What follows belongs to an exercise in optimizing a design on an open flow for small area, a short achievable clock period and few clock cycles; a production flow would make more cautious choices.
Where RTL was checked, it was by simulation tests only, not by an equivalence proof against the original.
The series may have gaps, and a smaller design here may also do less where the tests do not look.
Only the layout flow was run in run 6; the RTL was not checked for function there.
Power and IR drop assume default switching activity.

==> flow/design.v <==
module gpio_top(
	wb_clk_i, wb_rst_i, wb_cyc_i, wb_adr_i, wb_dat_i, wb_sel_i, wb_we_i, wb_stb_i,
	wb_dat_o, wb_ack_o, wb_err_o, wb_inta_o,
	aux_i,
	ext_pad_i, ext_pad_o, ext_padoe_o
  , clk_pad_i 
);
parameter dw = 32;
parameter aw = 8;
parameter gw = 32;
input             wb_clk_i;	 
input             wb_rst_i;	 
input             wb_cyc_i;	 
input   [aw-1:0]	wb_adr_i;	 
input   [dw-1:0]	wb_dat_i;	 
input	  [3:0]     wb_sel_i;	 
input             wb_we_i;	 
input             wb_stb_i;	 
output  [dw-1:0]  wb_dat_o;	 
output            wb_ack_o;	 
output            wb_err_o;	 
output            wb_inta_o;	 
input	  [gw-1:0]  aux_i;		 
input   [gw-1:0]  ext_pad_i;	 
input             clk_pad_i;	 
output  [gw-1:0]  ext_pad_o;	 
output  [gw-1:0]  ext_padoe_o;	 
reg	[gw-1:0]	rgpio_in;	 
reg	[gw-1:0]	rgpio_out;	 
reg	[gw-1:0]	rgpio_oe;	 
reg	[gw-1:0]	rgpio_inte;	 
reg	[gw-1:0]	rgpio_ptrig;	 
reg	[gw-1:0]	rgpio_aux;	 
reg	[1:0]		rgpio_ctrl;	 
reg	[gw-1:0]	rgpio_ints;	 
reg	[gw-1:0]	rgpio_eclk;	 
reg	[gw-1:0]	rgpio_nec;	 
reg  [gw-1:0]  sync      ,
               ext_pad_s ;
wire            rgpio_out_sel;   
wire            rgpio_oe_sel;  
wire            rgpio_inte_sel;  
wire            rgpio_ptrig_sel; 
wire            rgpio_aux_sel;   
wire            rgpio_ctrl_sel;  
wire            rgpio_ints_sel;  
wire            rgpio_eclk_sel ;
wire            rgpio_nec_sel ;
wire            full_decoding;   
wire  [gw-1:0]  in_muxed;  
wire            wb_ack;    
wire            wb_err;    
wire            wb_inta;   
reg   [dw-1:0]  wb_dat;    
reg             wb_ack_o;  
reg             wb_err_o;  
reg             wb_inta_o;   
reg   [dw-1:0]  wb_dat_o;  
wire  [gw-1:0]  out_pad;   
reg   [gw-1:0]  ext_pad_o;   
wire  [gw-1:0]  extc_in;   
wire  [gw-1:0]  pext_clk;  
reg   [gw-1:0]  pextc_sampled;   
reg   [gw-1:0]  nextc_sampled;   
assign wb_ack = wb_cyc_i & wb_stb_i & !wb_err_o;
always @(posedge wb_clk_i or posedge wb_rst_i)
	if (wb_rst_i)
		wb_ack_o <= 1'b0;
	else
		wb_ack_o <= wb_ack & ~wb_ack_o & (!wb_err) ;
assign wb_err = wb_cyc_i & wb_stb_i & !full_decoding;
always @(posedge wb_clk_i or posedge wb_rst_i)
	if (wb_rst_i)
		wb_err_o <= 1'b0;
	else
		wb_err_o <= wb_err & ~wb_err_o;
assign full_decoding = (wb_adr_i[7:6] == {7-6+1{1'b0}}) &
			(wb_adr_i[1:0] == {1-0+1{1'b0}});
assign rgpio_out_sel = wb_cyc_i & wb_stb_i & (wb_adr_i[6-1:1+1] == 8'h1) & full_decoding;
assign rgpio_oe_sel = wb_cyc_i & wb_stb_i & (wb_adr_i[6-1:1+1] == 8'h2) & full_decoding;
assign rgpio_inte_sel = wb_cyc_i & wb_stb_i & (wb_adr_i[6-1:1+1] == 8'h3) & full_decoding;
assign rgpio_ptrig_sel = wb_cyc_i & wb_stb_i & (wb_adr_i[6-1:1+1] == 8'h4) & full_decoding;
assign rgpio_aux_sel = wb_cyc_i & wb_stb_i & (wb_adr_i[6-1:1+1] == 8'h5) & full_decoding;
assign rgpio_ctrl_sel = wb_cyc_i & wb_stb_i & (wb_adr_i[6-1:1+1] == 8'h6) & full_decoding;
assign rgpio_ints_sel = wb_cyc_i & wb_stb_i & (wb_adr_i[6-1:1+1] == 8'h7) & full_decoding;
assign rgpio_eclk_sel = wb_cyc_i & wb_stb_i & (wb_adr_i[6-1:1+1] == 8'h8) & full_decoding;
assign rgpio_nec_sel = wb_cyc_i & wb_stb_i & (wb_adr_i[6-1:1+1] == 8'h9) & full_decoding;
always @(posedge wb_clk_i or posedge wb_rst_i)
	if (wb_rst_i)
		rgpio_ctrl <= 2'b0;
	else if (rgpio_ctrl_sel && wb_we_i)
		rgpio_ctrl <= wb_dat_i[1:0];
	else if (rgpio_ctrl[0])
		rgpio_ctrl[1] <= rgpio_ctrl[1] | wb_inta_o;
always @(posedge wb_clk_i or posedge wb_rst_i)
	if (wb_rst_i)
		rgpio_out <= {gw{1'b0}};
	else if (rgpio_out_sel && wb_we_i)
    begin
     if ( wb_sel_i [3] == 1'b1 )
       rgpio_out [gw-1:24] <= wb_dat_i [gw-1:24] ;
     if ( wb_sel_i [2] == 1'b1 )
       rgpio_out [23:16] <= wb_dat_i [23:16] ;
     if ( wb_sel_i [1] == 1'b1 )
       rgpio_out [15:8] <= wb_dat_i [15:8] ;
     if ( wb_sel_i [0] == 1'b1 )
       rgpio_out [7:0] <= wb_dat_i [7:0] ;
   end
always @(posedge wb_clk_i or posedge wb_rst_i)
	if (wb_rst_i)
		rgpio_oe <= {gw{1'b0}};
	else if (rgpio_oe_sel && wb_we_i)
  begin
     if ( wb_sel_i [3] == 1'b1 )
       rgpio_oe [gw-1:24] <= wb_dat_i [gw-1:24] ;
     if ( wb_sel_i [2] == 1'b1 )
       rgpio_oe [23:16] <= wb_dat_i [23:16] ;
     if ( wb_sel_i [1] == 1'b1 )
       rgpio_oe [15:8] <= wb_dat_i [15:8] ;
     if ( wb_sel_i [0] == 1'b1 )
       rgpio_oe [7:0] <= wb_dat_i [7:0] ;
   end
always @(posedge wb_clk_i or posedge wb_rst_i)
	if (wb_rst_i)
		rgpio_inte <= {gw{1'b0}};
	else if (rgpio_inte_sel && wb_we_i)
  begin
     if ( wb_sel_i [3] == 1'b1 )
       rgpio_inte [gw-1:24] <= wb_dat_i [gw-1:24] ;
     if ( wb_sel_i [2] == 1'b1 )
       rgpio_inte [23:16] <= wb_dat_i [23:16] ;
     if ( wb_sel_i [1] == 1'b1 )
       rgpio_inte [15:8] <= wb_dat_i [15:8] ;
     if ( wb_sel_i [0] == 1'b1 )
       rgpio_inte [7:0] <= wb_dat_i [7:0] ;
   end
always @(posedge wb_clk_i or posedge wb_rst_i)
	if (wb_rst_i)
		rgpio_ptrig <= {gw{1'b0}};
	else if (rgpio_ptrig_sel && wb_we_i)
  begin
     if ( wb_sel_i [3] == 1'b1 )
       rgpio_ptrig [gw-1:24] <= wb_dat_i [gw-1:24] ;
     if ( wb_sel_i [2] == 1'b1 )
       rgpio_ptrig [23:16] <= wb_dat_i [23:16] ;
     if ( wb_sel_i [1] == 1'b1 )
       rgpio_ptrig [15:8] <= wb_dat_i [15:8] ;
     if ( wb_sel_i [0] == 1'b1 )
       rgpio_ptrig [7:0] <= wb_dat_i [7:0] ;
   end
always @(posedge wb_clk_i or posedge wb_rst_i)
	if (wb_rst_i)
		rgpio_aux <= {gw{1'b0}};
	else if (rgpio_aux_sel && wb_we_i)
  begin
     if ( wb_sel_i [3] == 1'b1 )
       rgpio_aux [gw-1:24] <= wb_dat_i [gw-1:24] ;
     if ( wb_sel_i [2] == 1'b1 )
       rgpio_aux [23:16] <= wb_dat_i [23:16] ;
     if ( wb_sel_i [1] == 1'b1 )
       rgpio_aux [15:8] <= wb_dat_i [15:8] ;
     if ( wb_sel_i [0] == 1'b1 )
       rgpio_aux [7:0] <= wb_dat_i [7:0] ;
   end
always @(posedge wb_clk_i or posedge wb_rst_i)
	if (wb_rst_i)
		rgpio_eclk <= {gw{1'b0}};
	else if (rgpio_eclk_sel && wb_we_i)
  begin
     if ( wb_sel_i [3] == 1'b1 )
       rgpio_eclk [gw-1:24] <= wb_dat_i [gw-1:24] ;
     if ( wb_sel_i [2] == 1'b1 )
       rgpio_eclk [23:16] <= wb_dat_i [23:16] ;
     if ( wb_sel_i [1] == 1'b1 )
       rgpio_eclk [15:8] <= wb_dat_i [15:8] ;
     if ( wb_sel_i [0] == 1'b1 )
       rgpio_eclk [7:0] <= wb_dat_i [7:0] ;
   end
always @(posedge wb_clk_i or posedge wb_rst_i)
	if (wb_rst_i)
		rgpio_nec <= {gw{1'b0}};
	else if (rgpio_nec_sel && wb_we_i)
  begin
     if ( wb_sel_i [3] == 1'b1 )
       rgpio_nec [gw-1:24] <= wb_dat_i [gw-1:24] ;
     if ( wb_sel_i [2] == 1'b1 )
       rgpio_nec [23:16] <= wb_dat_i [23:16] ;
     if ( wb_sel_i [1] == 1'b1 )
       rgpio_nec [15:8] <= wb_dat_i [15:8] ;
     if ( wb_sel_i [0] == 1'b1 )
       rgpio_nec [7:0] <= wb_dat_i [7:0] ;
   end
always @(posedge wb_clk_i or posedge wb_rst_i)
  if (wb_rst_i) begin
    sync      <= {gw{1'b0}} ; 
    ext_pad_s <= {gw{1'b0}} ; 
  end else begin
    sync      <= ext_pad_i  ; 
    ext_pad_s <= sync       ; 
  end
always @(posedge wb_clk_i or posedge wb_rst_i)
	if (wb_rst_i)
		rgpio_in <= {gw{1'b0}};
	else
		rgpio_in <= in_muxed;
reg  sync_clk,
     clk_s   ,
     clk_r   ;
wire pedge   ,
     nedge   ;
wire [gw-1:0] pedge_vec   ,
              nedge_vec   ;
wire [gw-1:0] in_lach     ;
assign pedge =  clk_s & !clk_r ; 
assign nedge = !clk_s &  clk_r ; 
assign pedge_vec = {gw{pedge}} ;   
assign nedge_vec = {gw{nedge}} ;   
assign in_lach = (~rgpio_nec & pedge_vec) | (rgpio_nec & nedge_vec) ;
assign extc_in = (in_lach & ext_pad_s) | (~in_lach & pextc_sampled) ;
always @(posedge wb_clk_i or posedge wb_rst_i)
  if (wb_rst_i) begin
    sync_clk <= 1'b0 ;
    clk_s    <= 1'b0 ;
    clk_r    <= 1'b0 ;
  end else begin
    sync_clk <= clk_pad_i ;
    clk_s    <= sync_clk  ;
    clk_r    <= clk_s     ;
  end
always @(posedge wb_clk_i or posedge wb_rst_i)
  if (wb_rst_i) begin
    pextc_sampled <= {gw{1'b0}};
  end else begin
    pextc_sampled <= extc_in ;
  end
assign in_muxed = (rgpio_eclk & pextc_sampled) | (~rgpio_eclk & ext_pad_s) ;
always @(wb_adr_i or rgpio_in or rgpio_out or rgpio_oe or rgpio_inte or
		rgpio_ptrig or rgpio_aux or rgpio_ctrl or rgpio_ints or rgpio_eclk or rgpio_nec)
	case (wb_adr_i[6-1:1+1])
  	8'h1: begin
			wb_dat[dw-1:0] = rgpio_out;
		end
		8'h2: begin
			wb_dat[dw-1:0] = rgpio_oe;
		end
		8'h3: begin
			wb_dat[dw-1:0] = rgpio_inte;
		end
		8'h4: begin
			wb_dat[dw-1:0] = rgpio_ptrig;
		end
		8'h9: begin
			wb_dat[dw-1:0] = rgpio_nec;
		end
		8'h8: begin
			wb_dat[dw-1:0] = rgpio_eclk;
		end
		8'h5: begin
			wb_dat[dw-1:0] = rgpio_aux;
		end
		8'h6: begin
			wb_dat[1:0] = rgpio_ctrl;
			wb_dat[dw-1:2] = {dw-2{1'b0}};
		end
		8'h7: begin
			wb_dat[dw-1:0] = rgpio_ints;
		end
		default: begin
			wb_dat[dw-1:0] = rgpio_in;
		end
	endcase
always @(posedge wb_clk_i or posedge wb_rst_i)
	if (wb_rst_i)
		wb_dat_o <= {dw{1'b0}};
	else
		wb_dat_o <= wb_dat;
always @(posedge wb_clk_i or posedge wb_rst_i)
	if (wb_rst_i)
		rgpio_ints <= {gw{1'b0}};
	else if (rgpio_ints_sel && wb_we_i)
		rgpio_ints <= wb_dat_i[gw-1:0];
	else if (rgpio_ctrl[0])
		rgpio_ints <= (rgpio_ints | ((in_muxed ^ rgpio_in) & ~(in_muxed ^ rgpio_ptrig)) & rgpio_inte);
assign wb_inta = |rgpio_ints ? rgpio_ctrl[0] : 1'b0;
always @(posedge wb_clk_i or posedge wb_rst_i)
	if (wb_rst_i)
		wb_inta_o <= 1'b0;
	else
		wb_inta_o <= wb_inta;
assign ext_padoe_o = rgpio_oe;
assign out_pad = rgpio_out & ~rgpio_aux | aux_i & rgpio_aux;
always @(posedge wb_clk_i or posedge wb_rst_i)
	if (wb_rst_i)
		ext_pad_o <= {gw{1'b0}};
	else
		ext_pad_o <= out_pad;
endmodule
==> flow/run.sh <==
#!/bin/bash
# synth_recipe.tcl (not shown) runs the flow's synth.tcl, then flattens the netlist and writes it again
# the make line also repeats each setting of config.mk as NAME=value (left out here)
make -C /OpenROAD-flow-scripts/flow DESIGN_CONFIG=/design/flow/config.mk WORK_HOME=/design/flow/orfs CLKGATE_MAP_FILE= SYNTH_SCRIPT=/design/flow/synth_recipe.tcl finish
==> flow/config.mk <==
export PLATFORM = sky130hd
export DESIGN_NAME = gpio_top
export DESIGN_NICKNAME = gpio_top
export VERILOG_FILES = /design/flow/design.v
export SDC_FILE = /design/flow/constraint.sdc
export NUM_CORES = 4
export LEC_CHECK = 0
export CAP_MARGIN = 20
export CORE_MARGIN = 2
export CORE_UTILIZATION = 40
export PLACE_DENSITY = 0.6
export SLEW_MARGIN = 20
==> flow/constraint.sdc <==
create_clock -name core_clock -period 5.0 [get_ports {wb_clk_i}]
set_input_delay 1.0000 -clock core_clock [delete_from_list [all_inputs] [get_ports {wb_clk_i}]]
set_output_delay 1.0000 -clock core_clock [all_outputs]
set_load 0.01 [all_outputs]
==> out/metrics.cfg, run 1 <==
[cells_and_area]
signal_buffers=239
num-fill-cells=4004
drive_gt1_frac=0.263
num-multi-input-gates=830
seq_share=0.489
seq_area_um2=11400
n_sequential_cell=456
clkbuf_count=81
largestClassByArea=flip-flops and latches
finalInstanceArea_um2=23300
layout_common_cells=dfrtp_1 (456), mux2_2 (309), clkdlybuf4s50_1 (212)
clkCellAreaFrac=0.0725
multi_input_area_um2=7070
antennaDiodeCount=1
area_growth_pct=24.9
multi_input_area_share=0.303
nNonClkInverters=3
buffer_area_frac=0.102

[setup_path]
cp.buffers_inverters=1
rr_startpoint=clk_s
cp_cell_sequence=clkdlybuf4s50_1, nor4b_4, and2_0, nand2_1, mux2_1
r2r_cells=5
startpoint_type=input pin
crit_family=simple AND/OR/NAND/NOR gates
crit_slowest_cell=clkdlybuf4s50_1
critPathArrivalTime_ps=3710
cp_max_fo=17
crit_type=in -> reg
required_ps=5470
crit_path_end_kind=flip-flop

[global_routing]
grt_pass1_wl_um=82500
gr-usage-met1=0.311
grt_use_met2=0.369
overflow=0
grt-busiest-layer=met2
grt_pass1_vias=13311
use_met3=0.0414

[clock_network]
cts_setup_buffers=0
cts_buffers=50
cts_resized=0
root_buffer=clkbuf_16
cts_num_sinks=456
cts_hold_buf=0
htreeDepth=2
cts_tree=yes
clkSlewWorstSetupHoldPaths_ps=60
cts_buffer_depth=3

[timing]
slew_viol_final=0
rsz0062_at_grt=false
finalCriticalPeriod_ps=3240
hold_viol_final=0
slew-limit-headroom=0.229
whs_ps=338
finClkSkew_ps=15.9
setup-violations-final=0
period_share=0.648
final.setup.tns_ps=0
worst_pin_slew_ps=1160

[synthesis]
synth_top_area_share=0.611
synthSimpleGateAreaFrac=0.0777
ys_async_sr_fraction=1.00
syn_area_um2=18700
synth_common_cells=dfrtp_1 (456), mux2_2 (309), nand2b_1 (60)
synth_top_family_by_area=multiplexers
synth_seq_cells=456
synth_fp_nets=1465
synthCells=1351
synth_top_area_cell=dfrtp_1
synth_xor_area_frac=0
synth_adder_area_share=0
ys_types=43
muxShareOfSynthArea=0.211
synth.most_common_cell=dfrtp_1
synth_seq_area_share=0.611
synth.avg_cell_area_um2=13.8
synth_flop_cell=dfrtp_1
synth_compound_area_frac=0.0869
synth_edf_count=0

[die]
fp.dieH_um=220
design.core.area_um2=46400
nWellTaps=607
io_pins=213
num_rows=79
die-area_um2=48400
start_util=0.403
die-width_um=220

[place]
port_buffers=212
placed_cell_area_um2=21600
dp_cells=2135
dp_hpwl_um=34500
gp_congestion=0.823

[power]
p_per_area_nw_per_um2=351
p_leak_uw=0.0106
peakVddDrop_mv=0.219
power_uw=8180

[run]
maxCapViolations=0

[routing]
firstDrtPassIters=6
top_layer=met4
route.detailed.drc=0
drt_iter0_drc=1068
wl_met1_um=24000
met3_length_um=3080
detail-route-antenna-nets=0
route.met2.wl_um=25900

[hold_path]
min_path_cells=0
hold_path_class=reg -> reg
holdCritStartpoint=sync[26]
min_to=ext_pad_s[26]

[status]
status=complete, no violations

Testbench counts for the RTL of run 1, summed over its fixed seeds: cycles 48,000.
==> run 1: how the worst max path moves through the flow <==
stage | startpoint | end | slack (ps) | cells after the start
after floorplan | wb_rst_i | async pin | -2170 | 1
after global routing | wb_adr_i[2] | rgpio_aux[30] | 1690 | 6
after CTS | wb_adr_i[2] | rgpio_aux[30] | 1820 | 6
after global placement | wb_adr_i[2] | rgpio_aux[13] | 1250 | 6
after detailed placement | wb_adr_i[2] | rgpio_aux[30] | 1210 | 6
final | wb_adr_i[4] | rgpio_ptrig[4] | 1760 | 5
==> run 1: stage by stage <==
step | setup WS, ps | utilization
global placement | 1250 | 0.466
global route | 1690 | 0.503
floorplan | -2170 | -
detailed placement | 1210 | 0.467
CTS | 1820 | 0.503
finish | 1760 | 0.503
==> run 1: cells by family after synthesis <==
family                 count (synthesis)
flip-flops                           456
multiplexers                         354
AND/OR/NAND/NOR                      272
AO/OA/AOI/OAI                        204
buffers and inverters                 65
==> run 1: report_power, final <==
part / internal [uW] / switching [uW]
sequential: 3810 / 71.6
clock: 2290 / 1480
combinational: 248 / 280
run_1/clock_wires.png
Bar = 50 um.
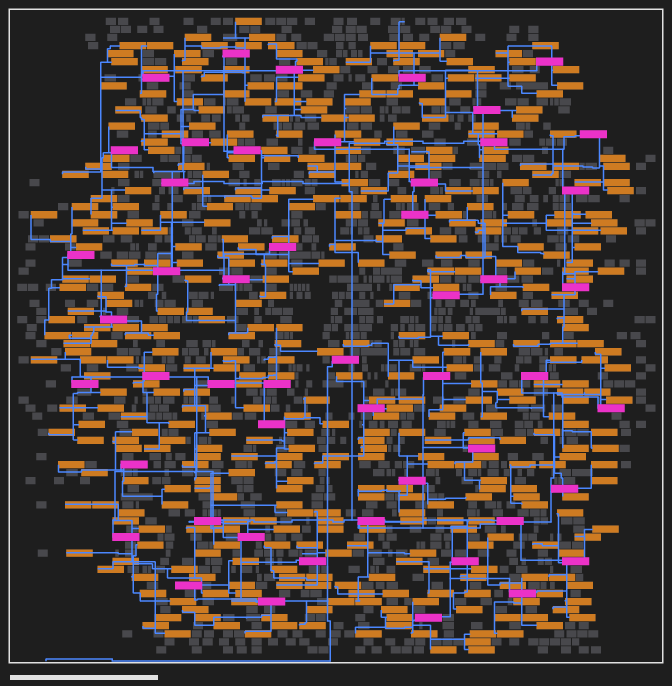
orange -> flip-flops  # count 456
magenta -> clock-net drivers  # count 50
blue -> clock wires  # length 5870 um
flops lie = spread over the die
insertion delay to the later sink of the worst-skew pair: 590 ps
Clock power frac: 0.460

run_1/layers.png
Only two layers are drawn.
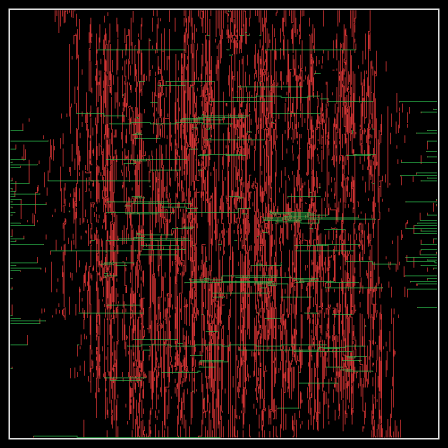
green -> M3  # wire length 3080 um
red -> M2  # wire length 25.9 mm
Total Wirelength: 54500 um
gr usage total: 0.229
DR WL/cell: 24.5 um
total number of vias: 12535

run_1/gates.png
Bar = 50 um.
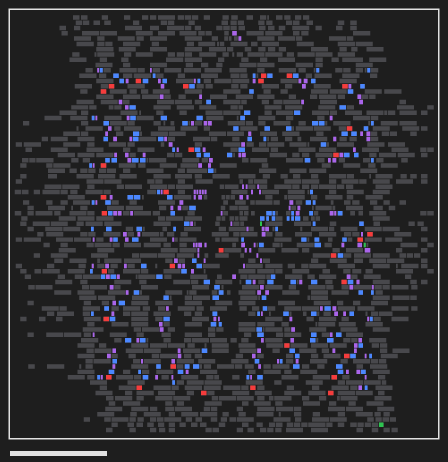
green -> inv cells  # cells 3
blue -> aoi and oai cells  # cells 172
red -> non-inverting ao/oa cells  # cells 32
purple -> nand cells  # cells 181
most common cell after layout, fill and taps aside: dfrtp_1
Finished Layout Cells: 2226

--- run 2 (changed files replaced; the others as in run 1) ---
==> flow/design.v <==
module gpio_top(
	wb_clk_i, wb_rst_i, wb_cyc_i, wb_adr_i, wb_dat_i, wb_sel_i, wb_we_i, wb_stb_i,
	wb_dat_o, wb_ack_o, wb_err_o, wb_inta_o,
	aux_i,
	ext_pad_i, ext_pad_o, ext_padoe_o,
	clk_pad_i
);
parameter dw = 32;
parameter aw = 8;
parameter gw = 32;
input             wb_clk_i;
input             wb_rst_i;
input             wb_cyc_i;
input   [aw-1:0]  wb_adr_i;
input   [dw-1:0]  wb_dat_i;
input   [3:0]     wb_sel_i;
input             wb_we_i;
input             wb_stb_i;
output  [dw-1:0]  wb_dat_o;
output            wb_ack_o;
output            wb_err_o;
output            wb_inta_o;
input   [gw-1:0]  aux_i;
input   [gw-1:0]  ext_pad_i;
input             clk_pad_i;
output  [gw-1:0]  ext_pad_o;
output  [gw-1:0]  ext_padoe_o;
reg  [gw-1:0] rgpio_in;
reg  [gw-1:0] rgpio_out;
reg  [gw-1:0] rgpio_oe;
reg  [gw-1:0] rgpio_inte;
reg  [gw-1:0] rgpio_ptrig;
reg  [gw-1:0] rgpio_aux;
reg  [1:0]    rgpio_ctrl;
reg  [gw-1:0] rgpio_ints;
reg  [gw-1:0] rgpio_eclk;
reg  [gw-1:0] rgpio_nec;
reg  [gw-1:0] sync, ext_pad_s;
reg  [gw-1:0] pextc_sampled;
reg           sync_clk, clk_s, clk_r;
reg           wb_inta_o;
reg  [gw-1:0] ext_pad_o;
wire       req    = wb_cyc_i & wb_stb_i;
wire       valid  = (wb_adr_i[7:6] == 2'b00) & (wb_adr_i[1:0] == 2'b00);
wire [3:0] ofs    = wb_adr_i[5:2];
wire       wr     = req & wb_we_i & valid;
assign wb_ack_o = req & valid & ~wb_rst_i;
assign wb_err_o = req & ~valid & ~wb_rst_i;
wire wr_out   = wr & (ofs == 4'h1);
wire wr_oe    = wr & (ofs == 4'h2);
wire wr_inte  = wr & (ofs == 4'h3);
wire wr_ptrig = wr & (ofs == 4'h4);
wire wr_aux   = wr & (ofs == 4'h5);
wire wr_ctrl  = wr & (ofs == 4'h6);
wire wr_ints  = wr & (ofs == 4'h7);
wire wr_eclk  = wr & (ofs == 4'h8);
wire wr_nec   = wr & (ofs == 4'h9);
function [gw-1:0] bytewr;
	input [gw-1:0] old;
	input [dw-1:0] d;
	input [3:0]    s;
	begin
		bytewr[31:24] = s[3] ? d[31:24] : old[31:24];
		bytewr[23:16] = s[2] ? d[23:16] : old[23:16];
		bytewr[15:8]  = s[1] ? d[15:8]  : old[15:8];
		bytewr[7:0]   = s[0] ? d[7:0]   : old[7:0];
	end
endfunction
always @(posedge wb_clk_i or posedge wb_rst_i)
	if (wb_rst_i) begin
		rgpio_out   <= {gw{1'b0}};
		rgpio_oe    <= {gw{1'b0}};
		rgpio_inte  <= {gw{1'b0}};
		rgpio_ptrig <= {gw{1'b0}};
		rgpio_aux   <= {gw{1'b0}};
		rgpio_eclk  <= {gw{1'b0}};
		rgpio_nec   <= {gw{1'b0}};
	end else begin
		if (wr_out)   rgpio_out   <= bytewr(rgpio_out,   wb_dat_i, wb_sel_i);
		if (wr_oe)    rgpio_oe    <= bytewr(rgpio_oe,    wb_dat_i, wb_sel_i);
		if (wr_inte)  rgpio_inte  <= bytewr(rgpio_inte,  wb_dat_i, wb_sel_i);
		if (wr_ptrig) rgpio_ptrig <= bytewr(rgpio_ptrig, wb_dat_i, wb_sel_i);
		if (wr_aux)   rgpio_aux   <= bytewr(rgpio_aux,   wb_dat_i, wb_sel_i);
		if (wr_eclk)  rgpio_eclk  <= bytewr(rgpio_eclk,  wb_dat_i, wb_sel_i);
		if (wr_nec)   rgpio_nec   <= bytewr(rgpio_nec,   wb_dat_i, wb_sel_i);
	end
always @(posedge wb_clk_i or posedge wb_rst_i)
	if (wb_rst_i)
		rgpio_ctrl <= 2'b0;
	else if (wr_ctrl)
		rgpio_ctrl <= wb_dat_i[1:0];
	else if (rgpio_ctrl[0])
		rgpio_ctrl[1] <= rgpio_ctrl[1] | wb_inta_o;
always @(posedge wb_clk_i or posedge wb_rst_i)
	if (wb_rst_i) begin
		sync      <= {gw{1'b0}};
		ext_pad_s <= {gw{1'b0}};
		sync_clk  <= 1'b0;
		clk_s     <= 1'b0;
		clk_r     <= 1'b0;
	end else begin
		sync      <= ext_pad_i;
		ext_pad_s <= sync;
		sync_clk  <= clk_pad_i;
		clk_s     <= sync_clk;
		clk_r     <= clk_s;
	end
wire          pedge   = clk_s & ~clk_r;
wire          nedge   = ~clk_s & clk_r;
wire [gw-1:0] in_lach = (~rgpio_nec & {gw{pedge}}) | (rgpio_nec & {gw{nedge}});
wire [gw-1:0] extc_in = (in_lach & ext_pad_s) | (~in_lach & pextc_sampled);
wire [gw-1:0] in_muxed = (rgpio_eclk & pextc_sampled) | (~rgpio_eclk & ext_pad_s);
always @(posedge wb_clk_i or posedge wb_rst_i)
	if (wb_rst_i) begin
		pextc_sampled <= {gw{1'b0}};
		rgpio_in      <= {gw{1'b0}};
	end else begin
		pextc_sampled <= extc_in;
		rgpio_in      <= in_muxed;
	end
always @(posedge wb_clk_i or posedge wb_rst_i)
	if (wb_rst_i)
		rgpio_ints <= {gw{1'b0}};
	else if (wr_ints)
		rgpio_ints <= wb_dat_i;
	else if (rgpio_ctrl[0])
		rgpio_ints <= rgpio_ints | (((in_muxed ^ rgpio_in) & ~(in_muxed ^ rgpio_ptrig)) & rgpio_inte);
always @(posedge wb_clk_i or posedge wb_rst_i)
	if (wb_rst_i)
		wb_inta_o <= 1'b0;
	else
		wb_inta_o <= (|rgpio_ints) & rgpio_ctrl[0];
assign ext_padoe_o = rgpio_oe;
always @(posedge wb_clk_i or posedge wb_rst_i)
	if (wb_rst_i)
		ext_pad_o <= {gw{1'b0}};
	else
		ext_pad_o <= (rgpio_out & ~rgpio_aux) | (aux_i & rgpio_aux);
reg [dw-1:0] rdat;
always @(*)
	case (ofs)
		4'h1:    rdat = rgpio_out;
		4'h2:    rdat = rgpio_oe;
		4'h3:    rdat = rgpio_inte;
		4'h4:    rdat = rgpio_ptrig;
		4'h5:    rdat = rgpio_aux;
		4'h6:    rdat = {{dw-2{1'b0}}, rgpio_ctrl};
		4'h7:    rdat = rgpio_ints;
		4'h8:    rdat = rgpio_eclk;
		4'h9:    rdat = rgpio_nec;
		default: rdat = rgpio_in;
	endcase
assign wb_dat_o = rdat;
endmodule
==> flow/config.mk <==
export PLATFORM = sky130hd
export DESIGN_NAME = gpio_top
export DESIGN_NICKNAME = gpio_top
export VERILOG_FILES = /design/flow/design.v
export SDC_FILE = /design/flow/constraint.sdc
export NUM_CORES = 4
export LEC_CHECK = 0
export CAP_MARGIN = 20
export CORE_MARGIN = 2
export CORE_UTILIZATION = 40
export PLACE_DENSITY = 0.6
export SETUP_SLACK_MARGIN = 1.0
export SLEW_MARGIN = 20
run_2/gates.png
Bar = 50 um.
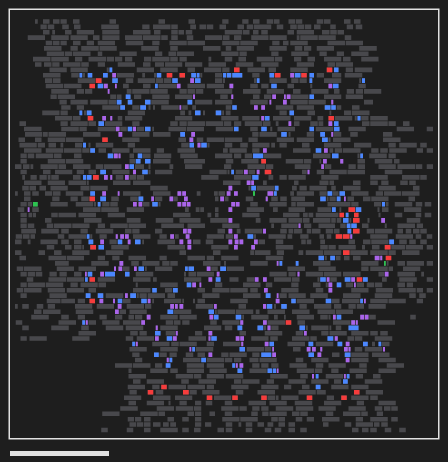
red -> non-inverting ao/oa cells  # cells 39, where spread over the die
blue -> aoi and oai cells  # cells 168
purple -> nand cells  # cells 179
green -> inv cells  # cells 3
fraction of area in multi-input gates: 0.321
Finished Layout Cells: 2209

run_2/sizing.png
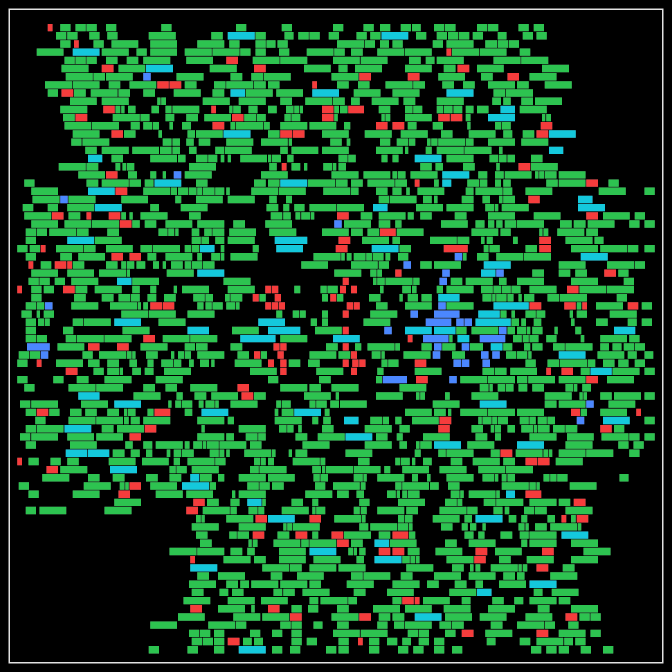
blue -> x3 and x4  # cells 34, share 2.1%
cyan -> x6 and larger  # cells 79, share 4.9%
green -> x1 and smaller  # cells 1347, share 83%
red -> x2  # cells 155, share 9.6%
Synth-to-Final Area Change: 25.5%
design area: 22700 um^2

run_2/layers.png
Only two layers are drawn.
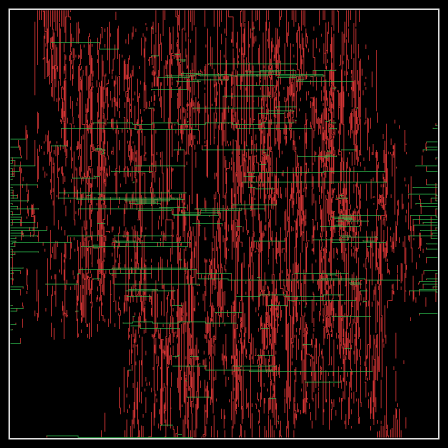
green -> M3  # wire length 3280 um
red -> M2  # wire length 23.5 mm
total number of vias: 12313
DR WL/cell: 23.4 um
gr usage total: 0.223
Total Wirelength: 51700 um

==> out/metrics.cfg, run 2 <==
[setup_path]
cp.buffers_inverters=5  ; +4
crit_family=buffers and inverters
startpoint_type=input pin
critPathArrivalTime_ps=2950  ; -760 ps
cp-endpoint=wb_dat_o[16]
rrSetupSlack_ps=3260
slowest_delay_ps=300
crit_type=in -> out
r2r_cells=5  ; unchanged
required_ps=4000  ; -1470 ps
crit_path_end_kind=primary output
crit_cells=9  ; +4
cp_cell_sequence=dlygate4sd2_1, buf_12, nor4b_4, buf_4, buf_12, a22o_1, a221oi_1, nand4_1, clkdlybuf4s15_1
crit_start=wb_adr_i[3]
cp_max_fo=12  ; -5
crit_slowest_cell=dlygate4sd2_1
cpMostUsedCell=buf_12
rr_startpoint=clk_s

[synthesis]
synth.avg_cell_area_um2=13.5  ; -2.6%
syn_area_um2=18100  ; -3.1%
synth_edf_count=0  ; unchanged
muxShareOfSynthArea=0.218  ; +0.00652
yosysWarnings=1
synth_compound_area_frac=0.0886  ; +0.00172
synth_xor_area_frac=0  ; unchanged
ys_async_sr_fraction=1.00  ; unchanged
synth_fp_nets=1458  ; -0.48%
synthSimpleGateAreaFrac=0.0926  ; +0.0148
synth_seq_cells=422  ; -7.5%
ys_types=48  ; +12%
synth_common_cells=dfrtp_1 (422), mux2_1 (226), mux2_2 (95)
synth_top_area_share=0.584  ; -0.0272
synthTopCellsByArea=dfrtp_1 (58%), mux2_1 (14%), mux2_2 (5.9%), a22oi_1 (2.3%), mux2i_1 (1.7%)
synth_top_area_cell=dfrtp_1
synthCells=1344  ; -0.52%
synth_adder_area_share=0  ; unchanged
synth.most_common_cell=dfrtp_1
synth_flop_cell=dfrtp_1
synth_top_family_by_area=multiplexers
synth_seq_area_share=0.584  ; -0.0272

[clock_network]
root_buffer=clkbuf_16
cts_tree=yes
cts_num_sinks=422  ; -7.5%
cts_buffers=47  ; -6.0%
cts_hold_buf=0  ; unchanged
htreeDepth=2  ; unchanged
cts_buffer_depth=3  ; unchanged
clock_latency_ps=590  ; about the same
clkSlewWorstSetupHoldPaths_ps=60  ; about the same

[power]
p_comb_frac=0.069  ; +0.005
switching_share=0.233  ; +0.00928
seq_power_uw=3580  ; -7.7%
internal-power_uw=5780  ; -8.9%
power_clock_uw=3440  ; -8.5%
p_clk_frac=0.457  ; -0.003
pg_comb_uw=519  ; -2%
power_uw=7540  ; -7.8%
p_per_area_nw_per_um2=332  ; -5.3%
peakVddDrop_mv=0.225  ; +2.8%
share_seq_of_total_power=0.475  ; about the same
p_leak_uw=0.0105  ; -0.37%
p_switching_uw=1760  ; -4.0%
maxPowerGroup=sequential cells

[routing]
top_layer=met4
detail-route-antenna-nets=0  ; unchanged
drt_iter0_drc=941  ; -12%
vias_per_cell=5.57
met3_length_um=3280  ; +6.5%
wl_met1_um=23600  ; -1.4%
firstDrtPassIters=7  ; +1
route.detailed.drc=0  ; unchanged
route.met2.wl_um=23500  ; -9.3%

[global_routing]
gr-usage-met1=0.321  ; +0.00960
grt_max_degree=124
grt_pass1_vias=12727  ; -4.4%
overflow=0  ; unchanged
use_met3=0.0463  ; +0.00491
grt_pass1_wl_um=79500  ; -3.7%
grt-busiest-layer=met2
antenna_found_initial=6
grt_use_met2=0.340  ; -0.0291

[place]
dp_cells=2117  ; -0.84%
placed_cell_area_um2=21000  ; -2.7%
gp_congestion=0.800  ; -2.7%
dp_hpwl_um=33700  ; -2.3%
port_buffers=212  ; unchanged
dp_slack_ps=399  ; -807 ps

[hold_path]
min_path_cells=0  ; unchanged
hold_path_class=reg -> reg

[timing]
rsz0062_at_grt=false
slew-limit-headroom=0.428  ; +0.199
slew_viol_final=0  ; unchanged
hold_viol_final=0  ; unchanged
finalCriticalPeriod_ps=3950  ; +709 ps
max_freq_mhz=253
final.setup.tns_ps=0  ; unchanged
setup-violations-final=0  ; unchanged
setup_ws_ps=1050  ; -709 ps
period_share=0.790  ; +0.142
finClkSkew_ps=25.3  ; +9.48 ps
worst_pin_slew_ps=856  ; -301 ps
whs_ps=344  ; +5.32 ps

[die]
num_rows=77  ; -2.5%
fp.dieH_um=217  ; -1.6%
die-width_um=217  ; -1.6%
start_util=0.407  ; +0.00439
die-area_um2=46900  ; -3.1%
io_pins=213  ; unchanged
design.core.area_um2=44400  ; -4.2%

[cells_and_area]
drive_gt1_frac=0.166  ; -0.0973
fin_util=0.511  ; +0.00802
layout_commonest_cell=dfrtp_1
final_nets=1693
layout_common_cells=dfrtp_1 (422), mux2_1 (226), clkdlybuf4s50_1 (176)

[run]
maxCapViolations=0  ; unchanged

[status]
status=complete, no violations

Testbench counts for the RTL of run 2, summed over its fixed seeds: cycles 24,000.
-- run 2: cell types whose count changed in the layout (fill, tap and decap cells not counted), sizes merged, moves of 9 or more --
cell	previous run	this run
nand2	57	75
clkdlybuf4s50	212	176
a22oi	34	56
clkbuf	81	72
nor2	46	56
a222oi	30	2
dlygate4sd2	0	20
nand2b	60	48
buf	27	40
nand4	3	29
nand3	59	25
dfrtp	456	422
o21ai	26	13
-- run 2: layout make-up --
cell class              count  area [um^2]
fillers                  3829        21700
flip-flops and latches    422        10600
multi-input cells         853         7300
repair buffers            252         2550
clock buffers              66         1380
well taps                 592          741
clock inverters            19          159
inverters                   3         15.0
diodes                      2         5.00
-- run 2: worst min-delay path by stage --
stage | from | to | slack (ps)
after global placement | sync[17] | ext_pad_s[17] | 330
after detailed placement | sync[17] | ext_pad_s[17] | 330
after global routing | sync[17] | ext_pad_s[17] | 350
after floorplan | sync_clk | clk_s | 330
final | sync[21] | ext_pad_s[21] | 340
after CTS | sync[21] | ext_pad_s[21] | 340
-- run 2: what timing repair did --
action,in CTS,in global routing
pin swaps,8,11
setup endpoints to repair,32,15
cloned,3,0
setup buffers,2,0
resized for setup,62,20
==> run 3, diff against run 2 <==
--- a/flow/config.mk
+++ b/flow/config.mk
@@ -9,5 +9,5 @@
 export CORE_MARGIN = 2
 export CORE_UTILIZATION = 40
 export PLACE_DENSITY = 0.6
-export SETUP_SLACK_MARGIN = 1.0
+export SETUP_SLACK_MARGIN = 2.0
 export SLEW_MARGIN = 20
run_3/routed.png
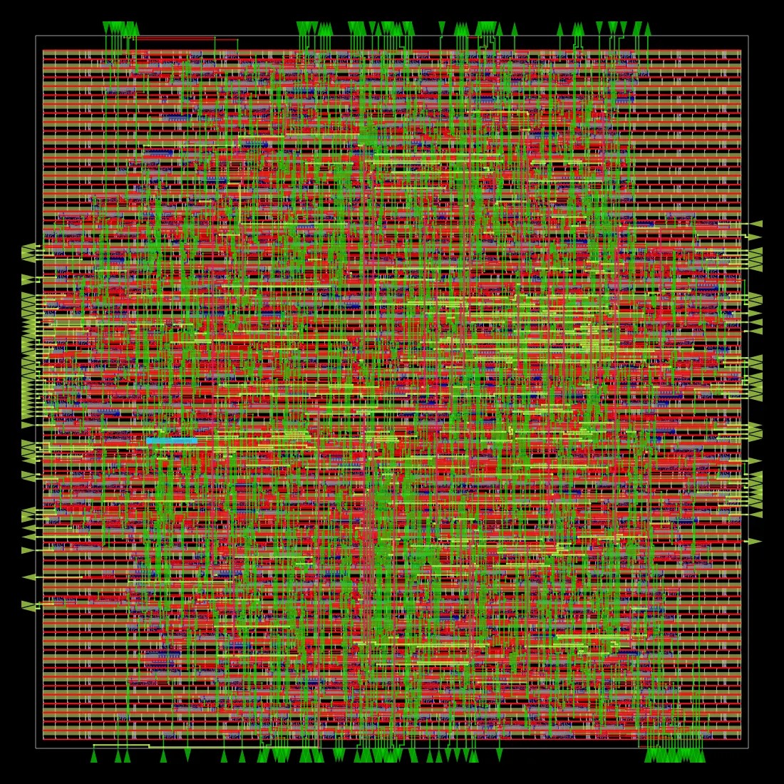
met3 WL: 3660 um
WL met2: 25200 um
Post-Route M1 WL: 24800 um
DR WL/cell: 24.4 um
Total Wirelength: 55500 um

run_3/sizing.png
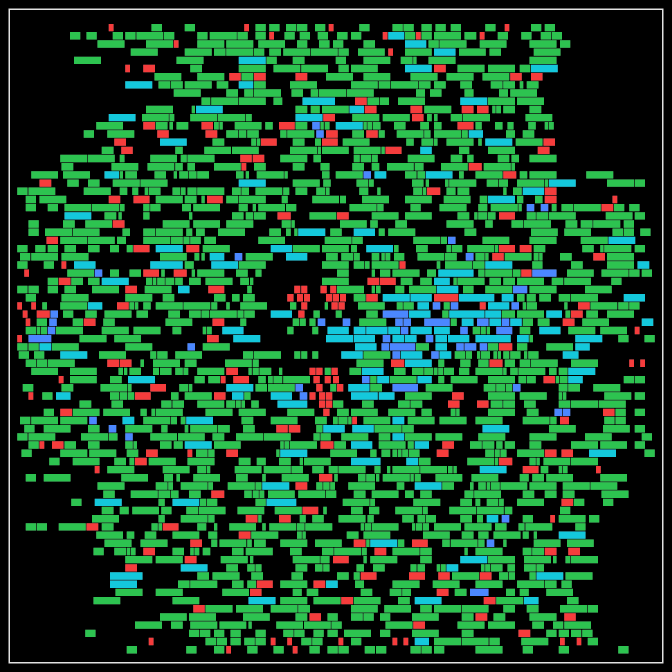
blue -> x3 and x4  # cells 52, share 3.1%
red -> x2  # cells 208, share 12%
cyan -> x6 and larger  # cells 138, share 8.2%
green -> x1 and smaller  # cells 1285, share 76%
worst setup margin: 1380 ps
design area: 23900 um^2

run_3/gates.png
Bar = 50 um.
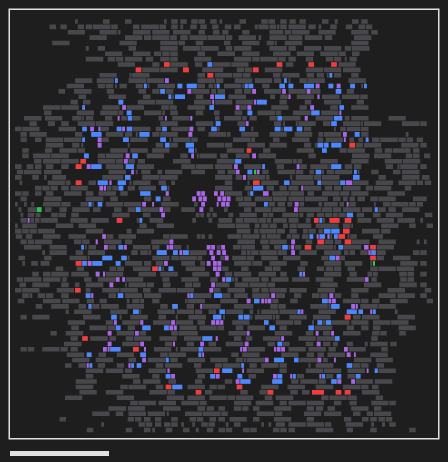
green -> inv cells  # cells 3
blue -> aoi and oai cells  # cells 168
purple -> nand cells  # cells 179
red -> non-inverting ao/oa cells  # cells 39, where spread over the die
Finished Layout Cells: 2277
fraction of area in multi-input gates: 0.315

==> out/metrics.cfg, run 3 <==
[status]
status=complete, no violations

[global_routing]
grt.total_usage=0.237  ; +0.0139
grt_max_degree=68  ; -45%
grt_use_met2=0.363  ; +0.0228
antenna_found_initial=3  ; -3
use_met3=0.0449  ; -0.00140
gr-usage-met1=0.336  ; +0.0149
overflow=0  ; unchanged
grt-busiest-layer=met2
grt_pass1_vias=13319  ; +4.7%
grt_pass1_wl_um=83700  ; +5.4%

[synthesis]
ys_types=48  ; unchanged
ys_async_sr_fraction=1.00  ; unchanged
yosysWarnings=1  ; unchanged
synth_edf_count=0  ; unchanged
synth_fp_nets=1458  ; unchanged
synth_seq_cells=422  ; unchanged
synth_flop_cell=dfrtp_1
synthTopCellsByArea=dfrtp_1 (58%), mux2_1 (14%), mux2_2 (5.9%), a22oi_1 (2.3%), mux2i_1 (1.7%)
synthCells=1344  ; unchanged
synth_seq_area_share=0.584  ; unchanged
synth_top_area_cell=dfrtp_1
synth_top_area_share=0.584  ; unchanged
synth_common_cells=dfrtp_1 (422), mux2_1 (226), mux2_2 (95)
synth.avg_cell_area_um2=13.5  ; unchanged
syn_area_um2=18100  ; unchanged
synth.most_common_cell=dfrtp_1

[power]
p_clk_frac=0.459  ; +0.002
internal-power_uw=5950  ; +2.9%
maxPowerGroup=sequential cells
power_clock_uw=3540  ; +3%
peakVddDrop_mv=0.176  ; -22%
pg_comb_uw=591  ; +14%
p_switching_uw=1760  ; +0.29%
p_leak_uw=0.0111  ; +5.4%
p_per_area_nw_per_um2=323  ; -2.8%
share_seq_of_total_power=0.464  ; -0.011
power_uw=7710  ; +2.3%
seq_power_uw=3580  ; about the same
switching_share=0.228  ; -0.00450
p_comb_frac=0.077  ; +0.008

[setup_path]
cp_max_fo=5  ; -7
rrSetupSlack_ps=3220  ; -40 ps
required_ps=4000  ; about the same
startpoint_type=input pin
rr_startpoint=clk_s
crit_start=wb_adr_i[5]
crit_type=in -> out
cp-endpoint=wb_dat_o[30]
critPathArrivalTime_ps=2620  ; -330 ps
crit_path_end_kind=primary output
r2r_cells=5  ; unchanged

[die]
die-area_um2=46900  ; unchanged
io_pins=213  ; unchanged
die-width_um=217  ; unchanged
num_rows=77  ; unchanged
start_util=0.407  ; unchanged
design.core.area_um2=44400  ; unchanged
fp.dieH_um=217  ; unchanged

[routing]
vias=12797  ; +3.9%
firstDrtPassIters=7  ; unchanged
detail-route-antenna-nets=0  ; unchanged
vias_per_cell=5.62  ; +0.83%
top_layer=met5
route.detailed.drc=0  ; unchanged
drt_iter0_drc=1033  ; +9.8%

[place]
dp_cells=2124  ; +0.33%
gp_congestion=0.806  ; +0.69%
dp_slack_ps=474  ; +75.5 ps
placed_cell_area_um2=21200  ; +0.68%
dp_hpwl_um=34700  ; +2.9%
port_buffers=212  ; unchanged

[timing]
worst_pin_slew_ps=834  ; -22.1 ps
period_share=0.723  ; -0.0666
whs_ps=339  ; -5.28 ps
slew-limit-headroom=0.443  ; +0.0148
final.setup.tns_ps=0  ; unchanged
finalCriticalPeriod_ps=3620  ; -333 ps
finClkSkew_ps=23.6  ; -1.79 ps
slew_viol_final=0  ; unchanged
rsz0062_at_grt=true
setup-violations-final=0  ; unchanged
max_freq_mhz=277  ; +9.2%
hold_viol_final=0  ; unchanged

[clock_network]
cts_tree=yes
cts_num_sinks=422  ; unchanged
cts_buffer_depth=3  ; unchanged
cts_hold_buf=0  ; unchanged
htreeDepth=2  ; unchanged
cts_setup_buffers=47  ; +45
cts_buffers=47  ; unchanged
cts_resized=237  ; +280%
clock_latency_ps=590  ; about the same
clkSlewWorstSetupHoldPaths_ps=60  ; about the same
root_buffer=clkbuf_16

[cells_and_area]
layout_common_cells=dfrtp_1 (422), mux2_1 (226), clkdlybuf4s50_1 (170)
layout_commonest_cell=dfrtp_1
area_growth_pct=32.0
drive_gt1_frac=0.236  ; +0.0705
fin_util=0.538  ; +0.0265
final_nets=1761  ; +4.0%

[hold_path]
hold_path_class=reg -> reg

[run]
maxCapViolations=0  ; unchanged

==> run 3: cell counts after synthesis <==
Identical to the previous run, type by type.
==> run 3: cell type report <==
cell class              instances  area (um^2)
diodes                          2         5.00
clock buffers                  75         1450
inverters                       3         15.0
multi-input cells             853         7520
flip-flops and latches        422        10600
fillers                      3682        20500
clock inverters                10          125
repair buffers                320         3460
well taps                     592          741
==> run 3: cells by family after synthesis <==
family | synth area share
AO/OA/AOI/OAI | 0.0886
multiplexers | 0.218
buffers and inverters | 0.0172
flip-flops | 0.584
AND/OR/NAND/NOR | 0.0926
==> run 3: how the worst min path moves through the flow <==
stage                     cells after the start  slack [ps]            end      from
after CTS                                     0         350   ext_pad_s[5]   sync[5]
after global placement                        0         330  ext_pad_s[14]  sync[14]
final                                         0         340   ext_pad_s[5]   sync[5]
after detailed placement                      0         340  ext_pad_s[14]  sync[14]
after floorplan                               0         330          clk_s  sync_clk
after global routing                          0         350  ext_pad_s[14]  sync[14]
==> run 3: worst max-delay path, cell delays in order <==
cell,delay (ps)
buf_8,110
buf_12,130
buf_12,120
nor4b_4,310
buf_6,200
buf_12,150
buf_6,110
a22o_1,160
a221oi_2,40
nand4_1,120
buf_2,150
==> run 4, diff against run 3 <==
--- a/flow/config.mk
+++ b/flow/config.mk
@@ -9,5 +9,5 @@
 export CORE_MARGIN = 2
 export CORE_UTILIZATION = 40
 export PLACE_DENSITY = 0.6
-export SETUP_SLACK_MARGIN = 2.0
+export SETUP_SLACK_MARGIN = 3.0
 export SLEW_MARGIN = 20
run_4/routed.png
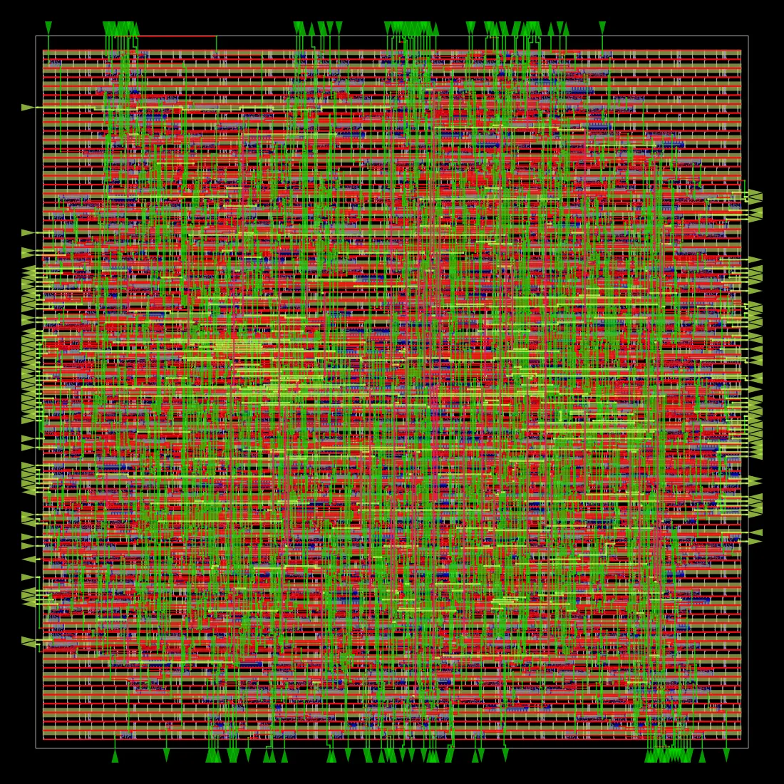
Max Used Layer: met4
Total Wirelength: 60900 um
Post-Route M1 WL: 26600 um
total number of vias: 13173

run_4/sizing.png
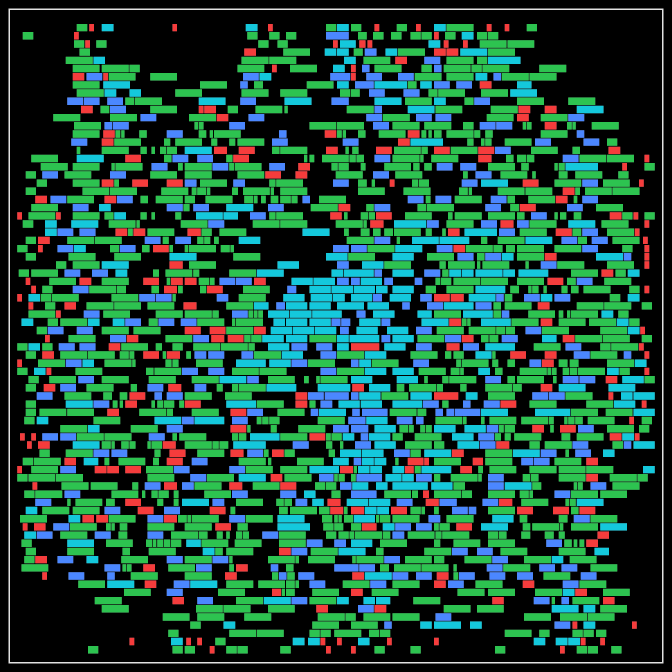
green -> x1 and smaller  # cells 913, share 53%
cyan -> x6 and larger  # cells 257, share 15%
blue -> x3 and x4  # cells 311, share 18%
red -> x2  # cells 245, share 14%
design area: 26400 um^2
Synth-to-Final Area Change: 46.0%
bufs w/o clock: 364
worst setup margin: 1410 ps

run_4/gates.png
Bar = 50 um.
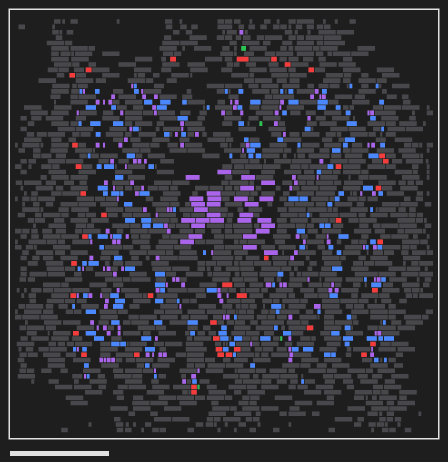
red -> non-inverting ao/oa cells  # cells 39, where spread over the die
green -> inv cells  # cells 4
blue -> aoi and oai cells  # cells 168
purple -> nand cells  # cells 179
Finished Layout Cells: 2320
fraction of area in multi-input gates: 0.348

==> out/metrics.cfg, run 4 <==
[clock_network]
cts_buffer_depth=3  ; unchanged
cts_buffers=47  ; unchanged
clkSlewWorstSetupHoldPaths_ps=60  ; about the same
cts_resized=631  ; +170%
cts_setup_buffers=74  ; +57%
cts_tree=yes
htreeDepth=2  ; unchanged
clock_latency_ps=580  ; about the same
cts_hold_buf=0  ; unchanged
root_buffer=clkbuf_16
cts_num_sinks=422  ; unchanged

[place]
port_buffers=212  ; unchanged
gp_congestion=0.825  ; +2.4%
dp_hpwl_um=34500  ; -0.61%
placed_cell_area_um2=22400  ; +5.6%
dp_slack_ps=211  ; -263 ps

[synthesis]
synthTopCellsByArea=dfrtp_1 (58%), mux2_1 (14%), mux2_2 (5.9%), a22oi_1 (2.3%), mux2i_1 (1.7%)
synth_compound_area_frac=0.0886  ; unchanged
synth_adder_area_share=0  ; unchanged
synth.avg_cell_area_um2=13.5  ; unchanged
synth_top_area_share=0.584  ; unchanged
synth_edf_count=0  ; unchanged
synth_xor_area_frac=0  ; unchanged
synth_fp_nets=1458  ; unchanged
synth_common_cells=dfrtp_1 (422), mux2_1 (226), mux2_2 (95)
synth_top_family_by_area=multiplexers
synth_top_area_cell=dfrtp_1
synth_flop_cell=dfrtp_1
muxShareOfSynthArea=0.218  ; unchanged
ys_async_sr_fraction=1.00  ; unchanged
synth_seq_cells=422  ; unchanged
ys_types=48  ; unchanged
synth.most_common_cell=dfrtp_1
synth_seq_area_share=0.584  ; unchanged
yosysWarnings=1  ; unchanged
synthSimpleGateAreaFrac=0.0926  ; unchanged
synthCells=1344  ; unchanged
syn_area_um2=18100  ; unchanged

[power]
seq_power_uw=3580  ; about the same
internal-power_uw=6230  ; +4.7%
p_per_area_nw_per_um2=305  ; -5.6%
p_comb_frac=0.082  ; +0.005
peakVddDrop_mv=0.221  ; +25%
p_clk_frac=0.473  ; +0.014
switching_share=0.226  ; -0.00228
pg_comb_uw=662  ; +12%
p_leak_uw=0.0123  ; +11%
power_clock_uw=3800  ; +7.3%
p_switching_uw=1820  ; +3.3%
maxPowerGroup=the clock network
share_seq_of_total_power=0.445  ; -0.019

[hold_path]
hold_path_class=reg -> reg

[setup_path]
crit_type=in -> out
slowest_delay_ps=240  ; -70 ps
crit_slowest_cell=a22o_1
cp_cell_sequence=buf_12, buf_12, nor4b_4, buf_6, buf_12, buf_16, a22o_1, a221oi_2, nand4_1, buf_2
startpoint_type=input pin
required_ps=4000  ; about the same
crit_family=buffers and inverters
cp_max_fo=6  ; +1
crit_path_end_kind=primary output
critPathArrivalTime_ps=2590  ; -30 ps
cpMostUsedCell=buf_12
cp.buffers_inverters=6  ; -1

[run]
maxCapViolations=0  ; unchanged

[global_routing]
grt-busiest-layer=met2
use_met3=0.0456  ; +0.000702
gr-usage-met1=0.351  ; +0.0156
overflow=0  ; unchanged
grt_pass1_wl_um=90600  ; +8.2%
grt_pass1_vias=14031  ; +5.3%
grt_max_degree=89  ; +31%
grt_use_met2=0.414  ; +0.0504
grt.total_usage=0.258  ; +0.0211
antenna_found_initial=2  ; -1

[timing]
slew_viol_final=0  ; unchanged
worst_pin_slew_ps=864  ; +30.1 ps
rsz0062_at_grt=true
finClkSkew_ps=9.72  ; -13.8 ps
setup-violations-final=0  ; unchanged
finalCriticalPeriod_ps=3590  ; -28.4 ps
slew-limit-headroom=0.421  ; -0.0219
hold_viol_final=0  ; unchanged
period_share=0.718  ; -0.00567
max_freq_mhz=279  ; +0.79%

[routing]
firstDrtPassIters=5  ; -2
post_drt_wl_per_cell_um=26.2  ; +7.7%
drt_iter0_drc=969  ; -6.2%
route.met2.wl_um=28200  ; +12%
vias_per_cell=5.68  ; +1.0%
detail-route-antenna-nets=0  ; unchanged
met3_length_um=3800  ; +3.7%
route.detailed.drc=0  ; unchanged

[die]
num_rows=77  ; unchanged
io_pins=213  ; unchanged
fp.dieH_um=217  ; unchanged
die-width_um=217  ; unchanged
design.core.area_um2=44400  ; unchanged
die-area_um2=46900  ; unchanged
start_util=0.407  ; unchanged

[cells_and_area]
drive_gt1_frac=0.471  ; +0.235
layout_commonest_cell=dfrtp_1
layout_common_cells=dfrtp_1 (421), mux2_4 (225), clkdlybuf4s50_1 (102)
final_nets=1806  ; +2.6%

[status]
status=complete, no violations

-- run 4: cell type report --
class,instances,area [um^2]
clock inverters,17,320
fillers,3397,18000
clock buffers,66,1380
repair buffers,364,4170
flip-flops and latches,422,10600
well taps,592,741
diodes,2,5.00
multi-input cells,853,9200
repair inverters,1,5.00
inverters,3,15.0
-- run 4: final timing paths --
check / depth (start not counted) / slack, ps / endpoint / start
max in group asynchronous: 3 / 3280 / rgpio_aux[3] / wb_rst_i
setup reg to reg: 5 / 3220 / flip-flop / clk_s
hold reg to reg: 0 / 340 / ext_pad_s[7] / sync[7]
hold / removal: 0 / 340 / ext_pad_s[7] / sync[7]
setup / recovery: 10 / 1410 / wb_dat_o[23] / wb_adr_i[3]
min in group asynchronous: 2 / 830 / rgpio_inte[13] / wb_rst_i
-- run 4: per-stage QoR --
stage / hold WS [ps] / setup TNS, ps / total power, uW / cells / utilization
after CTS: 345 / 0 / 8070 / 2293 / 0.578
after floorplan: 331 / -714650 / 3910 / 1344 / -
after detailed placement: 335 / 0 / 4200 / 2117 / 0.504
after global placement: 334 / 0 / 4190 / 2117 / 0.504
final: 344 / 0 / 8050 / 2320 / 0.594
after global routing: 352 / 0 / 8310 / 2319 / 0.594
==> run 5, diff against run 4 <==
--- a/flow/config.mk
+++ b/flow/config.mk
@@ -9,5 +9,4 @@
 export CORE_MARGIN = 2
 export CORE_UTILIZATION = 40
 export PLACE_DENSITY = 0.6
-export SETUP_SLACK_MARGIN = 3.0
 export SLEW_MARGIN = 20
run_5/routed.png
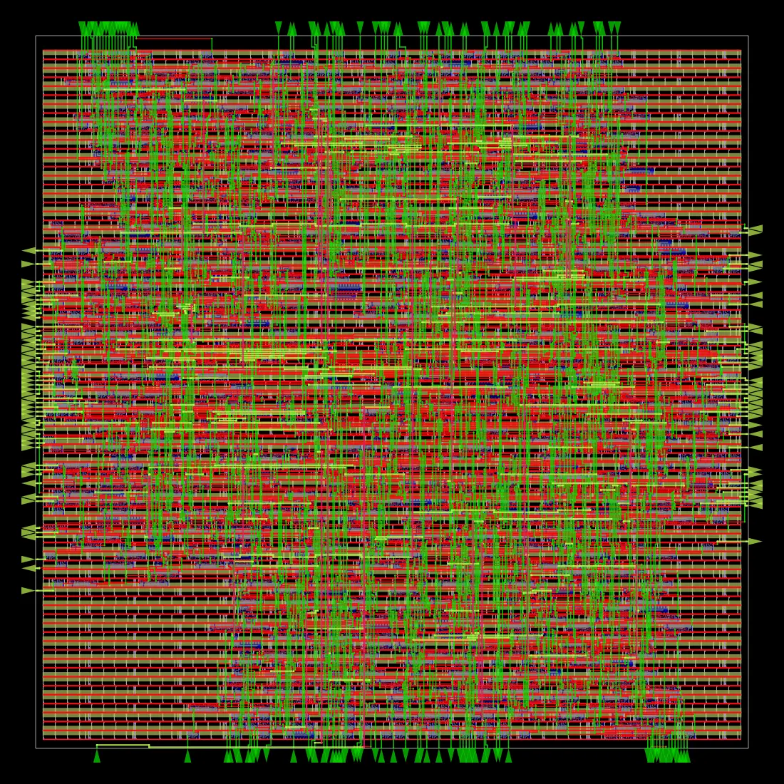
WL met2: 23200 um
gr usage total: 0.220
Total Wirelength: 51100 um
met3 WL: 3210 um

run_5/layers.png
Only two layers are drawn.
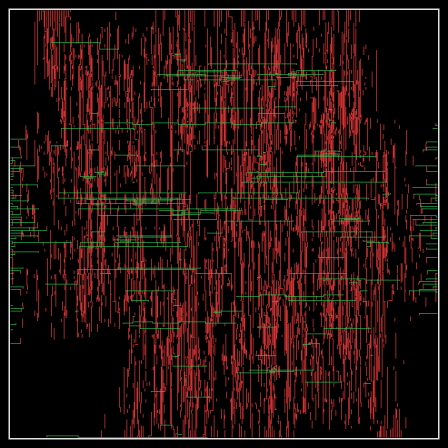
red -> M2  # wire length 23.2 mm
green -> M3  # wire length 3210 um
total number of vias: 12321
DR WL/cell: 23.2 um

run_5/clock_wires.png
Bar = 50 um.
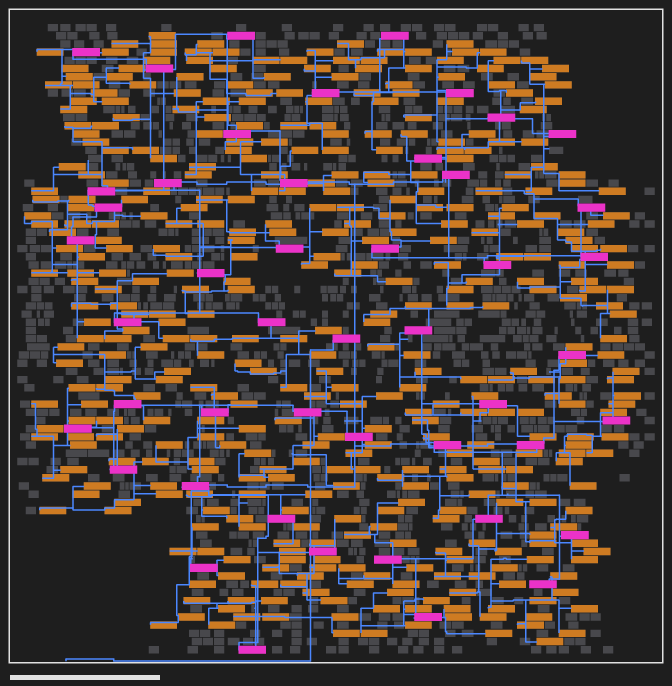
blue -> clock wires  # length 5630 um
magenta -> clock-net drivers  # count 47
orange -> flip-flops  # count 422
routed clock nets = 48
flops lie = spread over the die
clk pwr: 3440 uW
Clock power frac: 0.456

==> out/metrics.cfg, run 5 <==
[clock_network]
cts_hold_buf=0  ; unchanged
cts_buffers=47  ; unchanged
clock_latency_ps=590  ; about the same
cts_num_sinks=422  ; unchanged
htreeDepth=2  ; unchanged
cts_resized=0  ; -100%
cts_buffer_depth=3  ; unchanged
clkSlewWorstSetupHoldPaths_ps=60  ; about the same
cts_tree=yes
root_buffer=clkbuf_16

[synthesis]
synth.avg_cell_area_um2=13.5  ; unchanged
synth_top_area_cell=dfrtp_1
synth_fp_nets=1458  ; unchanged
synth_adder_area_share=0  ; unchanged
synth_xor_area_frac=0  ; unchanged
synth_top_family_by_area=multiplexers
ys_async_sr_fraction=1.00  ; unchanged
ys_types=48  ; unchanged
synthCells=1344  ; unchanged
synth_common_cells=dfrtp_1 (422), mux2_1 (226), mux2_2 (95)
synth_compound_area_frac=0.0886  ; unchanged
synthSimpleGateAreaFrac=0.0926  ; unchanged
synth_top_area_share=0.584  ; unchanged
yosysWarnings=1  ; unchanged
synth.most_common_cell=dfrtp_1
synth_flop_cell=dfrtp_1
syn_area_um2=18100  ; unchanged
muxShareOfSynthArea=0.218  ; unchanged
synth_seq_area_share=0.584  ; unchanged
synthTopCellsByArea=dfrtp_1 (58%), mux2_1 (14%), mux2_2 (5.9%), a22oi_1 (2.3%), mux2i_1 (1.7%)
synth_edf_count=0  ; unchanged
synth_seq_cells=422  ; unchanged

[place]
gp_congestion=0.800  ; -3.0%
dp_hpwl_um=33700  ; -2.2%
dp_cells=2117  ; unchanged
port_buffers=212  ; unchanged

[setup_path]
cpMostUsedCell=clkdlybuf4s50_1
rrSetupSlack_ps=3270  ; +50 ps
startpoint_type=input pin
critPathArrivalTime_ps=3620  ; +1030 ps
required_ps=4000  ; about the same
crit_family=buffers and inverters
crit_start=wb_adr_i[5]
slowest_delay_ps=680  ; +440 ps
cp_cell_sequence=clkdlybuf4s50_1, buf_12, nor4b_4, buf_4, a22o_1, a221oi_1, nand4_1, clkdlybuf4s50_1
rr_startpoint=clk_s
crit_type=in -> out
crit_path_end_kind=primary output
crit_cells=8  ; -2
crit_slowest_cell=clkdlybuf4s50_1
cp_max_fo=19  ; +13
cp-endpoint=wb_dat_o[14]
cp.buffers_inverters=4  ; -2
r2r_cells=5  ; unchanged

[timing]
slew_viol_final=0  ; unchanged
rsz0062_at_grt=false
max_freq_mhz=217  ; -22%
setup-violations-final=0  ; unchanged
worst_pin_slew_ps=851  ; -13.7 ps
period_share=0.924  ; +0.206
hold_viol_final=0  ; unchanged
slew-limit-headroom=0.432  ; +0.0109
setup_ws_ps=382  ; -1030 ps

[cells_and_area]
layout_commonest_cell=dfrtp_1
layout.cells.non_filler=2203  ; -5.0%
area_growth_pct=24.8
layout_common_cells=dfrtp_1 (422), mux2_1 (226), clkdlybuf4s50_1 (212)
seq_area_um2=10600  ; about the same
final_nets=1688  ; -6.5%

[routing]
firstDrtPassIters=6  ; +1
detail-route-antenna-nets=0  ; unchanged
route.detailed.drc=0  ; unchanged

[global_routing]
grt_max_degree=124  ; +39%
grt_pass1_vias=12704  ; -9.5%
overflow=0  ; unchanged

[hold_path]
holdCritStartpoint=sync[21]
min_path_cells=0  ; unchanged
min_to=ext_pad_s[21]
hold_path_class=reg -> reg

[die]
num_rows=77  ; unchanged
io_pins=213  ; unchanged
design.core.area_um2=44400  ; unchanged
die-area_um2=46900  ; unchanged
fp.dieH_um=217  ; unchanged
die-width_um=217  ; unchanged

[power]
p_comb_frac=0.069  ; -0.013
seq_power_uw=3580  ; about the same
p_leak_uw=0.0104  ; -16%
p_switching_uw=1750  ; -3.8%
internal-power_uw=5790  ; -7.1%
share_seq_of_total_power=0.475  ; +0.030
p_per_area_nw_per_um2=334  ; +9.5%
peakVddDrop_mv=0.227  ; +2.5%
maxPowerGroup=sequential cells
switching_share=0.232  ; +0.00604

[status]
status=complete, no violations

==> run 5: changes by cell type in the layout (fill, tap and decap cells not counted), sizes merged, moves of 2 or more <==
cell	delta
buf	-217
clkinvlp	-4
dlygate4sd2	-3
clkdlybuf4s50	+110
bufinv	-7
clkbuf	-4
clkinv	+9
inv	+3
bufbuf	-2
==> run 5: cell type report <==
class                           instances  area share
Antenna cell                            1    0.000111
Clock buffer                           66      0.0610
Clock inverter                         19     0.00704
Inverter                                3    0.000665
Multi-Input combinational cell        853       0.321
Sequential cell                       422       0.468
Tap cell                              592      0.0328
Timing Repair Buffer                  247       0.109
==> run 5: routing by layer <==
metal / share of wire / up-vias / GRT usage
met5: 0 / - / 0
met4: 0.025 / 0 / 0.0685
met3: 0.063 / 76 / 0.0498
met2: 0.45 / 395 / 0.336
met1: 0.46 / 6366 / 0.312
li1: - / 5484 / -
==> run 5: stage by stage <==
stage	setup TNS [ps]	utilization	total power (uW)	instance area, um^2	hold slack, ps
5_1_grt	0	0.508	7830	22600	349
2_1_floorplan	-714650	-	3870	18100	331
3_3_place_gp	0	0.474	4150	21000	333
3_5_place_dp	0	0.474	4160	21000	335
6_report	0	0.508	7540	22600	343
4_1_cts	0	0.508	7630	22600	338
## Run 6: files that changed since run 5, shown whole
==> flow/design.v <==
module gpio_top(
	wb_clk_i, wb_rst_i, wb_cyc_i, wb_adr_i, wb_dat_i, wb_sel_i, wb_we_i, wb_stb_i,
	wb_dat_o, wb_ack_o, wb_err_o, wb_inta_o,
	aux_i,
	ext_pad_i, ext_pad_o, ext_padoe_o,
	clk_pad_i
);
parameter dw = 32;
parameter aw = 8;
parameter gw = 32;
input             wb_clk_i;
input             wb_rst_i;
input             wb_cyc_i;
input   [aw-1:0]  wb_adr_i;
input   [dw-1:0]  wb_dat_i;
input   [3:0]     wb_sel_i;
input             wb_we_i;
input             wb_stb_i;
output  [dw-1:0]  wb_dat_o;
output            wb_ack_o;
output            wb_err_o;
output            wb_inta_o;
input   [gw-1:0]  aux_i;
input   [gw-1:0]  ext_pad_i;
input             clk_pad_i;
output  [gw-1:0]  ext_pad_o;
output  [gw-1:0]  ext_padoe_o;
reg  [gw-1:0] rgpio_in;
reg  [gw-1:0] rgpio_out;
reg  [gw-1:0] rgpio_oe;
reg  [gw-1:0] rgpio_inte;
reg  [gw-1:0] rgpio_ptrig;
reg  [gw-1:0] rgpio_aux;
reg  [1:0]    rgpio_ctrl;
reg  [gw-1:0] rgpio_ints;
reg  [gw-1:0] rgpio_eclk;
reg  [gw-1:0] rgpio_nec;
reg  [gw-1:0] sync, ext_pad_s;
reg  [gw-1:0] pextc_sampled;
reg           sync_clk, clk_s, clk_r;
reg           wb_inta_o;
reg  [gw-1:0] ext_pad_o;
wire       req    = wb_cyc_i & wb_stb_i;
wire       valid  = (wb_adr_i[7:6] == 2'b00) & (wb_adr_i[1:0] == 2'b00);
wire [3:0] ofs    = wb_adr_i[5:2];
wire       wr     = req & wb_we_i & valid;
assign wb_ack_o = req & valid & ~wb_rst_i;
assign wb_err_o = req & ~valid & ~wb_rst_i;
wire wr_out   = wr & (ofs == 4'h1);
wire wr_oe    = wr & (ofs == 4'h2);
wire wr_inte  = wr & (ofs == 4'h3);
wire wr_ptrig = wr & (ofs == 4'h4);
wire wr_aux   = wr & (ofs == 4'h5);
wire wr_ctrl  = wr & (ofs == 4'h6);
wire wr_ints  = wr & (ofs == 4'h7);
wire wr_eclk  = wr & (ofs == 4'h8);
wire wr_nec   = wr & (ofs == 4'h9);
wire [3:0] sel = wb_sel_i;
wire [gw-1:0] out_d, oe_d, inte_d, ptrig_d, aux_d, eclk_d, nec_d;
genvar b;
generate
	for (b = 0; b < 4; b = b + 1) begin : lane
		wire en_out   = wr_out   & sel[b];
		wire en_oe    = wr_oe    & sel[b];
		wire en_inte  = wr_inte  & sel[b];
		wire en_ptrig = wr_ptrig & sel[b];
		wire en_aux   = wr_aux   & sel[b];
		wire en_eclk  = wr_eclk  & sel[b];
		wire en_nec   = wr_nec   & sel[b];
		gpio_wlane u_out   (.en(en_out),   .en_n(~en_out),   .d(wb_dat_i[8*b+:8]), .q(rgpio_out[8*b+:8]),   .y(out_d[8*b+:8]));
		gpio_wlane u_oe    (.en(en_oe),    .en_n(~en_oe),    .d(wb_dat_i[8*b+:8]), .q(rgpio_oe[8*b+:8]),    .y(oe_d[8*b+:8]));
		gpio_wlane u_inte  (.en(en_inte),  .en_n(~en_inte),  .d(wb_dat_i[8*b+:8]), .q(rgpio_inte[8*b+:8]),  .y(inte_d[8*b+:8]));
		gpio_wlane u_ptrig (.en(en_ptrig), .en_n(~en_ptrig), .d(wb_dat_i[8*b+:8]), .q(rgpio_ptrig[8*b+:8]), .y(ptrig_d[8*b+:8]));
		gpio_wlane u_aux   (.en(en_aux),   .en_n(~en_aux),   .d(wb_dat_i[8*b+:8]), .q(rgpio_aux[8*b+:8]),   .y(aux_d[8*b+:8]));
		gpio_wlane u_eclk  (.en(en_eclk),  .en_n(~en_eclk),  .d(wb_dat_i[8*b+:8]), .q(rgpio_eclk[8*b+:8]),  .y(eclk_d[8*b+:8]));
		gpio_wlane u_nec   (.en(en_nec),   .en_n(~en_nec),   .d(wb_dat_i[8*b+:8]), .q(rgpio_nec[8*b+:8]),   .y(nec_d[8*b+:8]));
	end
endgenerate
always @(posedge wb_clk_i or posedge wb_rst_i)
	if (wb_rst_i) begin
		rgpio_out   <= {gw{1'b0}};
		rgpio_oe    <= {gw{1'b0}};
		rgpio_inte  <= {gw{1'b0}};
		rgpio_ptrig <= {gw{1'b0}};
		rgpio_aux   <= {gw{1'b0}};
		rgpio_eclk  <= {gw{1'b0}};
		rgpio_nec   <= {gw{1'b0}};
	end else begin
		rgpio_out   <= out_d;
		rgpio_oe    <= oe_d;
		rgpio_inte  <= inte_d;
		rgpio_ptrig <= ptrig_d;
		rgpio_aux   <= aux_d;
		rgpio_eclk  <= eclk_d;
		rgpio_nec   <= nec_d;
	end
always @(posedge wb_clk_i or posedge wb_rst_i)
	if (wb_rst_i)
		rgpio_ctrl <= 2'b0;
	else if (wr_ctrl)
		rgpio_ctrl <= wb_dat_i[1:0];
	else if (rgpio_ctrl[0])
		rgpio_ctrl[1] <= rgpio_ctrl[1] | wb_inta_o;
always @(posedge wb_clk_i or posedge wb_rst_i)
	if (wb_rst_i) begin
		sync      <= {gw{1'b0}};
		ext_pad_s <= {gw{1'b0}};
		sync_clk  <= 1'b0;
		clk_s     <= 1'b0;
		clk_r     <= 1'b0;
	end else begin
		sync      <= ext_pad_i;
		ext_pad_s <= sync;
		sync_clk  <= clk_pad_i;
		clk_s     <= sync_clk;
		clk_r     <= clk_s;
	end
wire          pedge   = clk_s & ~clk_r;
wire          nedge   = ~clk_s & clk_r;
wire [gw-1:0] in_lach = (~rgpio_nec & {gw{pedge}}) | (rgpio_nec & {gw{nedge}});
wire [gw-1:0] extc_in = (in_lach & ext_pad_s) | (~in_lach & pextc_sampled);
wire [gw-1:0] in_muxed = (rgpio_eclk & pextc_sampled) | (~rgpio_eclk & ext_pad_s);
always @(posedge wb_clk_i or posedge wb_rst_i)
	if (wb_rst_i) begin
		pextc_sampled <= {gw{1'b0}};
		rgpio_in      <= {gw{1'b0}};
	end else begin
		pextc_sampled <= extc_in;
		rgpio_in      <= in_muxed;
	end
always @(posedge wb_clk_i or posedge wb_rst_i)
	if (wb_rst_i)
		rgpio_ints <= {gw{1'b0}};
	else if (wr_ints)
		rgpio_ints <= wb_dat_i;
	else if (rgpio_ctrl[0])
		rgpio_ints <= rgpio_ints | (((in_muxed ^ rgpio_in) & ~(in_muxed ^ rgpio_ptrig)) & rgpio_inte);
always @(posedge wb_clk_i or posedge wb_rst_i)
	if (wb_rst_i)
		wb_inta_o <= 1'b0;
	else
		wb_inta_o <= (|rgpio_ints) & rgpio_ctrl[0];
assign ext_padoe_o = rgpio_oe;
always @(posedge wb_clk_i or posedge wb_rst_i)
	if (wb_rst_i)
		ext_pad_o <= {gw{1'b0}};
	else
		ext_pad_o <= (rgpio_out & ~rgpio_aux) | (aux_i & rgpio_aux);
wire [3:0] ofs_r = wb_adr_i[5:2];
genvar i;
generate
	for (b = 0; b < 4; b = b + 1) begin : rd
		wire [9:0] s;
		gpio_rdec u_dec (.a(ofs_r), .s(s));
		for (i = 8*b; i < 8*b+8; i = i + 1) begin : bt
			if (i < 2) begin : c
				gpio_rbit_c u_bit (.s(s), .r({rgpio_nec[i], rgpio_eclk[i], rgpio_ints[i], rgpio_ctrl[i],
					rgpio_aux[i], rgpio_ptrig[i], rgpio_inte[i], rgpio_oe[i], rgpio_out[i], rgpio_in[i]}),
					.y(wb_dat_o[i]));
			end else begin : n
				gpio_rbit u_bit (.s(s), .r({rgpio_nec[i], rgpio_eclk[i], rgpio_ints[i],
					rgpio_aux[i], rgpio_ptrig[i], rgpio_inte[i], rgpio_oe[i], rgpio_out[i], rgpio_in[i]}),
					.y(wb_dat_o[i]));
			end
		end
	end
endgenerate
endmodule
module gpio_wlane(en, en_n, d, q, y);
input        en, en_n;
input  [7:0] d, q;
output [7:0] y;
assign y = ({8{en}} & d) | ({8{en_n}} & q);
endmodule
module gpio_rdec(a, s);
input  [3:0] a;
output [9:0] s;
assign s[0] = (a == 4'd0) | (a >= 4'd10);
assign s[1] = (a == 4'd1);
assign s[2] = (a == 4'd2);
assign s[3] = (a == 4'd3);
assign s[4] = (a == 4'd4);
assign s[5] = (a == 4'd5);
assign s[6] = (a == 4'd6);
assign s[7] = (a == 4'd7);
assign s[8] = (a == 4'd8);
assign s[9] = (a == 4'd9);
endmodule
module gpio_rbit_c(s, r, y);
input  [9:0] s, r;
output       y;
assign y = |(s & r);
endmodule
module gpio_rbit(s, r, y);
input  [9:0] s;
input  [8:0] r;
output       y;
assign y = |({s[9:7], s[5:0]} & r);
endmodule
==> flow/config.mk <==
export PLATFORM = sky130hd
export DESIGN_NAME = gpio_top
export DESIGN_NICKNAME = gpio_top
export VERILOG_FILES = /design/flow/design.v
export SDC_FILE = /design/flow/constraint.sdc
export NUM_CORES = 4
export LEC_CHECK = 0
export CAP_MARGIN = 20
export CORE_MARGIN = 2
export CORE_UTILIZATION = 40
export PLACE_DENSITY = 0.6
export SETUP_SLACK_MARGIN = 2.0
export SLEW_MARGIN = 20
export SYNTH_HIERARCHICAL = 1
export SYNTH_MINIMUM_KEEP_SIZE = 0
run_6/sizing.png
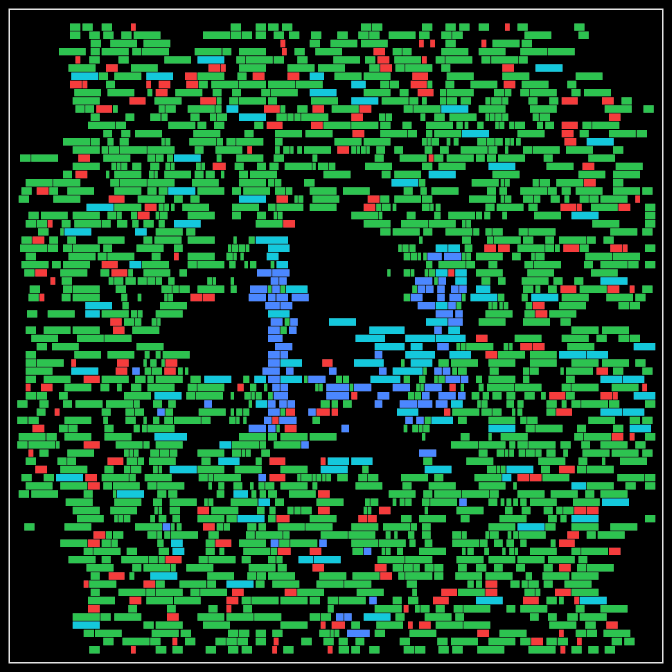
green -> x1 and smaller  # cells 1319, share 77%
blue -> x3 and x4  # cells 94, share 5.5%
red -> x2  # cells 188, share 11%
cyan -> x6 and larger  # cells 107, share 6.3%
design area: 23200 um^2
Synth-to-Final Area Change: 28.7%

run_6/gates.png
Bar = 50 um.
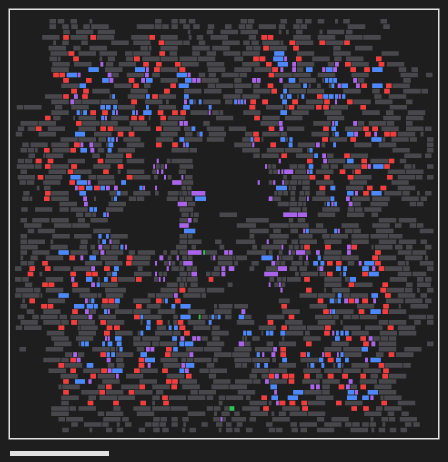
blue -> aoi and oai cells  # cells 201
purple -> nand cells  # cells 183
green -> inv cells  # cells 3
red -> non-inverting ao/oa cells  # cells 257, where spread over the die
fraction of area in multi-input gates: 0.318
Finished Layout Cells: 2301

run_6/clock_wires.png
Bar = 50 um.
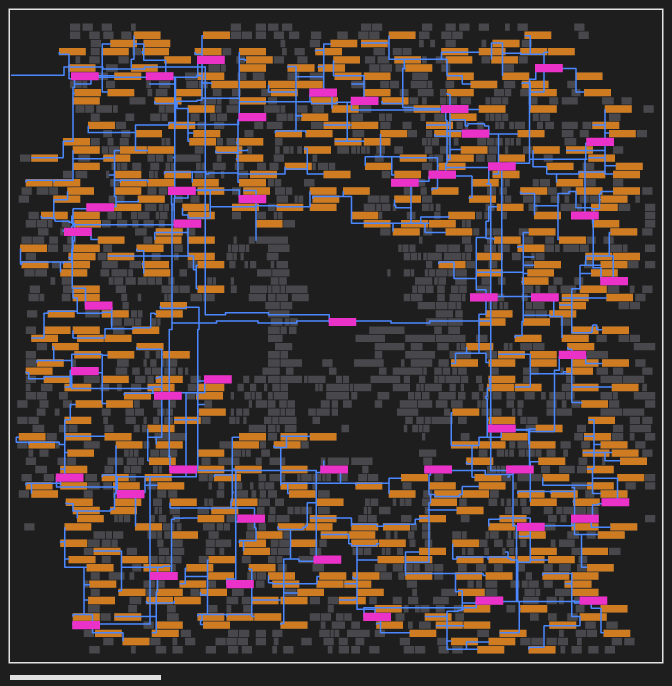
orange -> flip-flops  # count 422
magenta -> clock-net drivers  # count 46
blue -> clock wires  # length 5400 um
flops lie = spread over the die
insertion delay to the later sink of the worst-skew pair: 570 ps
Clock power frac: 0.440
clk pwr: 3290 uW
Clock Skew: 17.8 ps

==> out/metrics.cfg, run 6 <==
[global_routing]
grt_max_degree=135  ; +8.9%
grt_use_met2=0.383  ; +0.0468
overflow=0  ; unchanged
grt-busiest-layer=met2
antenna_found_initial=2
grt_pass1_vias=14036  ; +10%
gr-usage-met1=0.335  ; +0.0238
grt_pass1_wl_um=87400
grt.total_usage=0.245  ; +0.0252
use_met3=0.0535  ; +0.00365

[die]
num_rows=77  ; unchanged
design.core.area_um2=44400  ; unchanged
io_pins=213  ; unchanged
fp.dieH_um=216  ; about the same
start_util=0.407
die-area_um2=46900  ; -0.15%
die-width_um=216  ; about the same

[clock_network]
root_buffer=clkbuf_16
cts_buffer_depth=3  ; unchanged
cts_num_sinks=422  ; unchanged
htreeDepth=2  ; unchanged
cts_tree=yes
cts_buffers=46  ; -2.1%
clkSlewWorstSetupHoldPaths_ps=60  ; about the same

[setup_path]
cp_max_fo=8  ; -11
crit_path_end_kind=primary output
rrSetupSlack_ps=2590  ; -680 ps
required_ps=4000  ; about the same
startpoint_type=input pin
crit_slowest_cell=or4_4
crit_family=simple AND/OR/NAND/NOR gates
slowest_delay_ps=570  ; -110 ps
critPathArrivalTime_ps=2430  ; -1190 ps
cp.buffers_inverters=4  ; unchanged
cpMostUsedCell=buf_12
crit_type=in -> out
cp_cell_sequence=buf_12, buf_12, or4_4, nand2_8, buf_6, a222oi_1, nand3_1, buf_2
rr_startpoint=clk_s
r2r_cells=5  ; unchanged

[hold_path]
hold_path_class=reg -> reg
min_to=ext_pad_s[12]
min_path_cells=0  ; unchanged
holdCritStartpoint=sync[12]

[place]
placed_cell_area_um2=20900  ; -0.89%
dp_hpwl_um=35200  ; +4.3%
gp_congestion=0.857  ; +7.1%
dp_slack_ps=439
dp_cells=2165  ; +2.3%
port_buffers=212  ; unchanged

[synthesis]
synth_fp_nets=1516  ; +4.0%
synth.avg_cell_area_um2=12.9  ; -4.3%
syn_area_um2=18100  ; -0.15%
yosysWarnings=7  ; +6
synthCells=1402  ; +4.3%

[cells_and_area]
fin_util=0.523  ; +0.0150
seq_area_um2=10600  ; unchanged
layout_common_cells=dfrtp_1 (422), a22o_1 (256), clkdlybuf4s50_1 (170)
layout_commonest_cell=dfrtp_1
num-fill-cells=3829
multi_input_area_um2=7390
drive_gt1_frac=0.228
final_nets=1790  ; +6.0%

[timing]
rsz0062_at_grt=true
finalCriticalPeriod_ps=3430
worst_pin_slew_ps=1000  ; +152 ps
setup-violations-final=0  ; unchanged
hold_viol_final=0  ; unchanged
slew_viol_final=0  ; unchanged
whs_ps=343  ; +0.181 ps
final.setup.tns_ps=0  ; unchanged
max_freq_mhz=292  ; +35%
setup_ws_ps=1570  ; +1190 ps
slew-limit-headroom=0.329  ; -0.103
period_share=0.685  ; -0.238

[power]
peakVddDrop_mv=0.214  ; -5.8%
p_per_area_nw_per_um2=322  ; -3.5%
power_uw=7490  ; -0.68%
p_leak_uw=0.0102  ; -2.0%

[routing]
detail-route-antenna-nets=0  ; unchanged
route.met2.wl_um=26300  ; +14%
vias=13581  ; +10%
wl_met1_um=24200  ; +3.2%
postRouteWirelength_um=56700  ; +11%
post_drt_wl_per_cell_um=24.6  ; +6.3%
met3_length_um=4350  ; +35%
firstDrtPassIters=7  ; +1
vias_per_cell=5.90
route.detailed.drc=0  ; unchanged
drt_iter0_drc=1456
top_layer=met5

[status]
status=complete, no violations

[run]
maxCapViolations=0

run 6: how the worst max path moves through the flow:
stage                start            to  slack (ps)  cells after the start
6_report       wb_adr_i[2]  wb_dat_o[10]        1570                      8
5_1_grt        wb_adr_i[4]   wb_dat_o[7]        1520                     10
4_1_cts        wb_adr_i[2]  wb_dat_o[12]        1580                      8
3_5_place_dp   wb_adr_i[4]  wb_dat_o[15]         440                      8
3_3_place_gp   wb_adr_i[3]  wb_dat_o[27]         130                      7
2_1_floorplan     wb_rst_i     async pin       -1690                      1
run 6: cell type report:
class / count / share of cell area
sequential: 422 / 0.454
multi-input combinational: 900 / 0.318
timing repair buffer: 303 / 0.133
clock buffer: 66 / 0.0567
tap: 592 / 0.0319
clock inverter: 14 / 0.00544
inverter: 3 / 0.000646
antenna: 1 / 0.000108
run 6: report_power, final:
part / internal, uW / switching [uW] / total [uW]
clock network: 1930 / 1370 / 3290
logic: 294 / 321 / 615
registers: 3520 / 62.1 / 3580
run 6: timing repair:
action / 4_1_cts / 5_1_grt
endpoints found under the setup margin: 255 / 71
gates cloned: 9 / 0
pin swaps: 87 / 35
gates resized for setup: 260 / 16
hold buffers: 0 / 0
setup buffers: 40 / 6
==> run 7, diff against run 6 <==
--- a/flow/design.v
+++ b/flow/design.v
@@ -146,12 +146,20 @@
 		ext_pad_o <= {gw{1'b0}};
 	else
 		ext_pad_o <= (rgpio_out & ~rgpio_aux) | (aux_i & rgpio_aux);
-wire [3:0] ofs_r = wb_adr_i[5:2];
+wire [3:0] pn, qn;
+assign pn[0] = ~(wb_adr_i[3:2] == 2'd0);
+assign pn[1] = ~(wb_adr_i[3:2] == 2'd1);
+assign pn[2] = ~(wb_adr_i[3:2] == 2'd2);
+assign pn[3] = ~(wb_adr_i[3:2] == 2'd3);
+assign qn[0] = ~(wb_adr_i[5:4] == 2'd0);
+assign qn[1] = ~(wb_adr_i[5:4] == 2'd1);
+assign qn[2] = ~(wb_adr_i[5:4] == 2'd2);
+assign qn[3] = ~(wb_adr_i[5:4] == 2'd3);
 genvar i;
 generate
 	for (b = 0; b < 4; b = b + 1) begin : rd
 		wire [9:0] s;
-		gpio_rdec u_dec (.a(ofs_r), .s(s));
+		gpio_rsel u_sel (.pn(pn), .qn(qn), .a1(wb_adr_i[3]), .s(s));
 		for (i = 8*b; i < 8*b+8; i = i + 1) begin : bt
 			if (i < 2) begin : c
 				gpio_rbit_c u_bit (.s(s), .r({rgpio_nec[i], rgpio_eclk[i], rgpio_ints[i], rgpio_ctrl[i],
@@ -172,28 +180,42 @@
 output [7:0] y;
 assign y = ({8{en}} & d) | ({8{en_n}} & q);
 endmodule
-module gpio_rdec(a, s);
-input  [3:0] a;
+module gpio_rsel(pn, qn, a1, s);
+input  [3:0] pn, qn;
+input        a1;
 output [9:0] s;
-assign s[0] = (a == 4'd0) | (a >= 4'd10);
-assign s[1] = (a == 4'd1);
-assign s[2] = (a == 4'd2);
-assign s[3] = (a == 4'd3);
-assign s[4] = (a == 4'd4);
-assign s[5] = (a == 4'd5);
-assign s[6] = (a == 4'd6);
-assign s[7] = (a == 4'd7);
-assign s[8] = (a == 4'd8);
-assign s[9] = (a == 4'd9);
+assign s[1] = ~(pn[1] | qn[0]);
+assign s[2] = ~(pn[2] | qn[0]);
+assign s[3] = ~(pn[3] | qn[0]);
+assign s[4] = ~(pn[0] | qn[1]);
+assign s[5] = ~(pn[1] | qn[1]);
+assign s[6] = ~(pn[2] | qn[1]);
+assign s[7] = ~(pn[3] | qn[1]);
+assign s[8] = ~(pn[0] | qn[2]);
+assign s[9] = ~(pn[1] | qn[2]);
+assign s[0] = ~(pn[0] | qn[0]) | ~qn[3] | (~qn[2] & a1);
+endmodule
+module gpio_aoi222(a1, a2, b1, b2, c1, c2, y);
+input  a1, a2, b1, b2, c1, c2;
+output y;
+assign y = ~((a1 & a2) | (b1 & b2) | (c1 & c2));
 endmodule
 module gpio_rbit_c(s, r, y);
 input  [9:0] s, r;
 output       y;
-assign y = |(s & r);
+wire x0, x1, x2;
+gpio_aoi222 u0 (.a1(s[1]), .a2(r[1]), .b1(s[2]), .b2(r[2]), .c1(s[3]), .c2(r[3]), .y(x0));
+gpio_aoi222 u1 (.a1(s[4]), .a2(r[4]), .b1(s[5]), .b2(r[5]), .c1(s[7]), .c2(r[7]), .y(x1));
+gpio_aoi222 u2 (.a1(s[8]), .a2(r[8]), .b1(s[9]), .b2(r[9]), .c1(s[0]), .c2(r[0]), .y(x2));
+assign y = ~(x0 & x1 & x2 & ~(s[6] & r[6]));
 endmodule
 module gpio_rbit(s, r, y);
 input  [9:0] s;
 input  [8:0] r;
 output       y;
-assign y = |({s[9:7], s[5:0]} & r);
-endmodule
+wire x0, x1, x2;
+gpio_aoi222 u0 (.a1(s[1]), .a2(r[1]), .b1(s[2]), .b2(r[2]), .c1(s[3]), .c2(r[3]), .y(x0));
+gpio_aoi222 u1 (.a1(s[4]), .a2(r[4]), .b1(s[5]), .b2(r[5]), .c1(s[7]), .c2(r[6]), .y(x1));
+gpio_aoi222 u2 (.a1(s[8]), .a2(r[7]), .b1(s[9]), .b2(r[8]), .c1(s[0]), .c2(r[0]), .y(x2));
+assign y = ~(x0 & x1 & x2);
+endmodule
==> flow/flow/run.sh (new file) <==
#!/bin/bash
export BUFFER_PORTS_ARGS="-buffer_cell sky130_fd_sc_hd__buf_1"
export CTS_ARGS="-sink_clustering_enable -repair_clock_nets -sink_clustering_size 24 -sink_clustering_max_diameter 80 -dont_use_dummy_load"
bash standard.sh > standard.log 2>&1
==> flow/standard.sh (new file) <==
#!/bin/bash
# synth_recipe.tcl (not shown) runs the flow's synth.tcl, then flattens the netlist and writes it again
# the make line also repeats each setting of config.mk as NAME=value (left out here)
make -C /OpenROAD-flow-scripts/flow DESIGN_CONFIG=/design/flow/config.mk WORK_HOME=/design/flow/orfs CLKGATE_MAP_FILE= SYNTH_SCRIPT=/design/flow/synth_recipe.tcl "${@:-finish}"
removed: flow/run.sh
run_7/routed.png
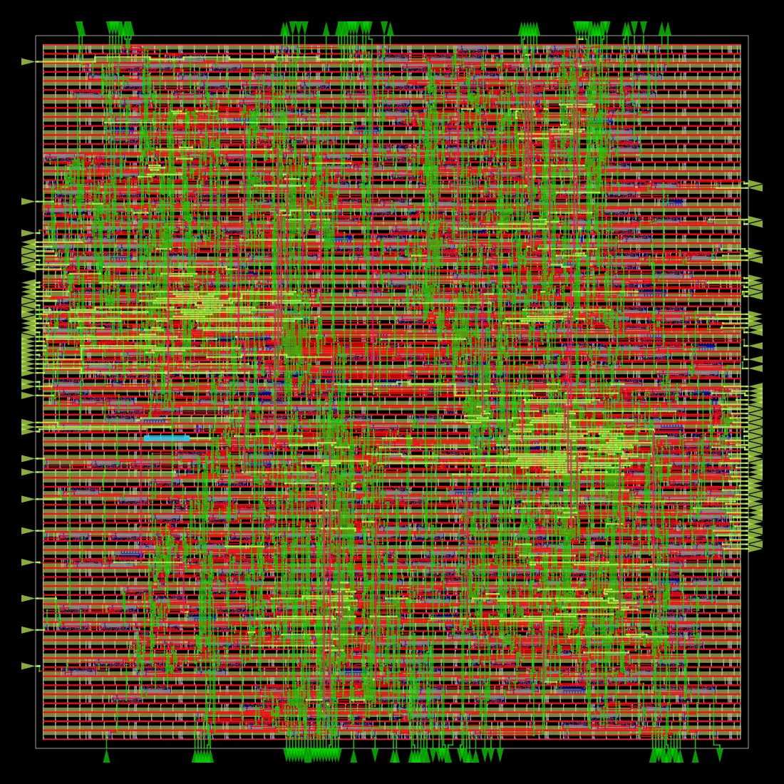
met3 WL: 4150 um
gr usage total: 0.231
DR WL/cell: 24.9 um
Post-Route M1 WL: 23400 um
WL met2: 24900 um

run_7/gates.png
Bar = 50 um.
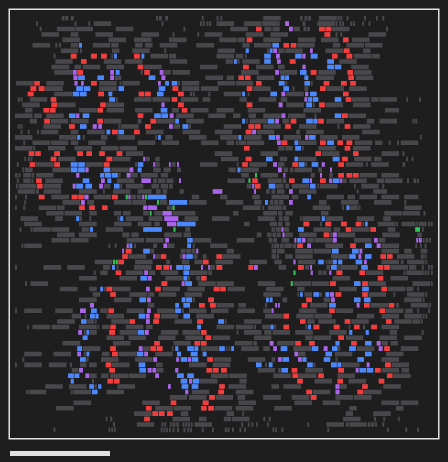
red -> non-inverting ao/oa cells  # cells 225, where spread over the die
purple -> nand cells  # cells 144
green -> inv cells  # cells 13
blue -> aoi and oai cells  # cells 208
fraction of area in multi-input gates: 0.341
Finished Layout Cells: 2165

run_7/sizing.png
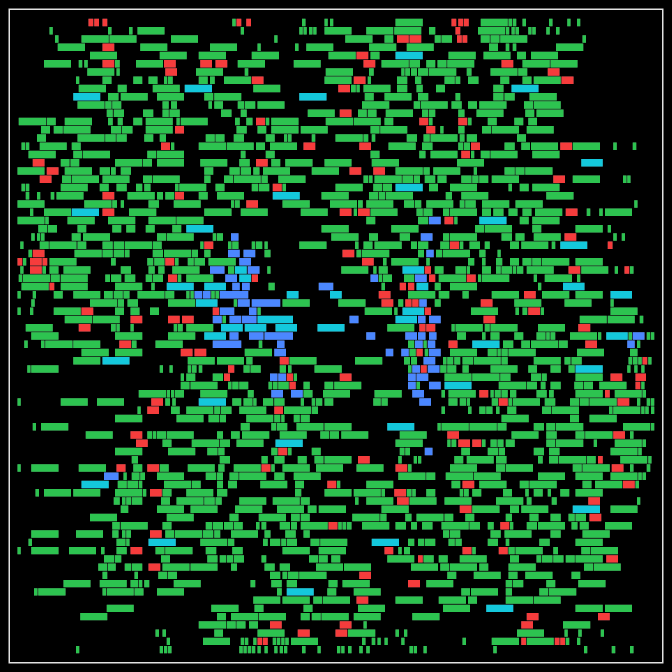
green -> x1 and smaller  # cells 1293, share 83%
blue -> x3 and x4  # cells 61, share 3.9%
red -> x2  # cells 167, share 11%
cyan -> x6 and larger  # cells 45, share 2.9%
design area: 20200 um^2
bufs w/o clock: 249
Synth-to-Final Area Change: 13.7%
worst setup margin: 1550 ps

==> out/metrics.cfg, run 7 <==
[timing]
finalCriticalPeriod_ps=3450  ; +26.8 ps
worst_pin_slew_ps=1070  ; +67.2 ps
slew_viol_final=0  ; unchanged
rsz0062_at_grt=true
hold_viol_final=0  ; unchanged
setup-violations-final=0  ; unchanged
slew-limit-headroom=0.286  ; -0.0433
whs_ps=348  ; +5.32 ps
max_freq_mhz=290  ; -0.78%
period_share=0.691  ; +0.00536
finClkSkew_ps=31.4  ; +13.6 ps
final.setup.tns_ps=0  ; unchanged

[cells_and_area]
layout_common_cells=dfrtp_1 (422), a22o_1 (224), buf_1 (182)
layout_commonest_cell=dfrtp_1
seq_area_um2=10600  ; unchanged
drive_gt1_frac=0.174  ; -0.0534
multi_input_area_um2=6900  ; -6.7%
num-fill-cells=4038  ; +5.5%
final_nets=1682  ; -6.0%

[routing]
vias=12986  ; -4.4%
vias_per_cell=6.00  ; +1.6%
firstDrtPassIters=8  ; +1
detail-route-antenna-nets=1  ; +1
postRouteWirelength_um=54000  ; -4.8%
drt_iter0_drc=1692  ; +16%
route.detailed.drc=0  ; unchanged

[global_routing]
grt_max_degree=128  ; -5.2%
grt_pass1_wl_um=82100  ; -6.0%
overflow=0  ; unchanged
grt_pass1_vias=13070  ; -6.9%
antenna_found_initial=3  ; +1

[clock_network]
cts_buffers=26  ; -43%
cts_buffer_depth=3  ; unchanged
htreeDepth=1  ; -1
clkSlewWorstSetupHoldPaths_ps=90  ; +30 ps
root_buffer=clkbuf_16
cts_num_sinks=422  ; unchanged
cts_setup_buffers=23  ; -43%
cts_tree=yes
cts_hold_buf=0  ; unchanged
cts_resized=95  ; -63%
clock_latency_ps=580  ; about the same

[die]
num_rows=77  ; unchanged
design.core.area_um2=44000  ; -0.87%
die-width_um=215  ; -0.72%
start_util=0.404  ; -0.00244
io_pins=213  ; unchanged
fp.dieH_um=215  ; -0.72%
die-area_um2=46200  ; -1.4%

[power]
p_comb_frac=0.082  ; about the same
pg_comb_uw=502  ; -18%
power_uw=6130  ; -18%
seq_power_uw=3580  ; about the same
power_clock_uw=2040  ; -38%
p_per_area_nw_per_um2=303  ; -6.0%
share_seq_of_total_power=0.584  ; +0.106
internal-power_uw=4620  ; -19%
p_leak_uw=0.00881  ; -13%
p_clk_frac=0.334  ; -0.106
peakVddDrop_mv=0.238  ; +11%
p_switching_uw=1500  ; -14%
maxPowerGroup=sequential cells
switching_share=0.245  ; +0.0116

[synthesis]
synth_fp_nets=1485  ; -2.0%
synthCells=1371  ; -2.2%
syn_area_um2=17800  ; -1.5%
yosysWarnings=7  ; unchanged
synth.avg_cell_area_um2=13.0  ; +0.77%

[status]
status=complete, but fails checks
violatedChecks=antenna violations

[place]
dp_slack_ps=1120  ; +677 ps
dp_hpwl_um=36400  ; +3.5%
port_buffers=212  ; unchanged
gp_congestion=0.904  ; +5.5%
dp_cells=2105  ; -2.8%

[setup_path]
cp_max_fo=8  ; unchanged
cp_cell_sequence=buf_12, or2_4, o221ai_4, a222oi_1, nand3_1, buf_2
crit_type=in -> out
slowest_delay_ps=510  ; -60 ps
crit_path_end_kind=primary output
cp.buffers_inverters=2  ; -2
startpoint_type=input pin
crit_family=compound AO/OA/AOI/OAI gates
required_ps=4000  ; about the same
critPathArrivalTime_ps=2450  ; +20 ps
crit_slowest_cell=a222oi_1

[hold_path]
hold_path_class=reg -> reg

[run]
maxCapViolations=0  ; unchanged

Testbench counts for the RTL of run 7, summed over its fixed seeds: cycles 24,000.
-- run 7: layout make-up --
cell class / instances / share of cell area
clock buffer: 26 / 0.0322
antenna: 7 / 0.000866
multi-input combinational: 856 / 0.341
inverter: 13 / 0.00260
sequential: 422 / 0.522
timing repair buffer: 249 / 0.0650
tap: 592 / 0.0366
-- run 7: per-stage QoR --
step                 util  instance area [um^2]
floorplan               -                 17900
global placement    0.431                 19000
detailed placement  0.431                 19000
CTS                 0.458                 20200
global route        0.459                 20200
finish              0.460                 20200
-- run 7: routing by layer --
metal | GRT usage | vias up | wire length (um)
li1 | - | 5700 | -
met1 | 0.327 | 6593 | 23400
met2 | 0.361 | 600 | 24900
met3 | 0.0452 | 91 | 4150
met4 | 0.0657 | 2 | 1510
met5 | 0.00313 | - | 11
-- run 7: final timing paths --
check	startpoint	end	slack (ps)	cells past startpoint
min	sync[17]	ext_pad_s[17]	350	0
min in group asynchronous	wb_rst_i	ext_pad_s[5]	470	2
max in group asynchronous	wb_rst_i	rgpio_ints[28]	3490	3
max	wb_adr_i[5]	wb_dat_o[20]	1550	6
min reg2reg	sync[17]	ext_pad_s[17]	350	0
max reg2reg	clk_s	flip-flop	2690	4
==> run 8, diff against run 7 <==
--- a/flow/design.v
+++ b/flow/design.v
@@ -42,19 +42,27 @@
 reg  [gw-1:0] ext_pad_o;
 wire       req    = wb_cyc_i & wb_stb_i;
 wire       valid  = (wb_adr_i[7:6] == 2'b00) & (wb_adr_i[1:0] == 2'b00);
-wire [3:0] ofs    = wb_adr_i[5:2];
 wire       wr     = req & wb_we_i & valid;
 assign wb_ack_o = req & valid & ~wb_rst_i;
 assign wb_err_o = req & ~valid & ~wb_rst_i;
-wire wr_out   = wr & (ofs == 4'h1);
-wire wr_oe    = wr & (ofs == 4'h2);
-wire wr_inte  = wr & (ofs == 4'h3);
-wire wr_ptrig = wr & (ofs == 4'h4);
-wire wr_aux   = wr & (ofs == 4'h5);
-wire wr_ctrl  = wr & (ofs == 4'h6);
-wire wr_ints  = wr & (ofs == 4'h7);
-wire wr_eclk  = wr & (ofs == 4'h8);
-wire wr_nec   = wr & (ofs == 4'h9);
+wire [3:0] p, q;
+gpio_pdec u_pdec_p (.a(wb_adr_i[3:2]), .y(p));
+gpio_pdec u_pdec_q (.a(wb_adr_i[5:4]), .y(q));
+wire [2:0] tn;
+wire       a4n;
+gpio_inv   u_a4n (.a(wb_adr_i[4]), .y(a4n));
+gpio_nand2 u_t0  (.a(p[0]), .b(q[0]), .y(tn[0]));
+gpio_nand2 u_t1  (.a(wb_adr_i[5]), .b(wb_adr_i[4]), .y(tn[1]));
+gpio_nand3 u_t2  (.a(wb_adr_i[5]), .b(a4n), .c(wb_adr_i[3]), .y(tn[2]));
+wire wr_out   = wr & p[1] & q[0];
+wire wr_oe    = wr & p[2] & q[0];
+wire wr_inte  = wr & p[3] & q[0];
+wire wr_ptrig = wr & p[0] & q[1];
+wire wr_aux   = wr & p[1] & q[1];
+wire wr_ctrl  = wr & p[2] & q[1];
+wire wr_ints  = wr & p[3] & q[1];
+wire wr_eclk  = wr & p[0] & q[2];
+wire wr_nec   = wr & p[1] & q[2];
 wire [3:0] sel = wb_sel_i;
 wire [gw-1:0] out_d, oe_d, inte_d, ptrig_d, aux_d, eclk_d, nec_d;
 genvar b;
@@ -146,20 +154,11 @@
 		ext_pad_o <= {gw{1'b0}};
 	else
 		ext_pad_o <= (rgpio_out & ~rgpio_aux) | (aux_i & rgpio_aux);
-wire [3:0] pn, qn;
-assign pn[0] = ~(wb_adr_i[3:2] == 2'd0);
-assign pn[1] = ~(wb_adr_i[3:2] == 2'd1);
-assign pn[2] = ~(wb_adr_i[3:2] == 2'd2);
-assign pn[3] = ~(wb_adr_i[3:2] == 2'd3);
-assign qn[0] = ~(wb_adr_i[5:4] == 2'd0);
-assign qn[1] = ~(wb_adr_i[5:4] == 2'd1);
-assign qn[2] = ~(wb_adr_i[5:4] == 2'd2);
-assign qn[3] = ~(wb_adr_i[5:4] == 2'd3);
 genvar i;
 generate
 	for (b = 0; b < 4; b = b + 1) begin : rd
 		wire [9:0] s;
-		gpio_rsel u_sel (.pn(pn), .qn(qn), .a1(wb_adr_i[3]), .s(s));
+		gpio_rsel u_sel (.p(p), .q(q), .tn(tn), .s(s));
 		for (i = 8*b; i < 8*b+8; i = i + 1) begin : bt
 			if (i < 2) begin : c
 				gpio_rbit_c u_bit (.s(s), .r({rgpio_nec[i], rgpio_eclk[i], rgpio_ints[i], rgpio_ctrl[i],
@@ -180,20 +179,56 @@
 output [7:0] y;
 assign y = ({8{en}} & d) | ({8{en_n}} & q);
 endmodule
-module gpio_rsel(pn, qn, a1, s);
-input  [3:0] pn, qn;
-input        a1;
+module gpio_pdec(a, y);
+input  [1:0] a;
+output [3:0] y;
+wire [1:0] an;
+gpio_inv  u_i0 (.a(a[0]), .y(an[0]));
+gpio_inv  u_i1 (.a(a[1]), .y(an[1]));
+gpio_nor2 u_n0 (.a(a[1]),  .b(a[0]),  .y(y[0]));
+gpio_nor2 u_n1 (.a(a[1]),  .b(an[0]), .y(y[1]));
+gpio_nor2 u_n2 (.a(an[1]), .b(a[0]),  .y(y[2]));
+gpio_nor2 u_n3 (.a(an[1]), .b(an[0]), .y(y[3]));
+endmodule
+module gpio_inv(a, y);
+input  a;
+output y;
+assign y = ~a;
+endmodule
+module gpio_nor2(a, b, y);
+input  a, b;
+output y;
+assign y = ~(a | b);
+endmodule
+module gpio_nand2(a, b, y);
+input  a, b;
+output y;
+assign y = ~(a & b);
+endmodule
+module gpio_nand3(a, b, c, y);
+input  a, b, c;
+output y;
+assign y = ~(a & b & c);
+endmodule
+module gpio_and2(a, b, y);
+input  a, b;
+output y;
+assign y = a & b;
+endmodule
+module gpio_rsel(p, q, tn, s);
+input  [3:0] p, q;
+input  [2:0] tn;
 output [9:0] s;
-assign s[1] = ~(pn[1] | qn[0]);
-assign s[2] = ~(pn[2] | qn[0]);
-assign s[3] = ~(pn[3] | qn[0]);
-assign s[4] = ~(pn[0] | qn[1]);
-assign s[5] = ~(pn[1] | qn[1]);
-assign s[6] = ~(pn[2] | qn[1]);
-assign s[7] = ~(pn[3] | qn[1]);
-assign s[8] = ~(pn[0] | qn[2]);
-assign s[9] = ~(pn[1] | qn[2]);
-assign s[0] = ~(pn[0] | qn[0]) | ~qn[3] | (~qn[2] & a1);
+gpio_and2 u1 (.a(p[1]), .b(q[0]), .y(s[1]));
+gpio_and2 u2 (.a(p[2]), .b(q[0]), .y(s[2]));
+gpio_and2 u3 (.a(p[3]), .b(q[0]), .y(s[3]));
+gpio_and2 u4 (.a(p[0]), .b(q[1]), .y(s[4]));
+gpio_and2 u5 (.a(p[1]), .b(q[1]), .y(s[5]));
+gpio_and2 u6 (.a(p[2]), .b(q[1]), .y(s[6]));
+gpio_and2 u7 (.a(p[3]), .b(q[1]), .y(s[7]));
+gpio_and2 u8 (.a(p[0]), .b(q[2]), .y(s[8]));
+gpio_and2 u9 (.a(p[1]), .b(q[2]), .y(s[9]));
+gpio_nand3 u0 (.a(tn[0]), .b(tn[1]), .c(tn[2]), .y(s[0]));
 endmodule
 module gpio_aoi222(a1, a2, b1, b2, c1, c2, y);
 input  a1, a2, b1, b2, c1, c2;
==> flow/flow/run.sh (replaced) <==
#!/bin/bash
# The standard layout (standard.sh, its synthesis unchanged), with:
#  - every port buffered by a small buf cell instead of the default delay
#    buffer;
#  - more antenna repair iterations after detailed routing;
#  - a check of the finished layout for antenna violations; if any remain,
#    the layout is made again with the placement density lower bound
#    nudged, at most three times in all.
# Each attempt's tool output goes to standard_N.log, each check's to
# check_N.log.
export BUFFER_PORTS_ARGS="-buffer_cell sky130_fd_sc_hd__buf_1"
export MAX_REPAIR_ANTENNAS_ITER_DRT=10
export CTS_ARGS="-sink_clustering_enable -repair_clock_nets -sink_clustering_size 24 -sink_clustering_max_diameter 80 -dont_use_dummy_load"
RES=orfs/results/sky130hd/gpio_top/base/6_final.odb
cat > check_antennas.tcl <<EOT
read_db $RES
set n [check_antennas]
puts "ANTENNA_VIOLATIONS \$n"
EOT
addons=(0 0.2 0.3)
for n in 1 2 3; do
  if [[ $n -gt 1 ]]; then
    rm -rf orfs out/final.def
    mkdir -p out
    export PLACE_DENSITY_LB_ADDON=${addons[$((n-1))]}
  fi
  bash standard.sh > standard_$n.log 2>&1
  status=$?
  if [[ $status -eq 0 && -f out/final.def && -f $RES ]]; then
    openroad -no_init -exit check_antennas.tcl > check_$n.log 2>&1
    if grep -q '^ANTENNA_VIOLATIONS 0$' check_$n.log; then
      exit 0
    fi
  fi
done
exit 0
--- a/flow/config.mk
+++ b/flow/config.mk
@@ -8,6 +8,8 @@
 export CAP_MARGIN = 20
 export CORE_MARGIN = 2
 export CORE_UTILIZATION = 40
+export CTS_CLUSTER_DIAMETER = 80
+export CTS_CLUSTER_SIZE = 24
 export PLACE_DENSITY = 0.6
 export SETUP_SLACK_MARGIN = 2.0
 export SLEW_MARGIN = 20
run_8/clock_wires.png
Bar = 50 um.
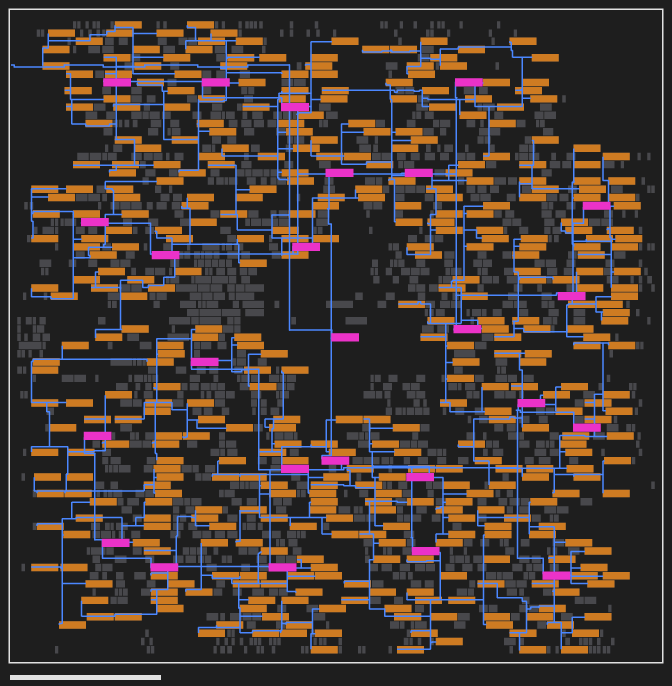
orange -> flip-flops  # count 422
magenta -> clock-net drivers  # count 25
blue -> clock wires  # length 4830 um
routed clock nets = 26
flops lie = spread over the die
clk pwr: 1980 uW
Clock power frac: 0.328

run_8/sizing.png
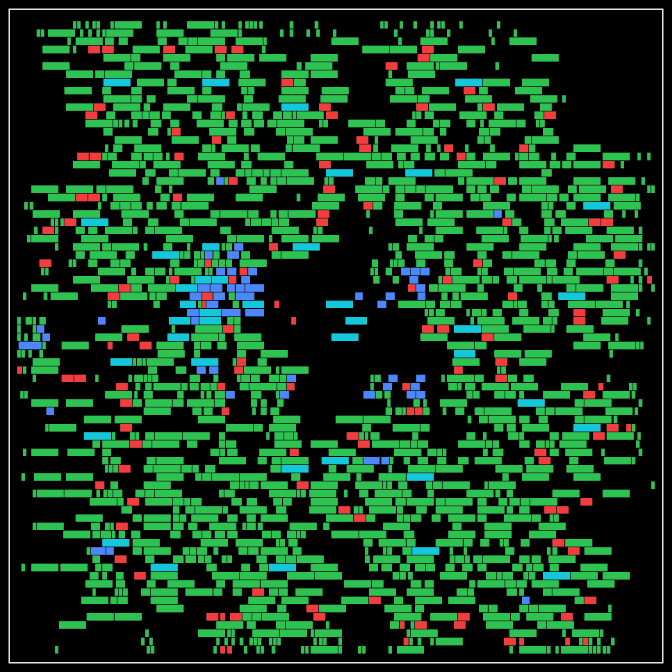
cyan -> x6 and larger  # cells 39, share 2.5%
red -> x2  # cells 135, share 8.7%
blue -> x3 and x4  # cells 53, share 3.4%
green -> x1 and smaller  # cells 1321, share 85%
bufs w/o clock: 235
worst setup margin: 1590 ps

run_8/layers.png
Only two layers are drawn.
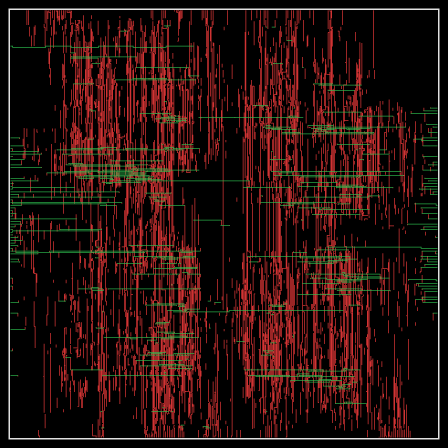
red -> M2  # wire length 24.9 mm
green -> M3  # wire length 4290 um
DR WL/cell: 25.5 um
gr usage total: 0.231

==> out/metrics.cfg, run 8 <==
[setup_path]
cpMostUsedCell=buf_12
crit_path_end_kind=primary output
crit_type=in -> out
cp_cell_sequence=buf_12, clkinv_8, nor2_4, buf_12, and2_4, a222oi_1, nand4_1, buf_2
cp.buffers_inverters=4  ; +2
startpoint_type=input pin
crit_family=buffers and inverters
slowest_delay_ps=410  ; -100 ps
crit_slowest_cell=a222oi_1
required_ps=4000  ; about the same
critPathArrivalTime_ps=2410  ; -40 ps
cp_max_fo=7  ; -1

[die]
fp.dieH_um=216  ; +0.37%
io_pins=213  ; unchanged
start_util=0.405  ; +0.00132
num_rows=77  ; unchanged
die-area_um2=46500  ; +0.75%
die-width_um=216  ; +0.37%
design.core.area_um2=44200  ; +0.44%

[place]
dp_slack_ps=1010  ; -104 ps
gp_congestion=0.895  ; -0.97%
placed_cell_area_um2=19000  ; about the same
dp_hpwl_um=35800  ; -1.5%
port_buffers=212  ; unchanged
dp_cells=2102  ; -0.14%

[timing]
finalCriticalPeriod_ps=3410  ; -41.3 ps
whs_ps=339  ; -9.31 ps
slew-limit-headroom=0.326  ; +0.0403
max_freq_mhz=293  ; +1.2%
hold_viol_final=0  ; unchanged
slew_viol_final=0  ; unchanged
rsz0062_at_grt=true
finClkSkew_ps=31.5  ; +0.0933 ps
setup-violations-final=0  ; unchanged
period_share=0.682  ; -0.00827
worst_pin_slew_ps=1010  ; -58.1 ps
final.setup.tns_ps=0  ; unchanged

[cells_and_area]
num-fill-cells=4008  ; -0.74%
seq_area_um2=10600  ; unchanged
layout.cells.non_filler=2141  ; -1.1%
layout_common_cells=dfrtp_1 (422), a22o_1 (224), buf_1 (196)
drive_gt1_frac=0.147  ; -0.0277
fin_util=0.453  ; -0.00684
area_growth_pct=11.7
finalInstanceArea_um2=20000  ; -1.1%
multi_input_area_um2=6770  ; -1.9%
final_nets=1664  ; -1.1%
layout_commonest_cell=dfrtp_1

[clock_network]
cts_hold_buf=0  ; unchanged
cts_tree=yes
cts_num_sinks=422  ; unchanged
cts_buffer_depth=3  ; unchanged
root_buffer=clkbuf_16
clock_latency_ps=570  ; about the same
htreeDepth=1  ; unchanged
cts_buffers=25  ; -3.8%
clkSlewWorstSetupHoldPaths_ps=90  ; about the same

[synthesis]
synthCells=1374  ; +0.22%
yosysWarnings=7  ; unchanged
synth_fp_nets=1488  ; +0.20%
syn_area_um2=17900  ; +0.77%
synth.avg_cell_area_um2=13.1  ; +0.55%

[global_routing]
overflow=0  ; unchanged
grt_max_degree=133  ; +3.9%
grt_pass1_wl_um=81700  ; -0.46%
antenna_found_initial=3  ; unchanged
grt_pass1_vias=12932  ; -1.1%

[power]
switching_share=0.243  ; -0.00234
maxPowerGroup=sequential cells
seq_power_uw=3580  ; about the same
pg_comb_uw=480  ; -4.4%
p_per_area_nw_per_um2=302  ; -0.25%
internal-power_uw=4580  ; -1.0%
p_comb_frac=0.079  ; -0.003
p_leak_uw=0.00902  ; +2.4%
peakVddDrop_mv=0.240  ; +0.66%
p_switching_uw=1470  ; -2.2%
share_seq_of_total_power=0.593  ; +0.009
power_uw=6050  ; -1.3%

[routing]
route.detailed.drc=0  ; unchanged
postRouteWirelength_um=54600  ; +1.1%
detail-route-antenna-nets=0  ; -1
drt_iter0_drc=1753  ; +3.6%
vias=12960  ; -0.20%
firstDrtPassIters=6  ; -2
vias_per_cell=6.05  ; +0.92%

[run]
maxCapViolations=0  ; unchanged

[status]
status=complete, no violations

[hold_path]
hold_path_class=reg -> reg

Testbench counts for the RTL of run 8, summed over its fixed seeds: cycles 24,000.
run 8: path summary, 6_finish.rpt:
path | start | end | slack [ps] | cells after the start
setup / recovery | wb_adr_i[2] | wb_dat_o[0] | 1590 | 8
hold / removal | sync[18] | ext_pad_s[18] | 340 | 0
setup reg to reg | clk_s | flip-flop | 2590 | 4
hold reg to reg | sync[18] | ext_pad_s[18] | 340 | 0
max in group asynchronous | wb_rst_i | sync[12] | 2630 | 4
min in group asynchronous | wb_rst_i | sync[26] | 450 | 2
run 8: per-layer routing:
layer,vias up,track usage,wire [um]
li1,5655,-,-
met1,6628,0.328,23700
met2,578,0.352,24900
met3,93,0.0471,4290
met4,6,0.0807,1670
met5,-,0,34
run 8: layout make-up:
type,instances,share of cell area
Antenna cell,1,0.000125
Sequential cell,422,0.527
Multi-Input combinational cell,819,0.338
Tap cell,592,0.0370
Clock buffer,25,0.0312
Inverter,46,0.00944
Timing Repair Buffer,235,0.0566
Timing Repair inverter,1,0.000250
run 8: timing repair:
| item | in CTS | in global routing |
|---|---|---|
| gates cloned | 4 | 0 |
| pin swaps | 63 | 27 |
| gates resized for setup | 113 | 14 |
| endpoints found under the setup margin | 113 | 41 |
| buffers inserted | 4 | 5 |
==> run 9, diff against run 8 <==
--- a/flow/flow/run.sh
+++ b/flow/flow/run.sh
@@ -10,7 +10,7 @@
 # check_N.log.
 export BUFFER_PORTS_ARGS="-buffer_cell sky130_fd_sc_hd__buf_1"
 export MAX_REPAIR_ANTENNAS_ITER_DRT=10
-export CTS_ARGS="-sink_clustering_enable -repair_clock_nets -sink_clustering_size 24 -sink_clustering_max_diameter 80 -dont_use_dummy_load"
+export CTS_ARGS="-sink_clustering_enable -repair_clock_nets -sink_clustering_size 16 -sink_clustering_max_diameter 60 -dont_use_dummy_load -buf_list sky130_fd_sc_hd__clkbuf_8"
 RES=orfs/results/sky130hd/gpio_top/base/6_final.odb
 cat > check_antennas.tcl <<EOT
 read_db $RES
run_9/sizing.png
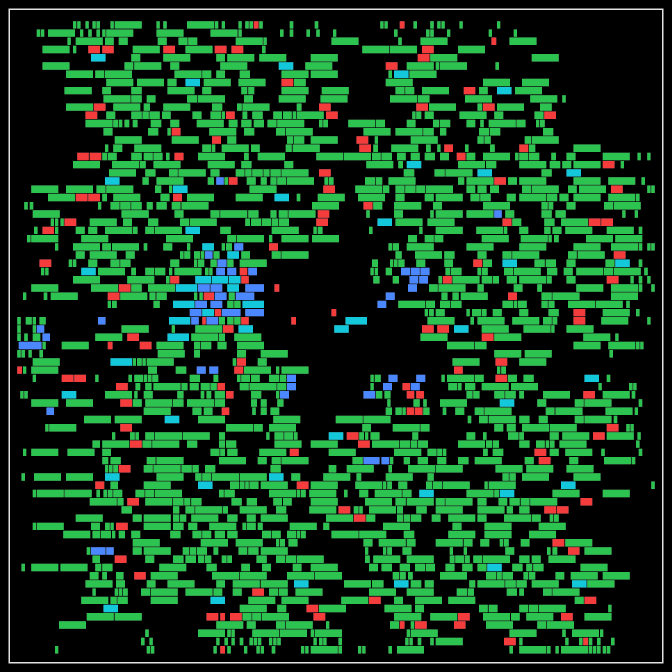
cyan -> x6 and larger  # cells 50, share 3.2%
red -> x2  # cells 134, share 8.6%
green -> x1 and smaller  # cells 1325, share 85%
blue -> x3 and x4  # cells 47, share 3.0%
worst setup margin: 1610 ps
Synth-to-Final Area Change: 10.5%

run_9/gates.png
Bar = 50 um.
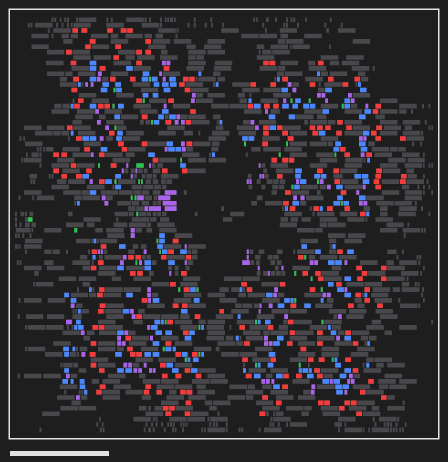
purple -> nand cells  # cells 134
blue -> aoi and oai cells  # cells 203, where spread over the die
green -> inv cells  # cells 47
red -> non-inverting ao/oa cells  # cells 225, where spread over the die
fraction of area in multi-input gates: 0.341
Finished Layout Cells: 2148

run_9/layers.png
Only two layers are drawn.
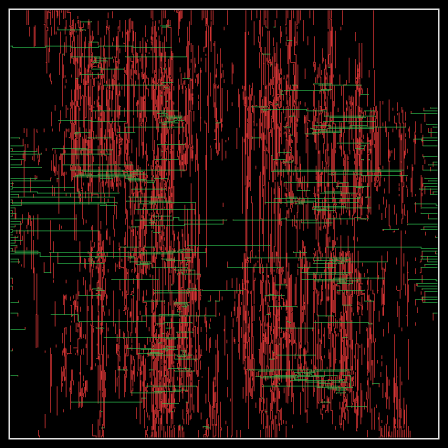
green -> M3  # wire length 4470 um
red -> M2  # wire length 24.7 mm
DR WL/cell: 25.6 um
total number of vias: 13058
Total Wirelength: 54900 um
gr usage total: 0.234

==> out/metrics.cfg, run 9 <==
[status]
status=complete, no violations

[cells_and_area]
layout_commonest_cell=dfrtp_1
drive_gt1_frac=0.148  ; +0.00182
antennaDiodeCount=0  ; -1
layout_common_cells=dfrtp_1 (422), a22o_1 (224), buf_1 (200)
final_nets=1672  ; +0.48%
seq_area_um2=10600  ; unchanged
num-fill-cells=4042  ; +0.85%
seq_share=0.533  ; +0.00546
num-multi-input-gates=819  ; unchanged
largestClassByArea=flip-flops and latches
buffer_area_frac=0.0539  ; -0.00270
clkCellAreaFrac=0.0250  ; -0.00624
signal_buffers=232  ; -1.3%
clkbuf_count=36  ; +44%
multi_input_area_um2=6760  ; about the same
nNonClkInverters=47  ; unchanged
n_sequential_cell=422  ; unchanged

[place]
dp_hpwl_um=35800  ; unchanged
placed_cell_area_um2=19000  ; unchanged
port_buffers=212  ; unchanged
gp_congestion=0.895  ; unchanged

[die]
design.core.area_um2=44200  ; unchanged
nWellTaps=592  ; unchanged
die-width_um=216  ; unchanged
fp.dieH_um=216  ; unchanged
die-area_um2=46500  ; unchanged
num_rows=77  ; unchanged
io_pins=213  ; unchanged
start_util=0.405  ; unchanged

[power]
maxPowerGroup=sequential cells
internal-power_uw=4330  ; -5.3%
seq_power_uw=3580  ; about the same
p_clk_frac=0.302  ; -0.026
power_uw=5810  ; -3.9%
p_per_area_nw_per_um2=293  ; -2.9%
p_leak_uw=0.00893  ; -1.0%
switching_share=0.254  ; +0.0113
p_comb_frac=0.081  ; +0.002
peakVddDrop_mv=0.162  ; -33%
pg_comb_uw=473  ; -1%
share_seq_of_total_power=0.617  ; +0.024

[run]
maxCapViolations=0  ; unchanged

[setup_path]
critPathArrivalTime_ps=2390  ; -20 ps
crit_cells=8  ; unchanged
crit_slowest_cell=a222oi_1
startpoint_type=input pin
crit_start=wb_adr_i[2]
required_ps=4000  ; about the same
cp.buffers_inverters=4  ; unchanged
r2r_cells=4  ; unchanged
cp_max_fo=8  ; +1
crit_family=buffers and inverters
rr_startpoint=clk_s
crit_type=in -> out
cp_cell_sequence=buf_12, inv_8, nor2_4, buf_6, and2_4, a222oi_1, nand3_1, buf_2
cp-endpoint=wb_dat_o[17]
crit_path_end_kind=primary output

[synthesis]
synth.avg_cell_area_um2=13.1  ; unchanged
synthCells=1374  ; unchanged
yosysWarnings=7  ; unchanged
synth_fp_nets=1488  ; unchanged
syn_area_um2=17900  ; unchanged

[clock_network]
cts_resized=112  ; -0.88%
htreeDepth=2  ; +1
cts_hold_buf=0  ; unchanged
root_buffer=clkbuf_8
clkSlewWorstSetupHoldPaths_ps=90  ; about the same
cts_setup_buffers=4  ; unchanged
cts_num_sinks=422  ; unchanged
cts_buffers=36  ; +44%
cts_tree=yes
clock_latency_ps=630  ; +60 ps
cts_buffer_depth=3  ; unchanged

[timing]
whs_ps=349  ; +9.72 ps
setup-violations-final=0  ; unchanged
slew_viol_final=0  ; unchanged
finalCriticalPeriod_ps=3390  ; -18.9 ps
rsz0062_at_grt=true
period_share=0.679  ; -0.00377
max_freq_mhz=295  ; +0.56%
finClkSkew_ps=76.9  ; +45.4 ps

[global_routing]
overflow=0  ; unchanged
grt_pass1_wl_um=82200  ; +0.57%
antenna_found_initial=3  ; unchanged
grt_pass1_vias=13031  ; +0.77%
grt_max_degree=133  ; unchanged

[routing]
firstDrtPassIters=7  ; +1
route.detailed.drc=0  ; unchanged
vias_per_cell=6.08  ; +0.43%
drt_iter0_drc=1675  ; -4.4%

[hold_path]
hold_path_class=reg -> reg

-- run 9: routing by layer --
metal / GRT usage / routed length [um] / vias to the layer above
li1: - / - / 5655
met1: 0.328 / 23700 / 6603
met2: 0.352 / 24700 / 665
met3: 0.0509 / 4470 / 129
met4: 0.0945 / 2060 / 6
met5: 0 / 34 / -
-- run 9: per-stage QoR --
| stage | instances | utilization | TNS [ps] | setup WS, ps |
|---|---|---|---|---|
| after floorplan | 1374 | - | -721020 | -3940 |
| after global placement | 2102 | 0.429 | 0 | 1020 |
| after detailed placement | 2102 | 0.429 | 0 | 1010 |
| after CTS | 2146 | 0.447 | 0 | 1640 |
| after global routing | 2148 | 0.448 | 0 | 1580 |
| final | 2148 | 0.448 | 0 | 1610 |
-- run 9: worst min path at each step --
stage,startpoint,end,slack (ps),cells past startpoint
3_5_place_dp,sync[28],ext_pad_s[28],330,0
2_1_floorplan,sync_clk,clk_s,330,0
6_report,sync[13],ext_pad_s[13],350,0
4_1_cts,wb_rst_i,rgpio_nec[25],340,2
5_1_grt,sync[29],ext_pad_s[29],360,0
3_3_place_gp,sync[20],ext_pad_s[20],330,0

==> screenshots <==
Clock network drawn from the DEF.
Bar = 50 um.
(a)
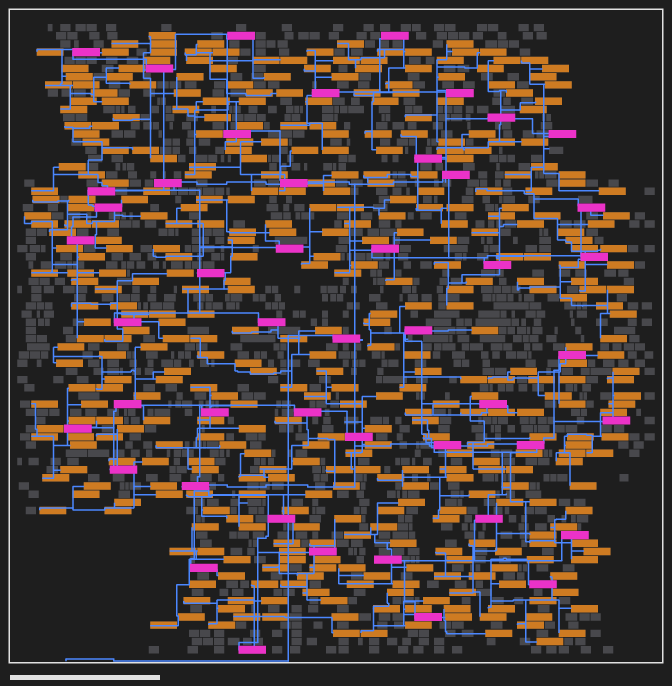
(b)
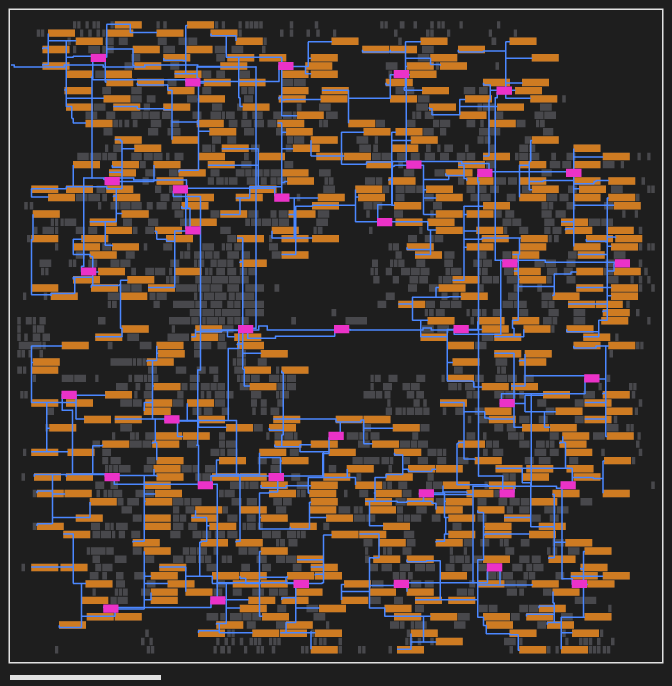
(c)
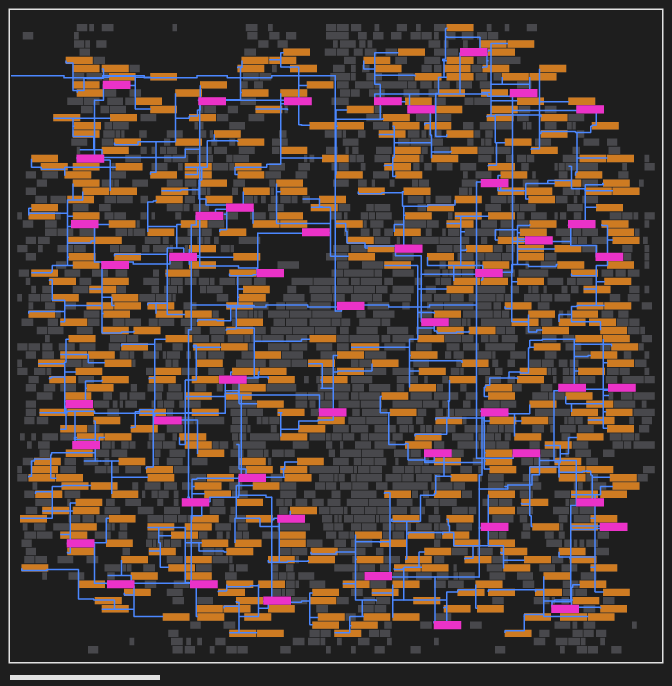
(d)
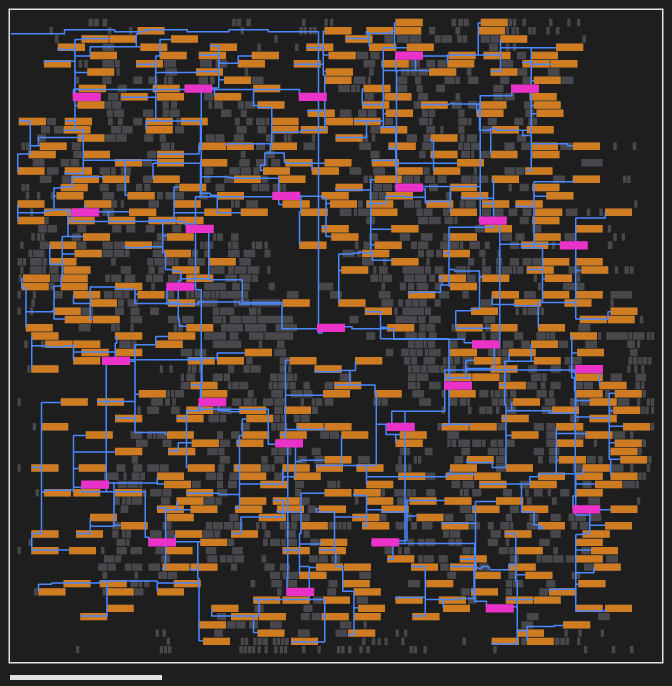
(e)
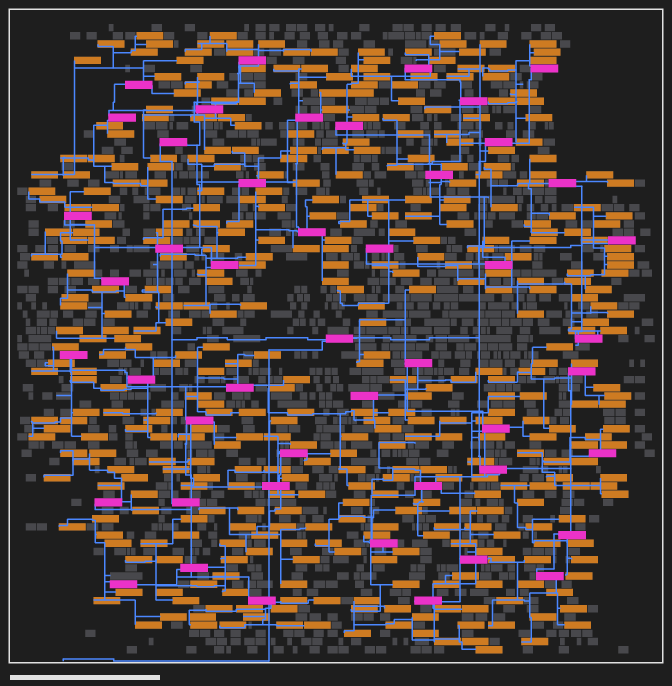
- (b) = run 9
- (d) = run 7
- (e) = run 3
- (c) = run 4
- (a) = run 2

Key to (e):
orange -> flip-flops  # count 422
magenta -> clock-net drivers  # count 47
blue -> clock wires  # length 5710 um
flops lie = spread over the die
routed clock nets = 48

static timing again, ports no longer ideal:
The flow's constraints put no driver on any port. The routed layouts listed below were extracted and timed again, unchanged, in two steps.
Step 1 sets driving cells, clkbuf_16 on the clock port and buf_2 on the other inputs (assumed; they add their load-dependent delay and slew).
Step 2 adds t to the input delays and takes it off the output delays; t is the mean of the earliest and latest rising clock arrival at the registers after step 1. Input paths then give back, and output paths get back, about the clock's delay inside the block.
Slacks: ideal ports / drivers / drivers and shift; pairs: ideal ports / drivers.
run | shift t [ns] | setup slack, ns | latest minus earliest clock arrival (ns) | worst data-port slew with drivers (ns)
run 1 | 0.638 | 1.759 / 1.784 / 1.146 | 0.018 / 0.018 | 0.08
run 2 | 0.635 | 1.050 / 1.021 / 1.021 | 0.026 / 0.026 | 0.10
run 3 | 0.631 | 1.384 / 1.343 / 1.343 | 0.025 / 0.025 | 0.09
run 4 | 0.625 | 1.412 / 1.348 / 1.348 | 0.014 / 0.015 | 0.10
run 5 | 0.631 | 0.382 / 0.356 / 0.356 | 0.024 / 0.024 | 0.10
run 6 | 0.621 | 1.574 / 1.518 / 1.432 | 0.020 / 0.021 | 0.09
run 7 | 0.621 | 1.547 / 1.399 / 1.399 | 0.034 / 0.034 | 0.15
run 8 | 0.606 | 1.588 / 1.493 / 1.456 | 0.034 / 0.034 | 0.12
run 9 | 0.649 | 1.607 / 1.498 / 1.388 | 0.077 / 0.077 | 0.11
For run 1, which loses most, drivers alone change the setup slack by +0.025 ns; drivers and shift together by -0.613 ns.
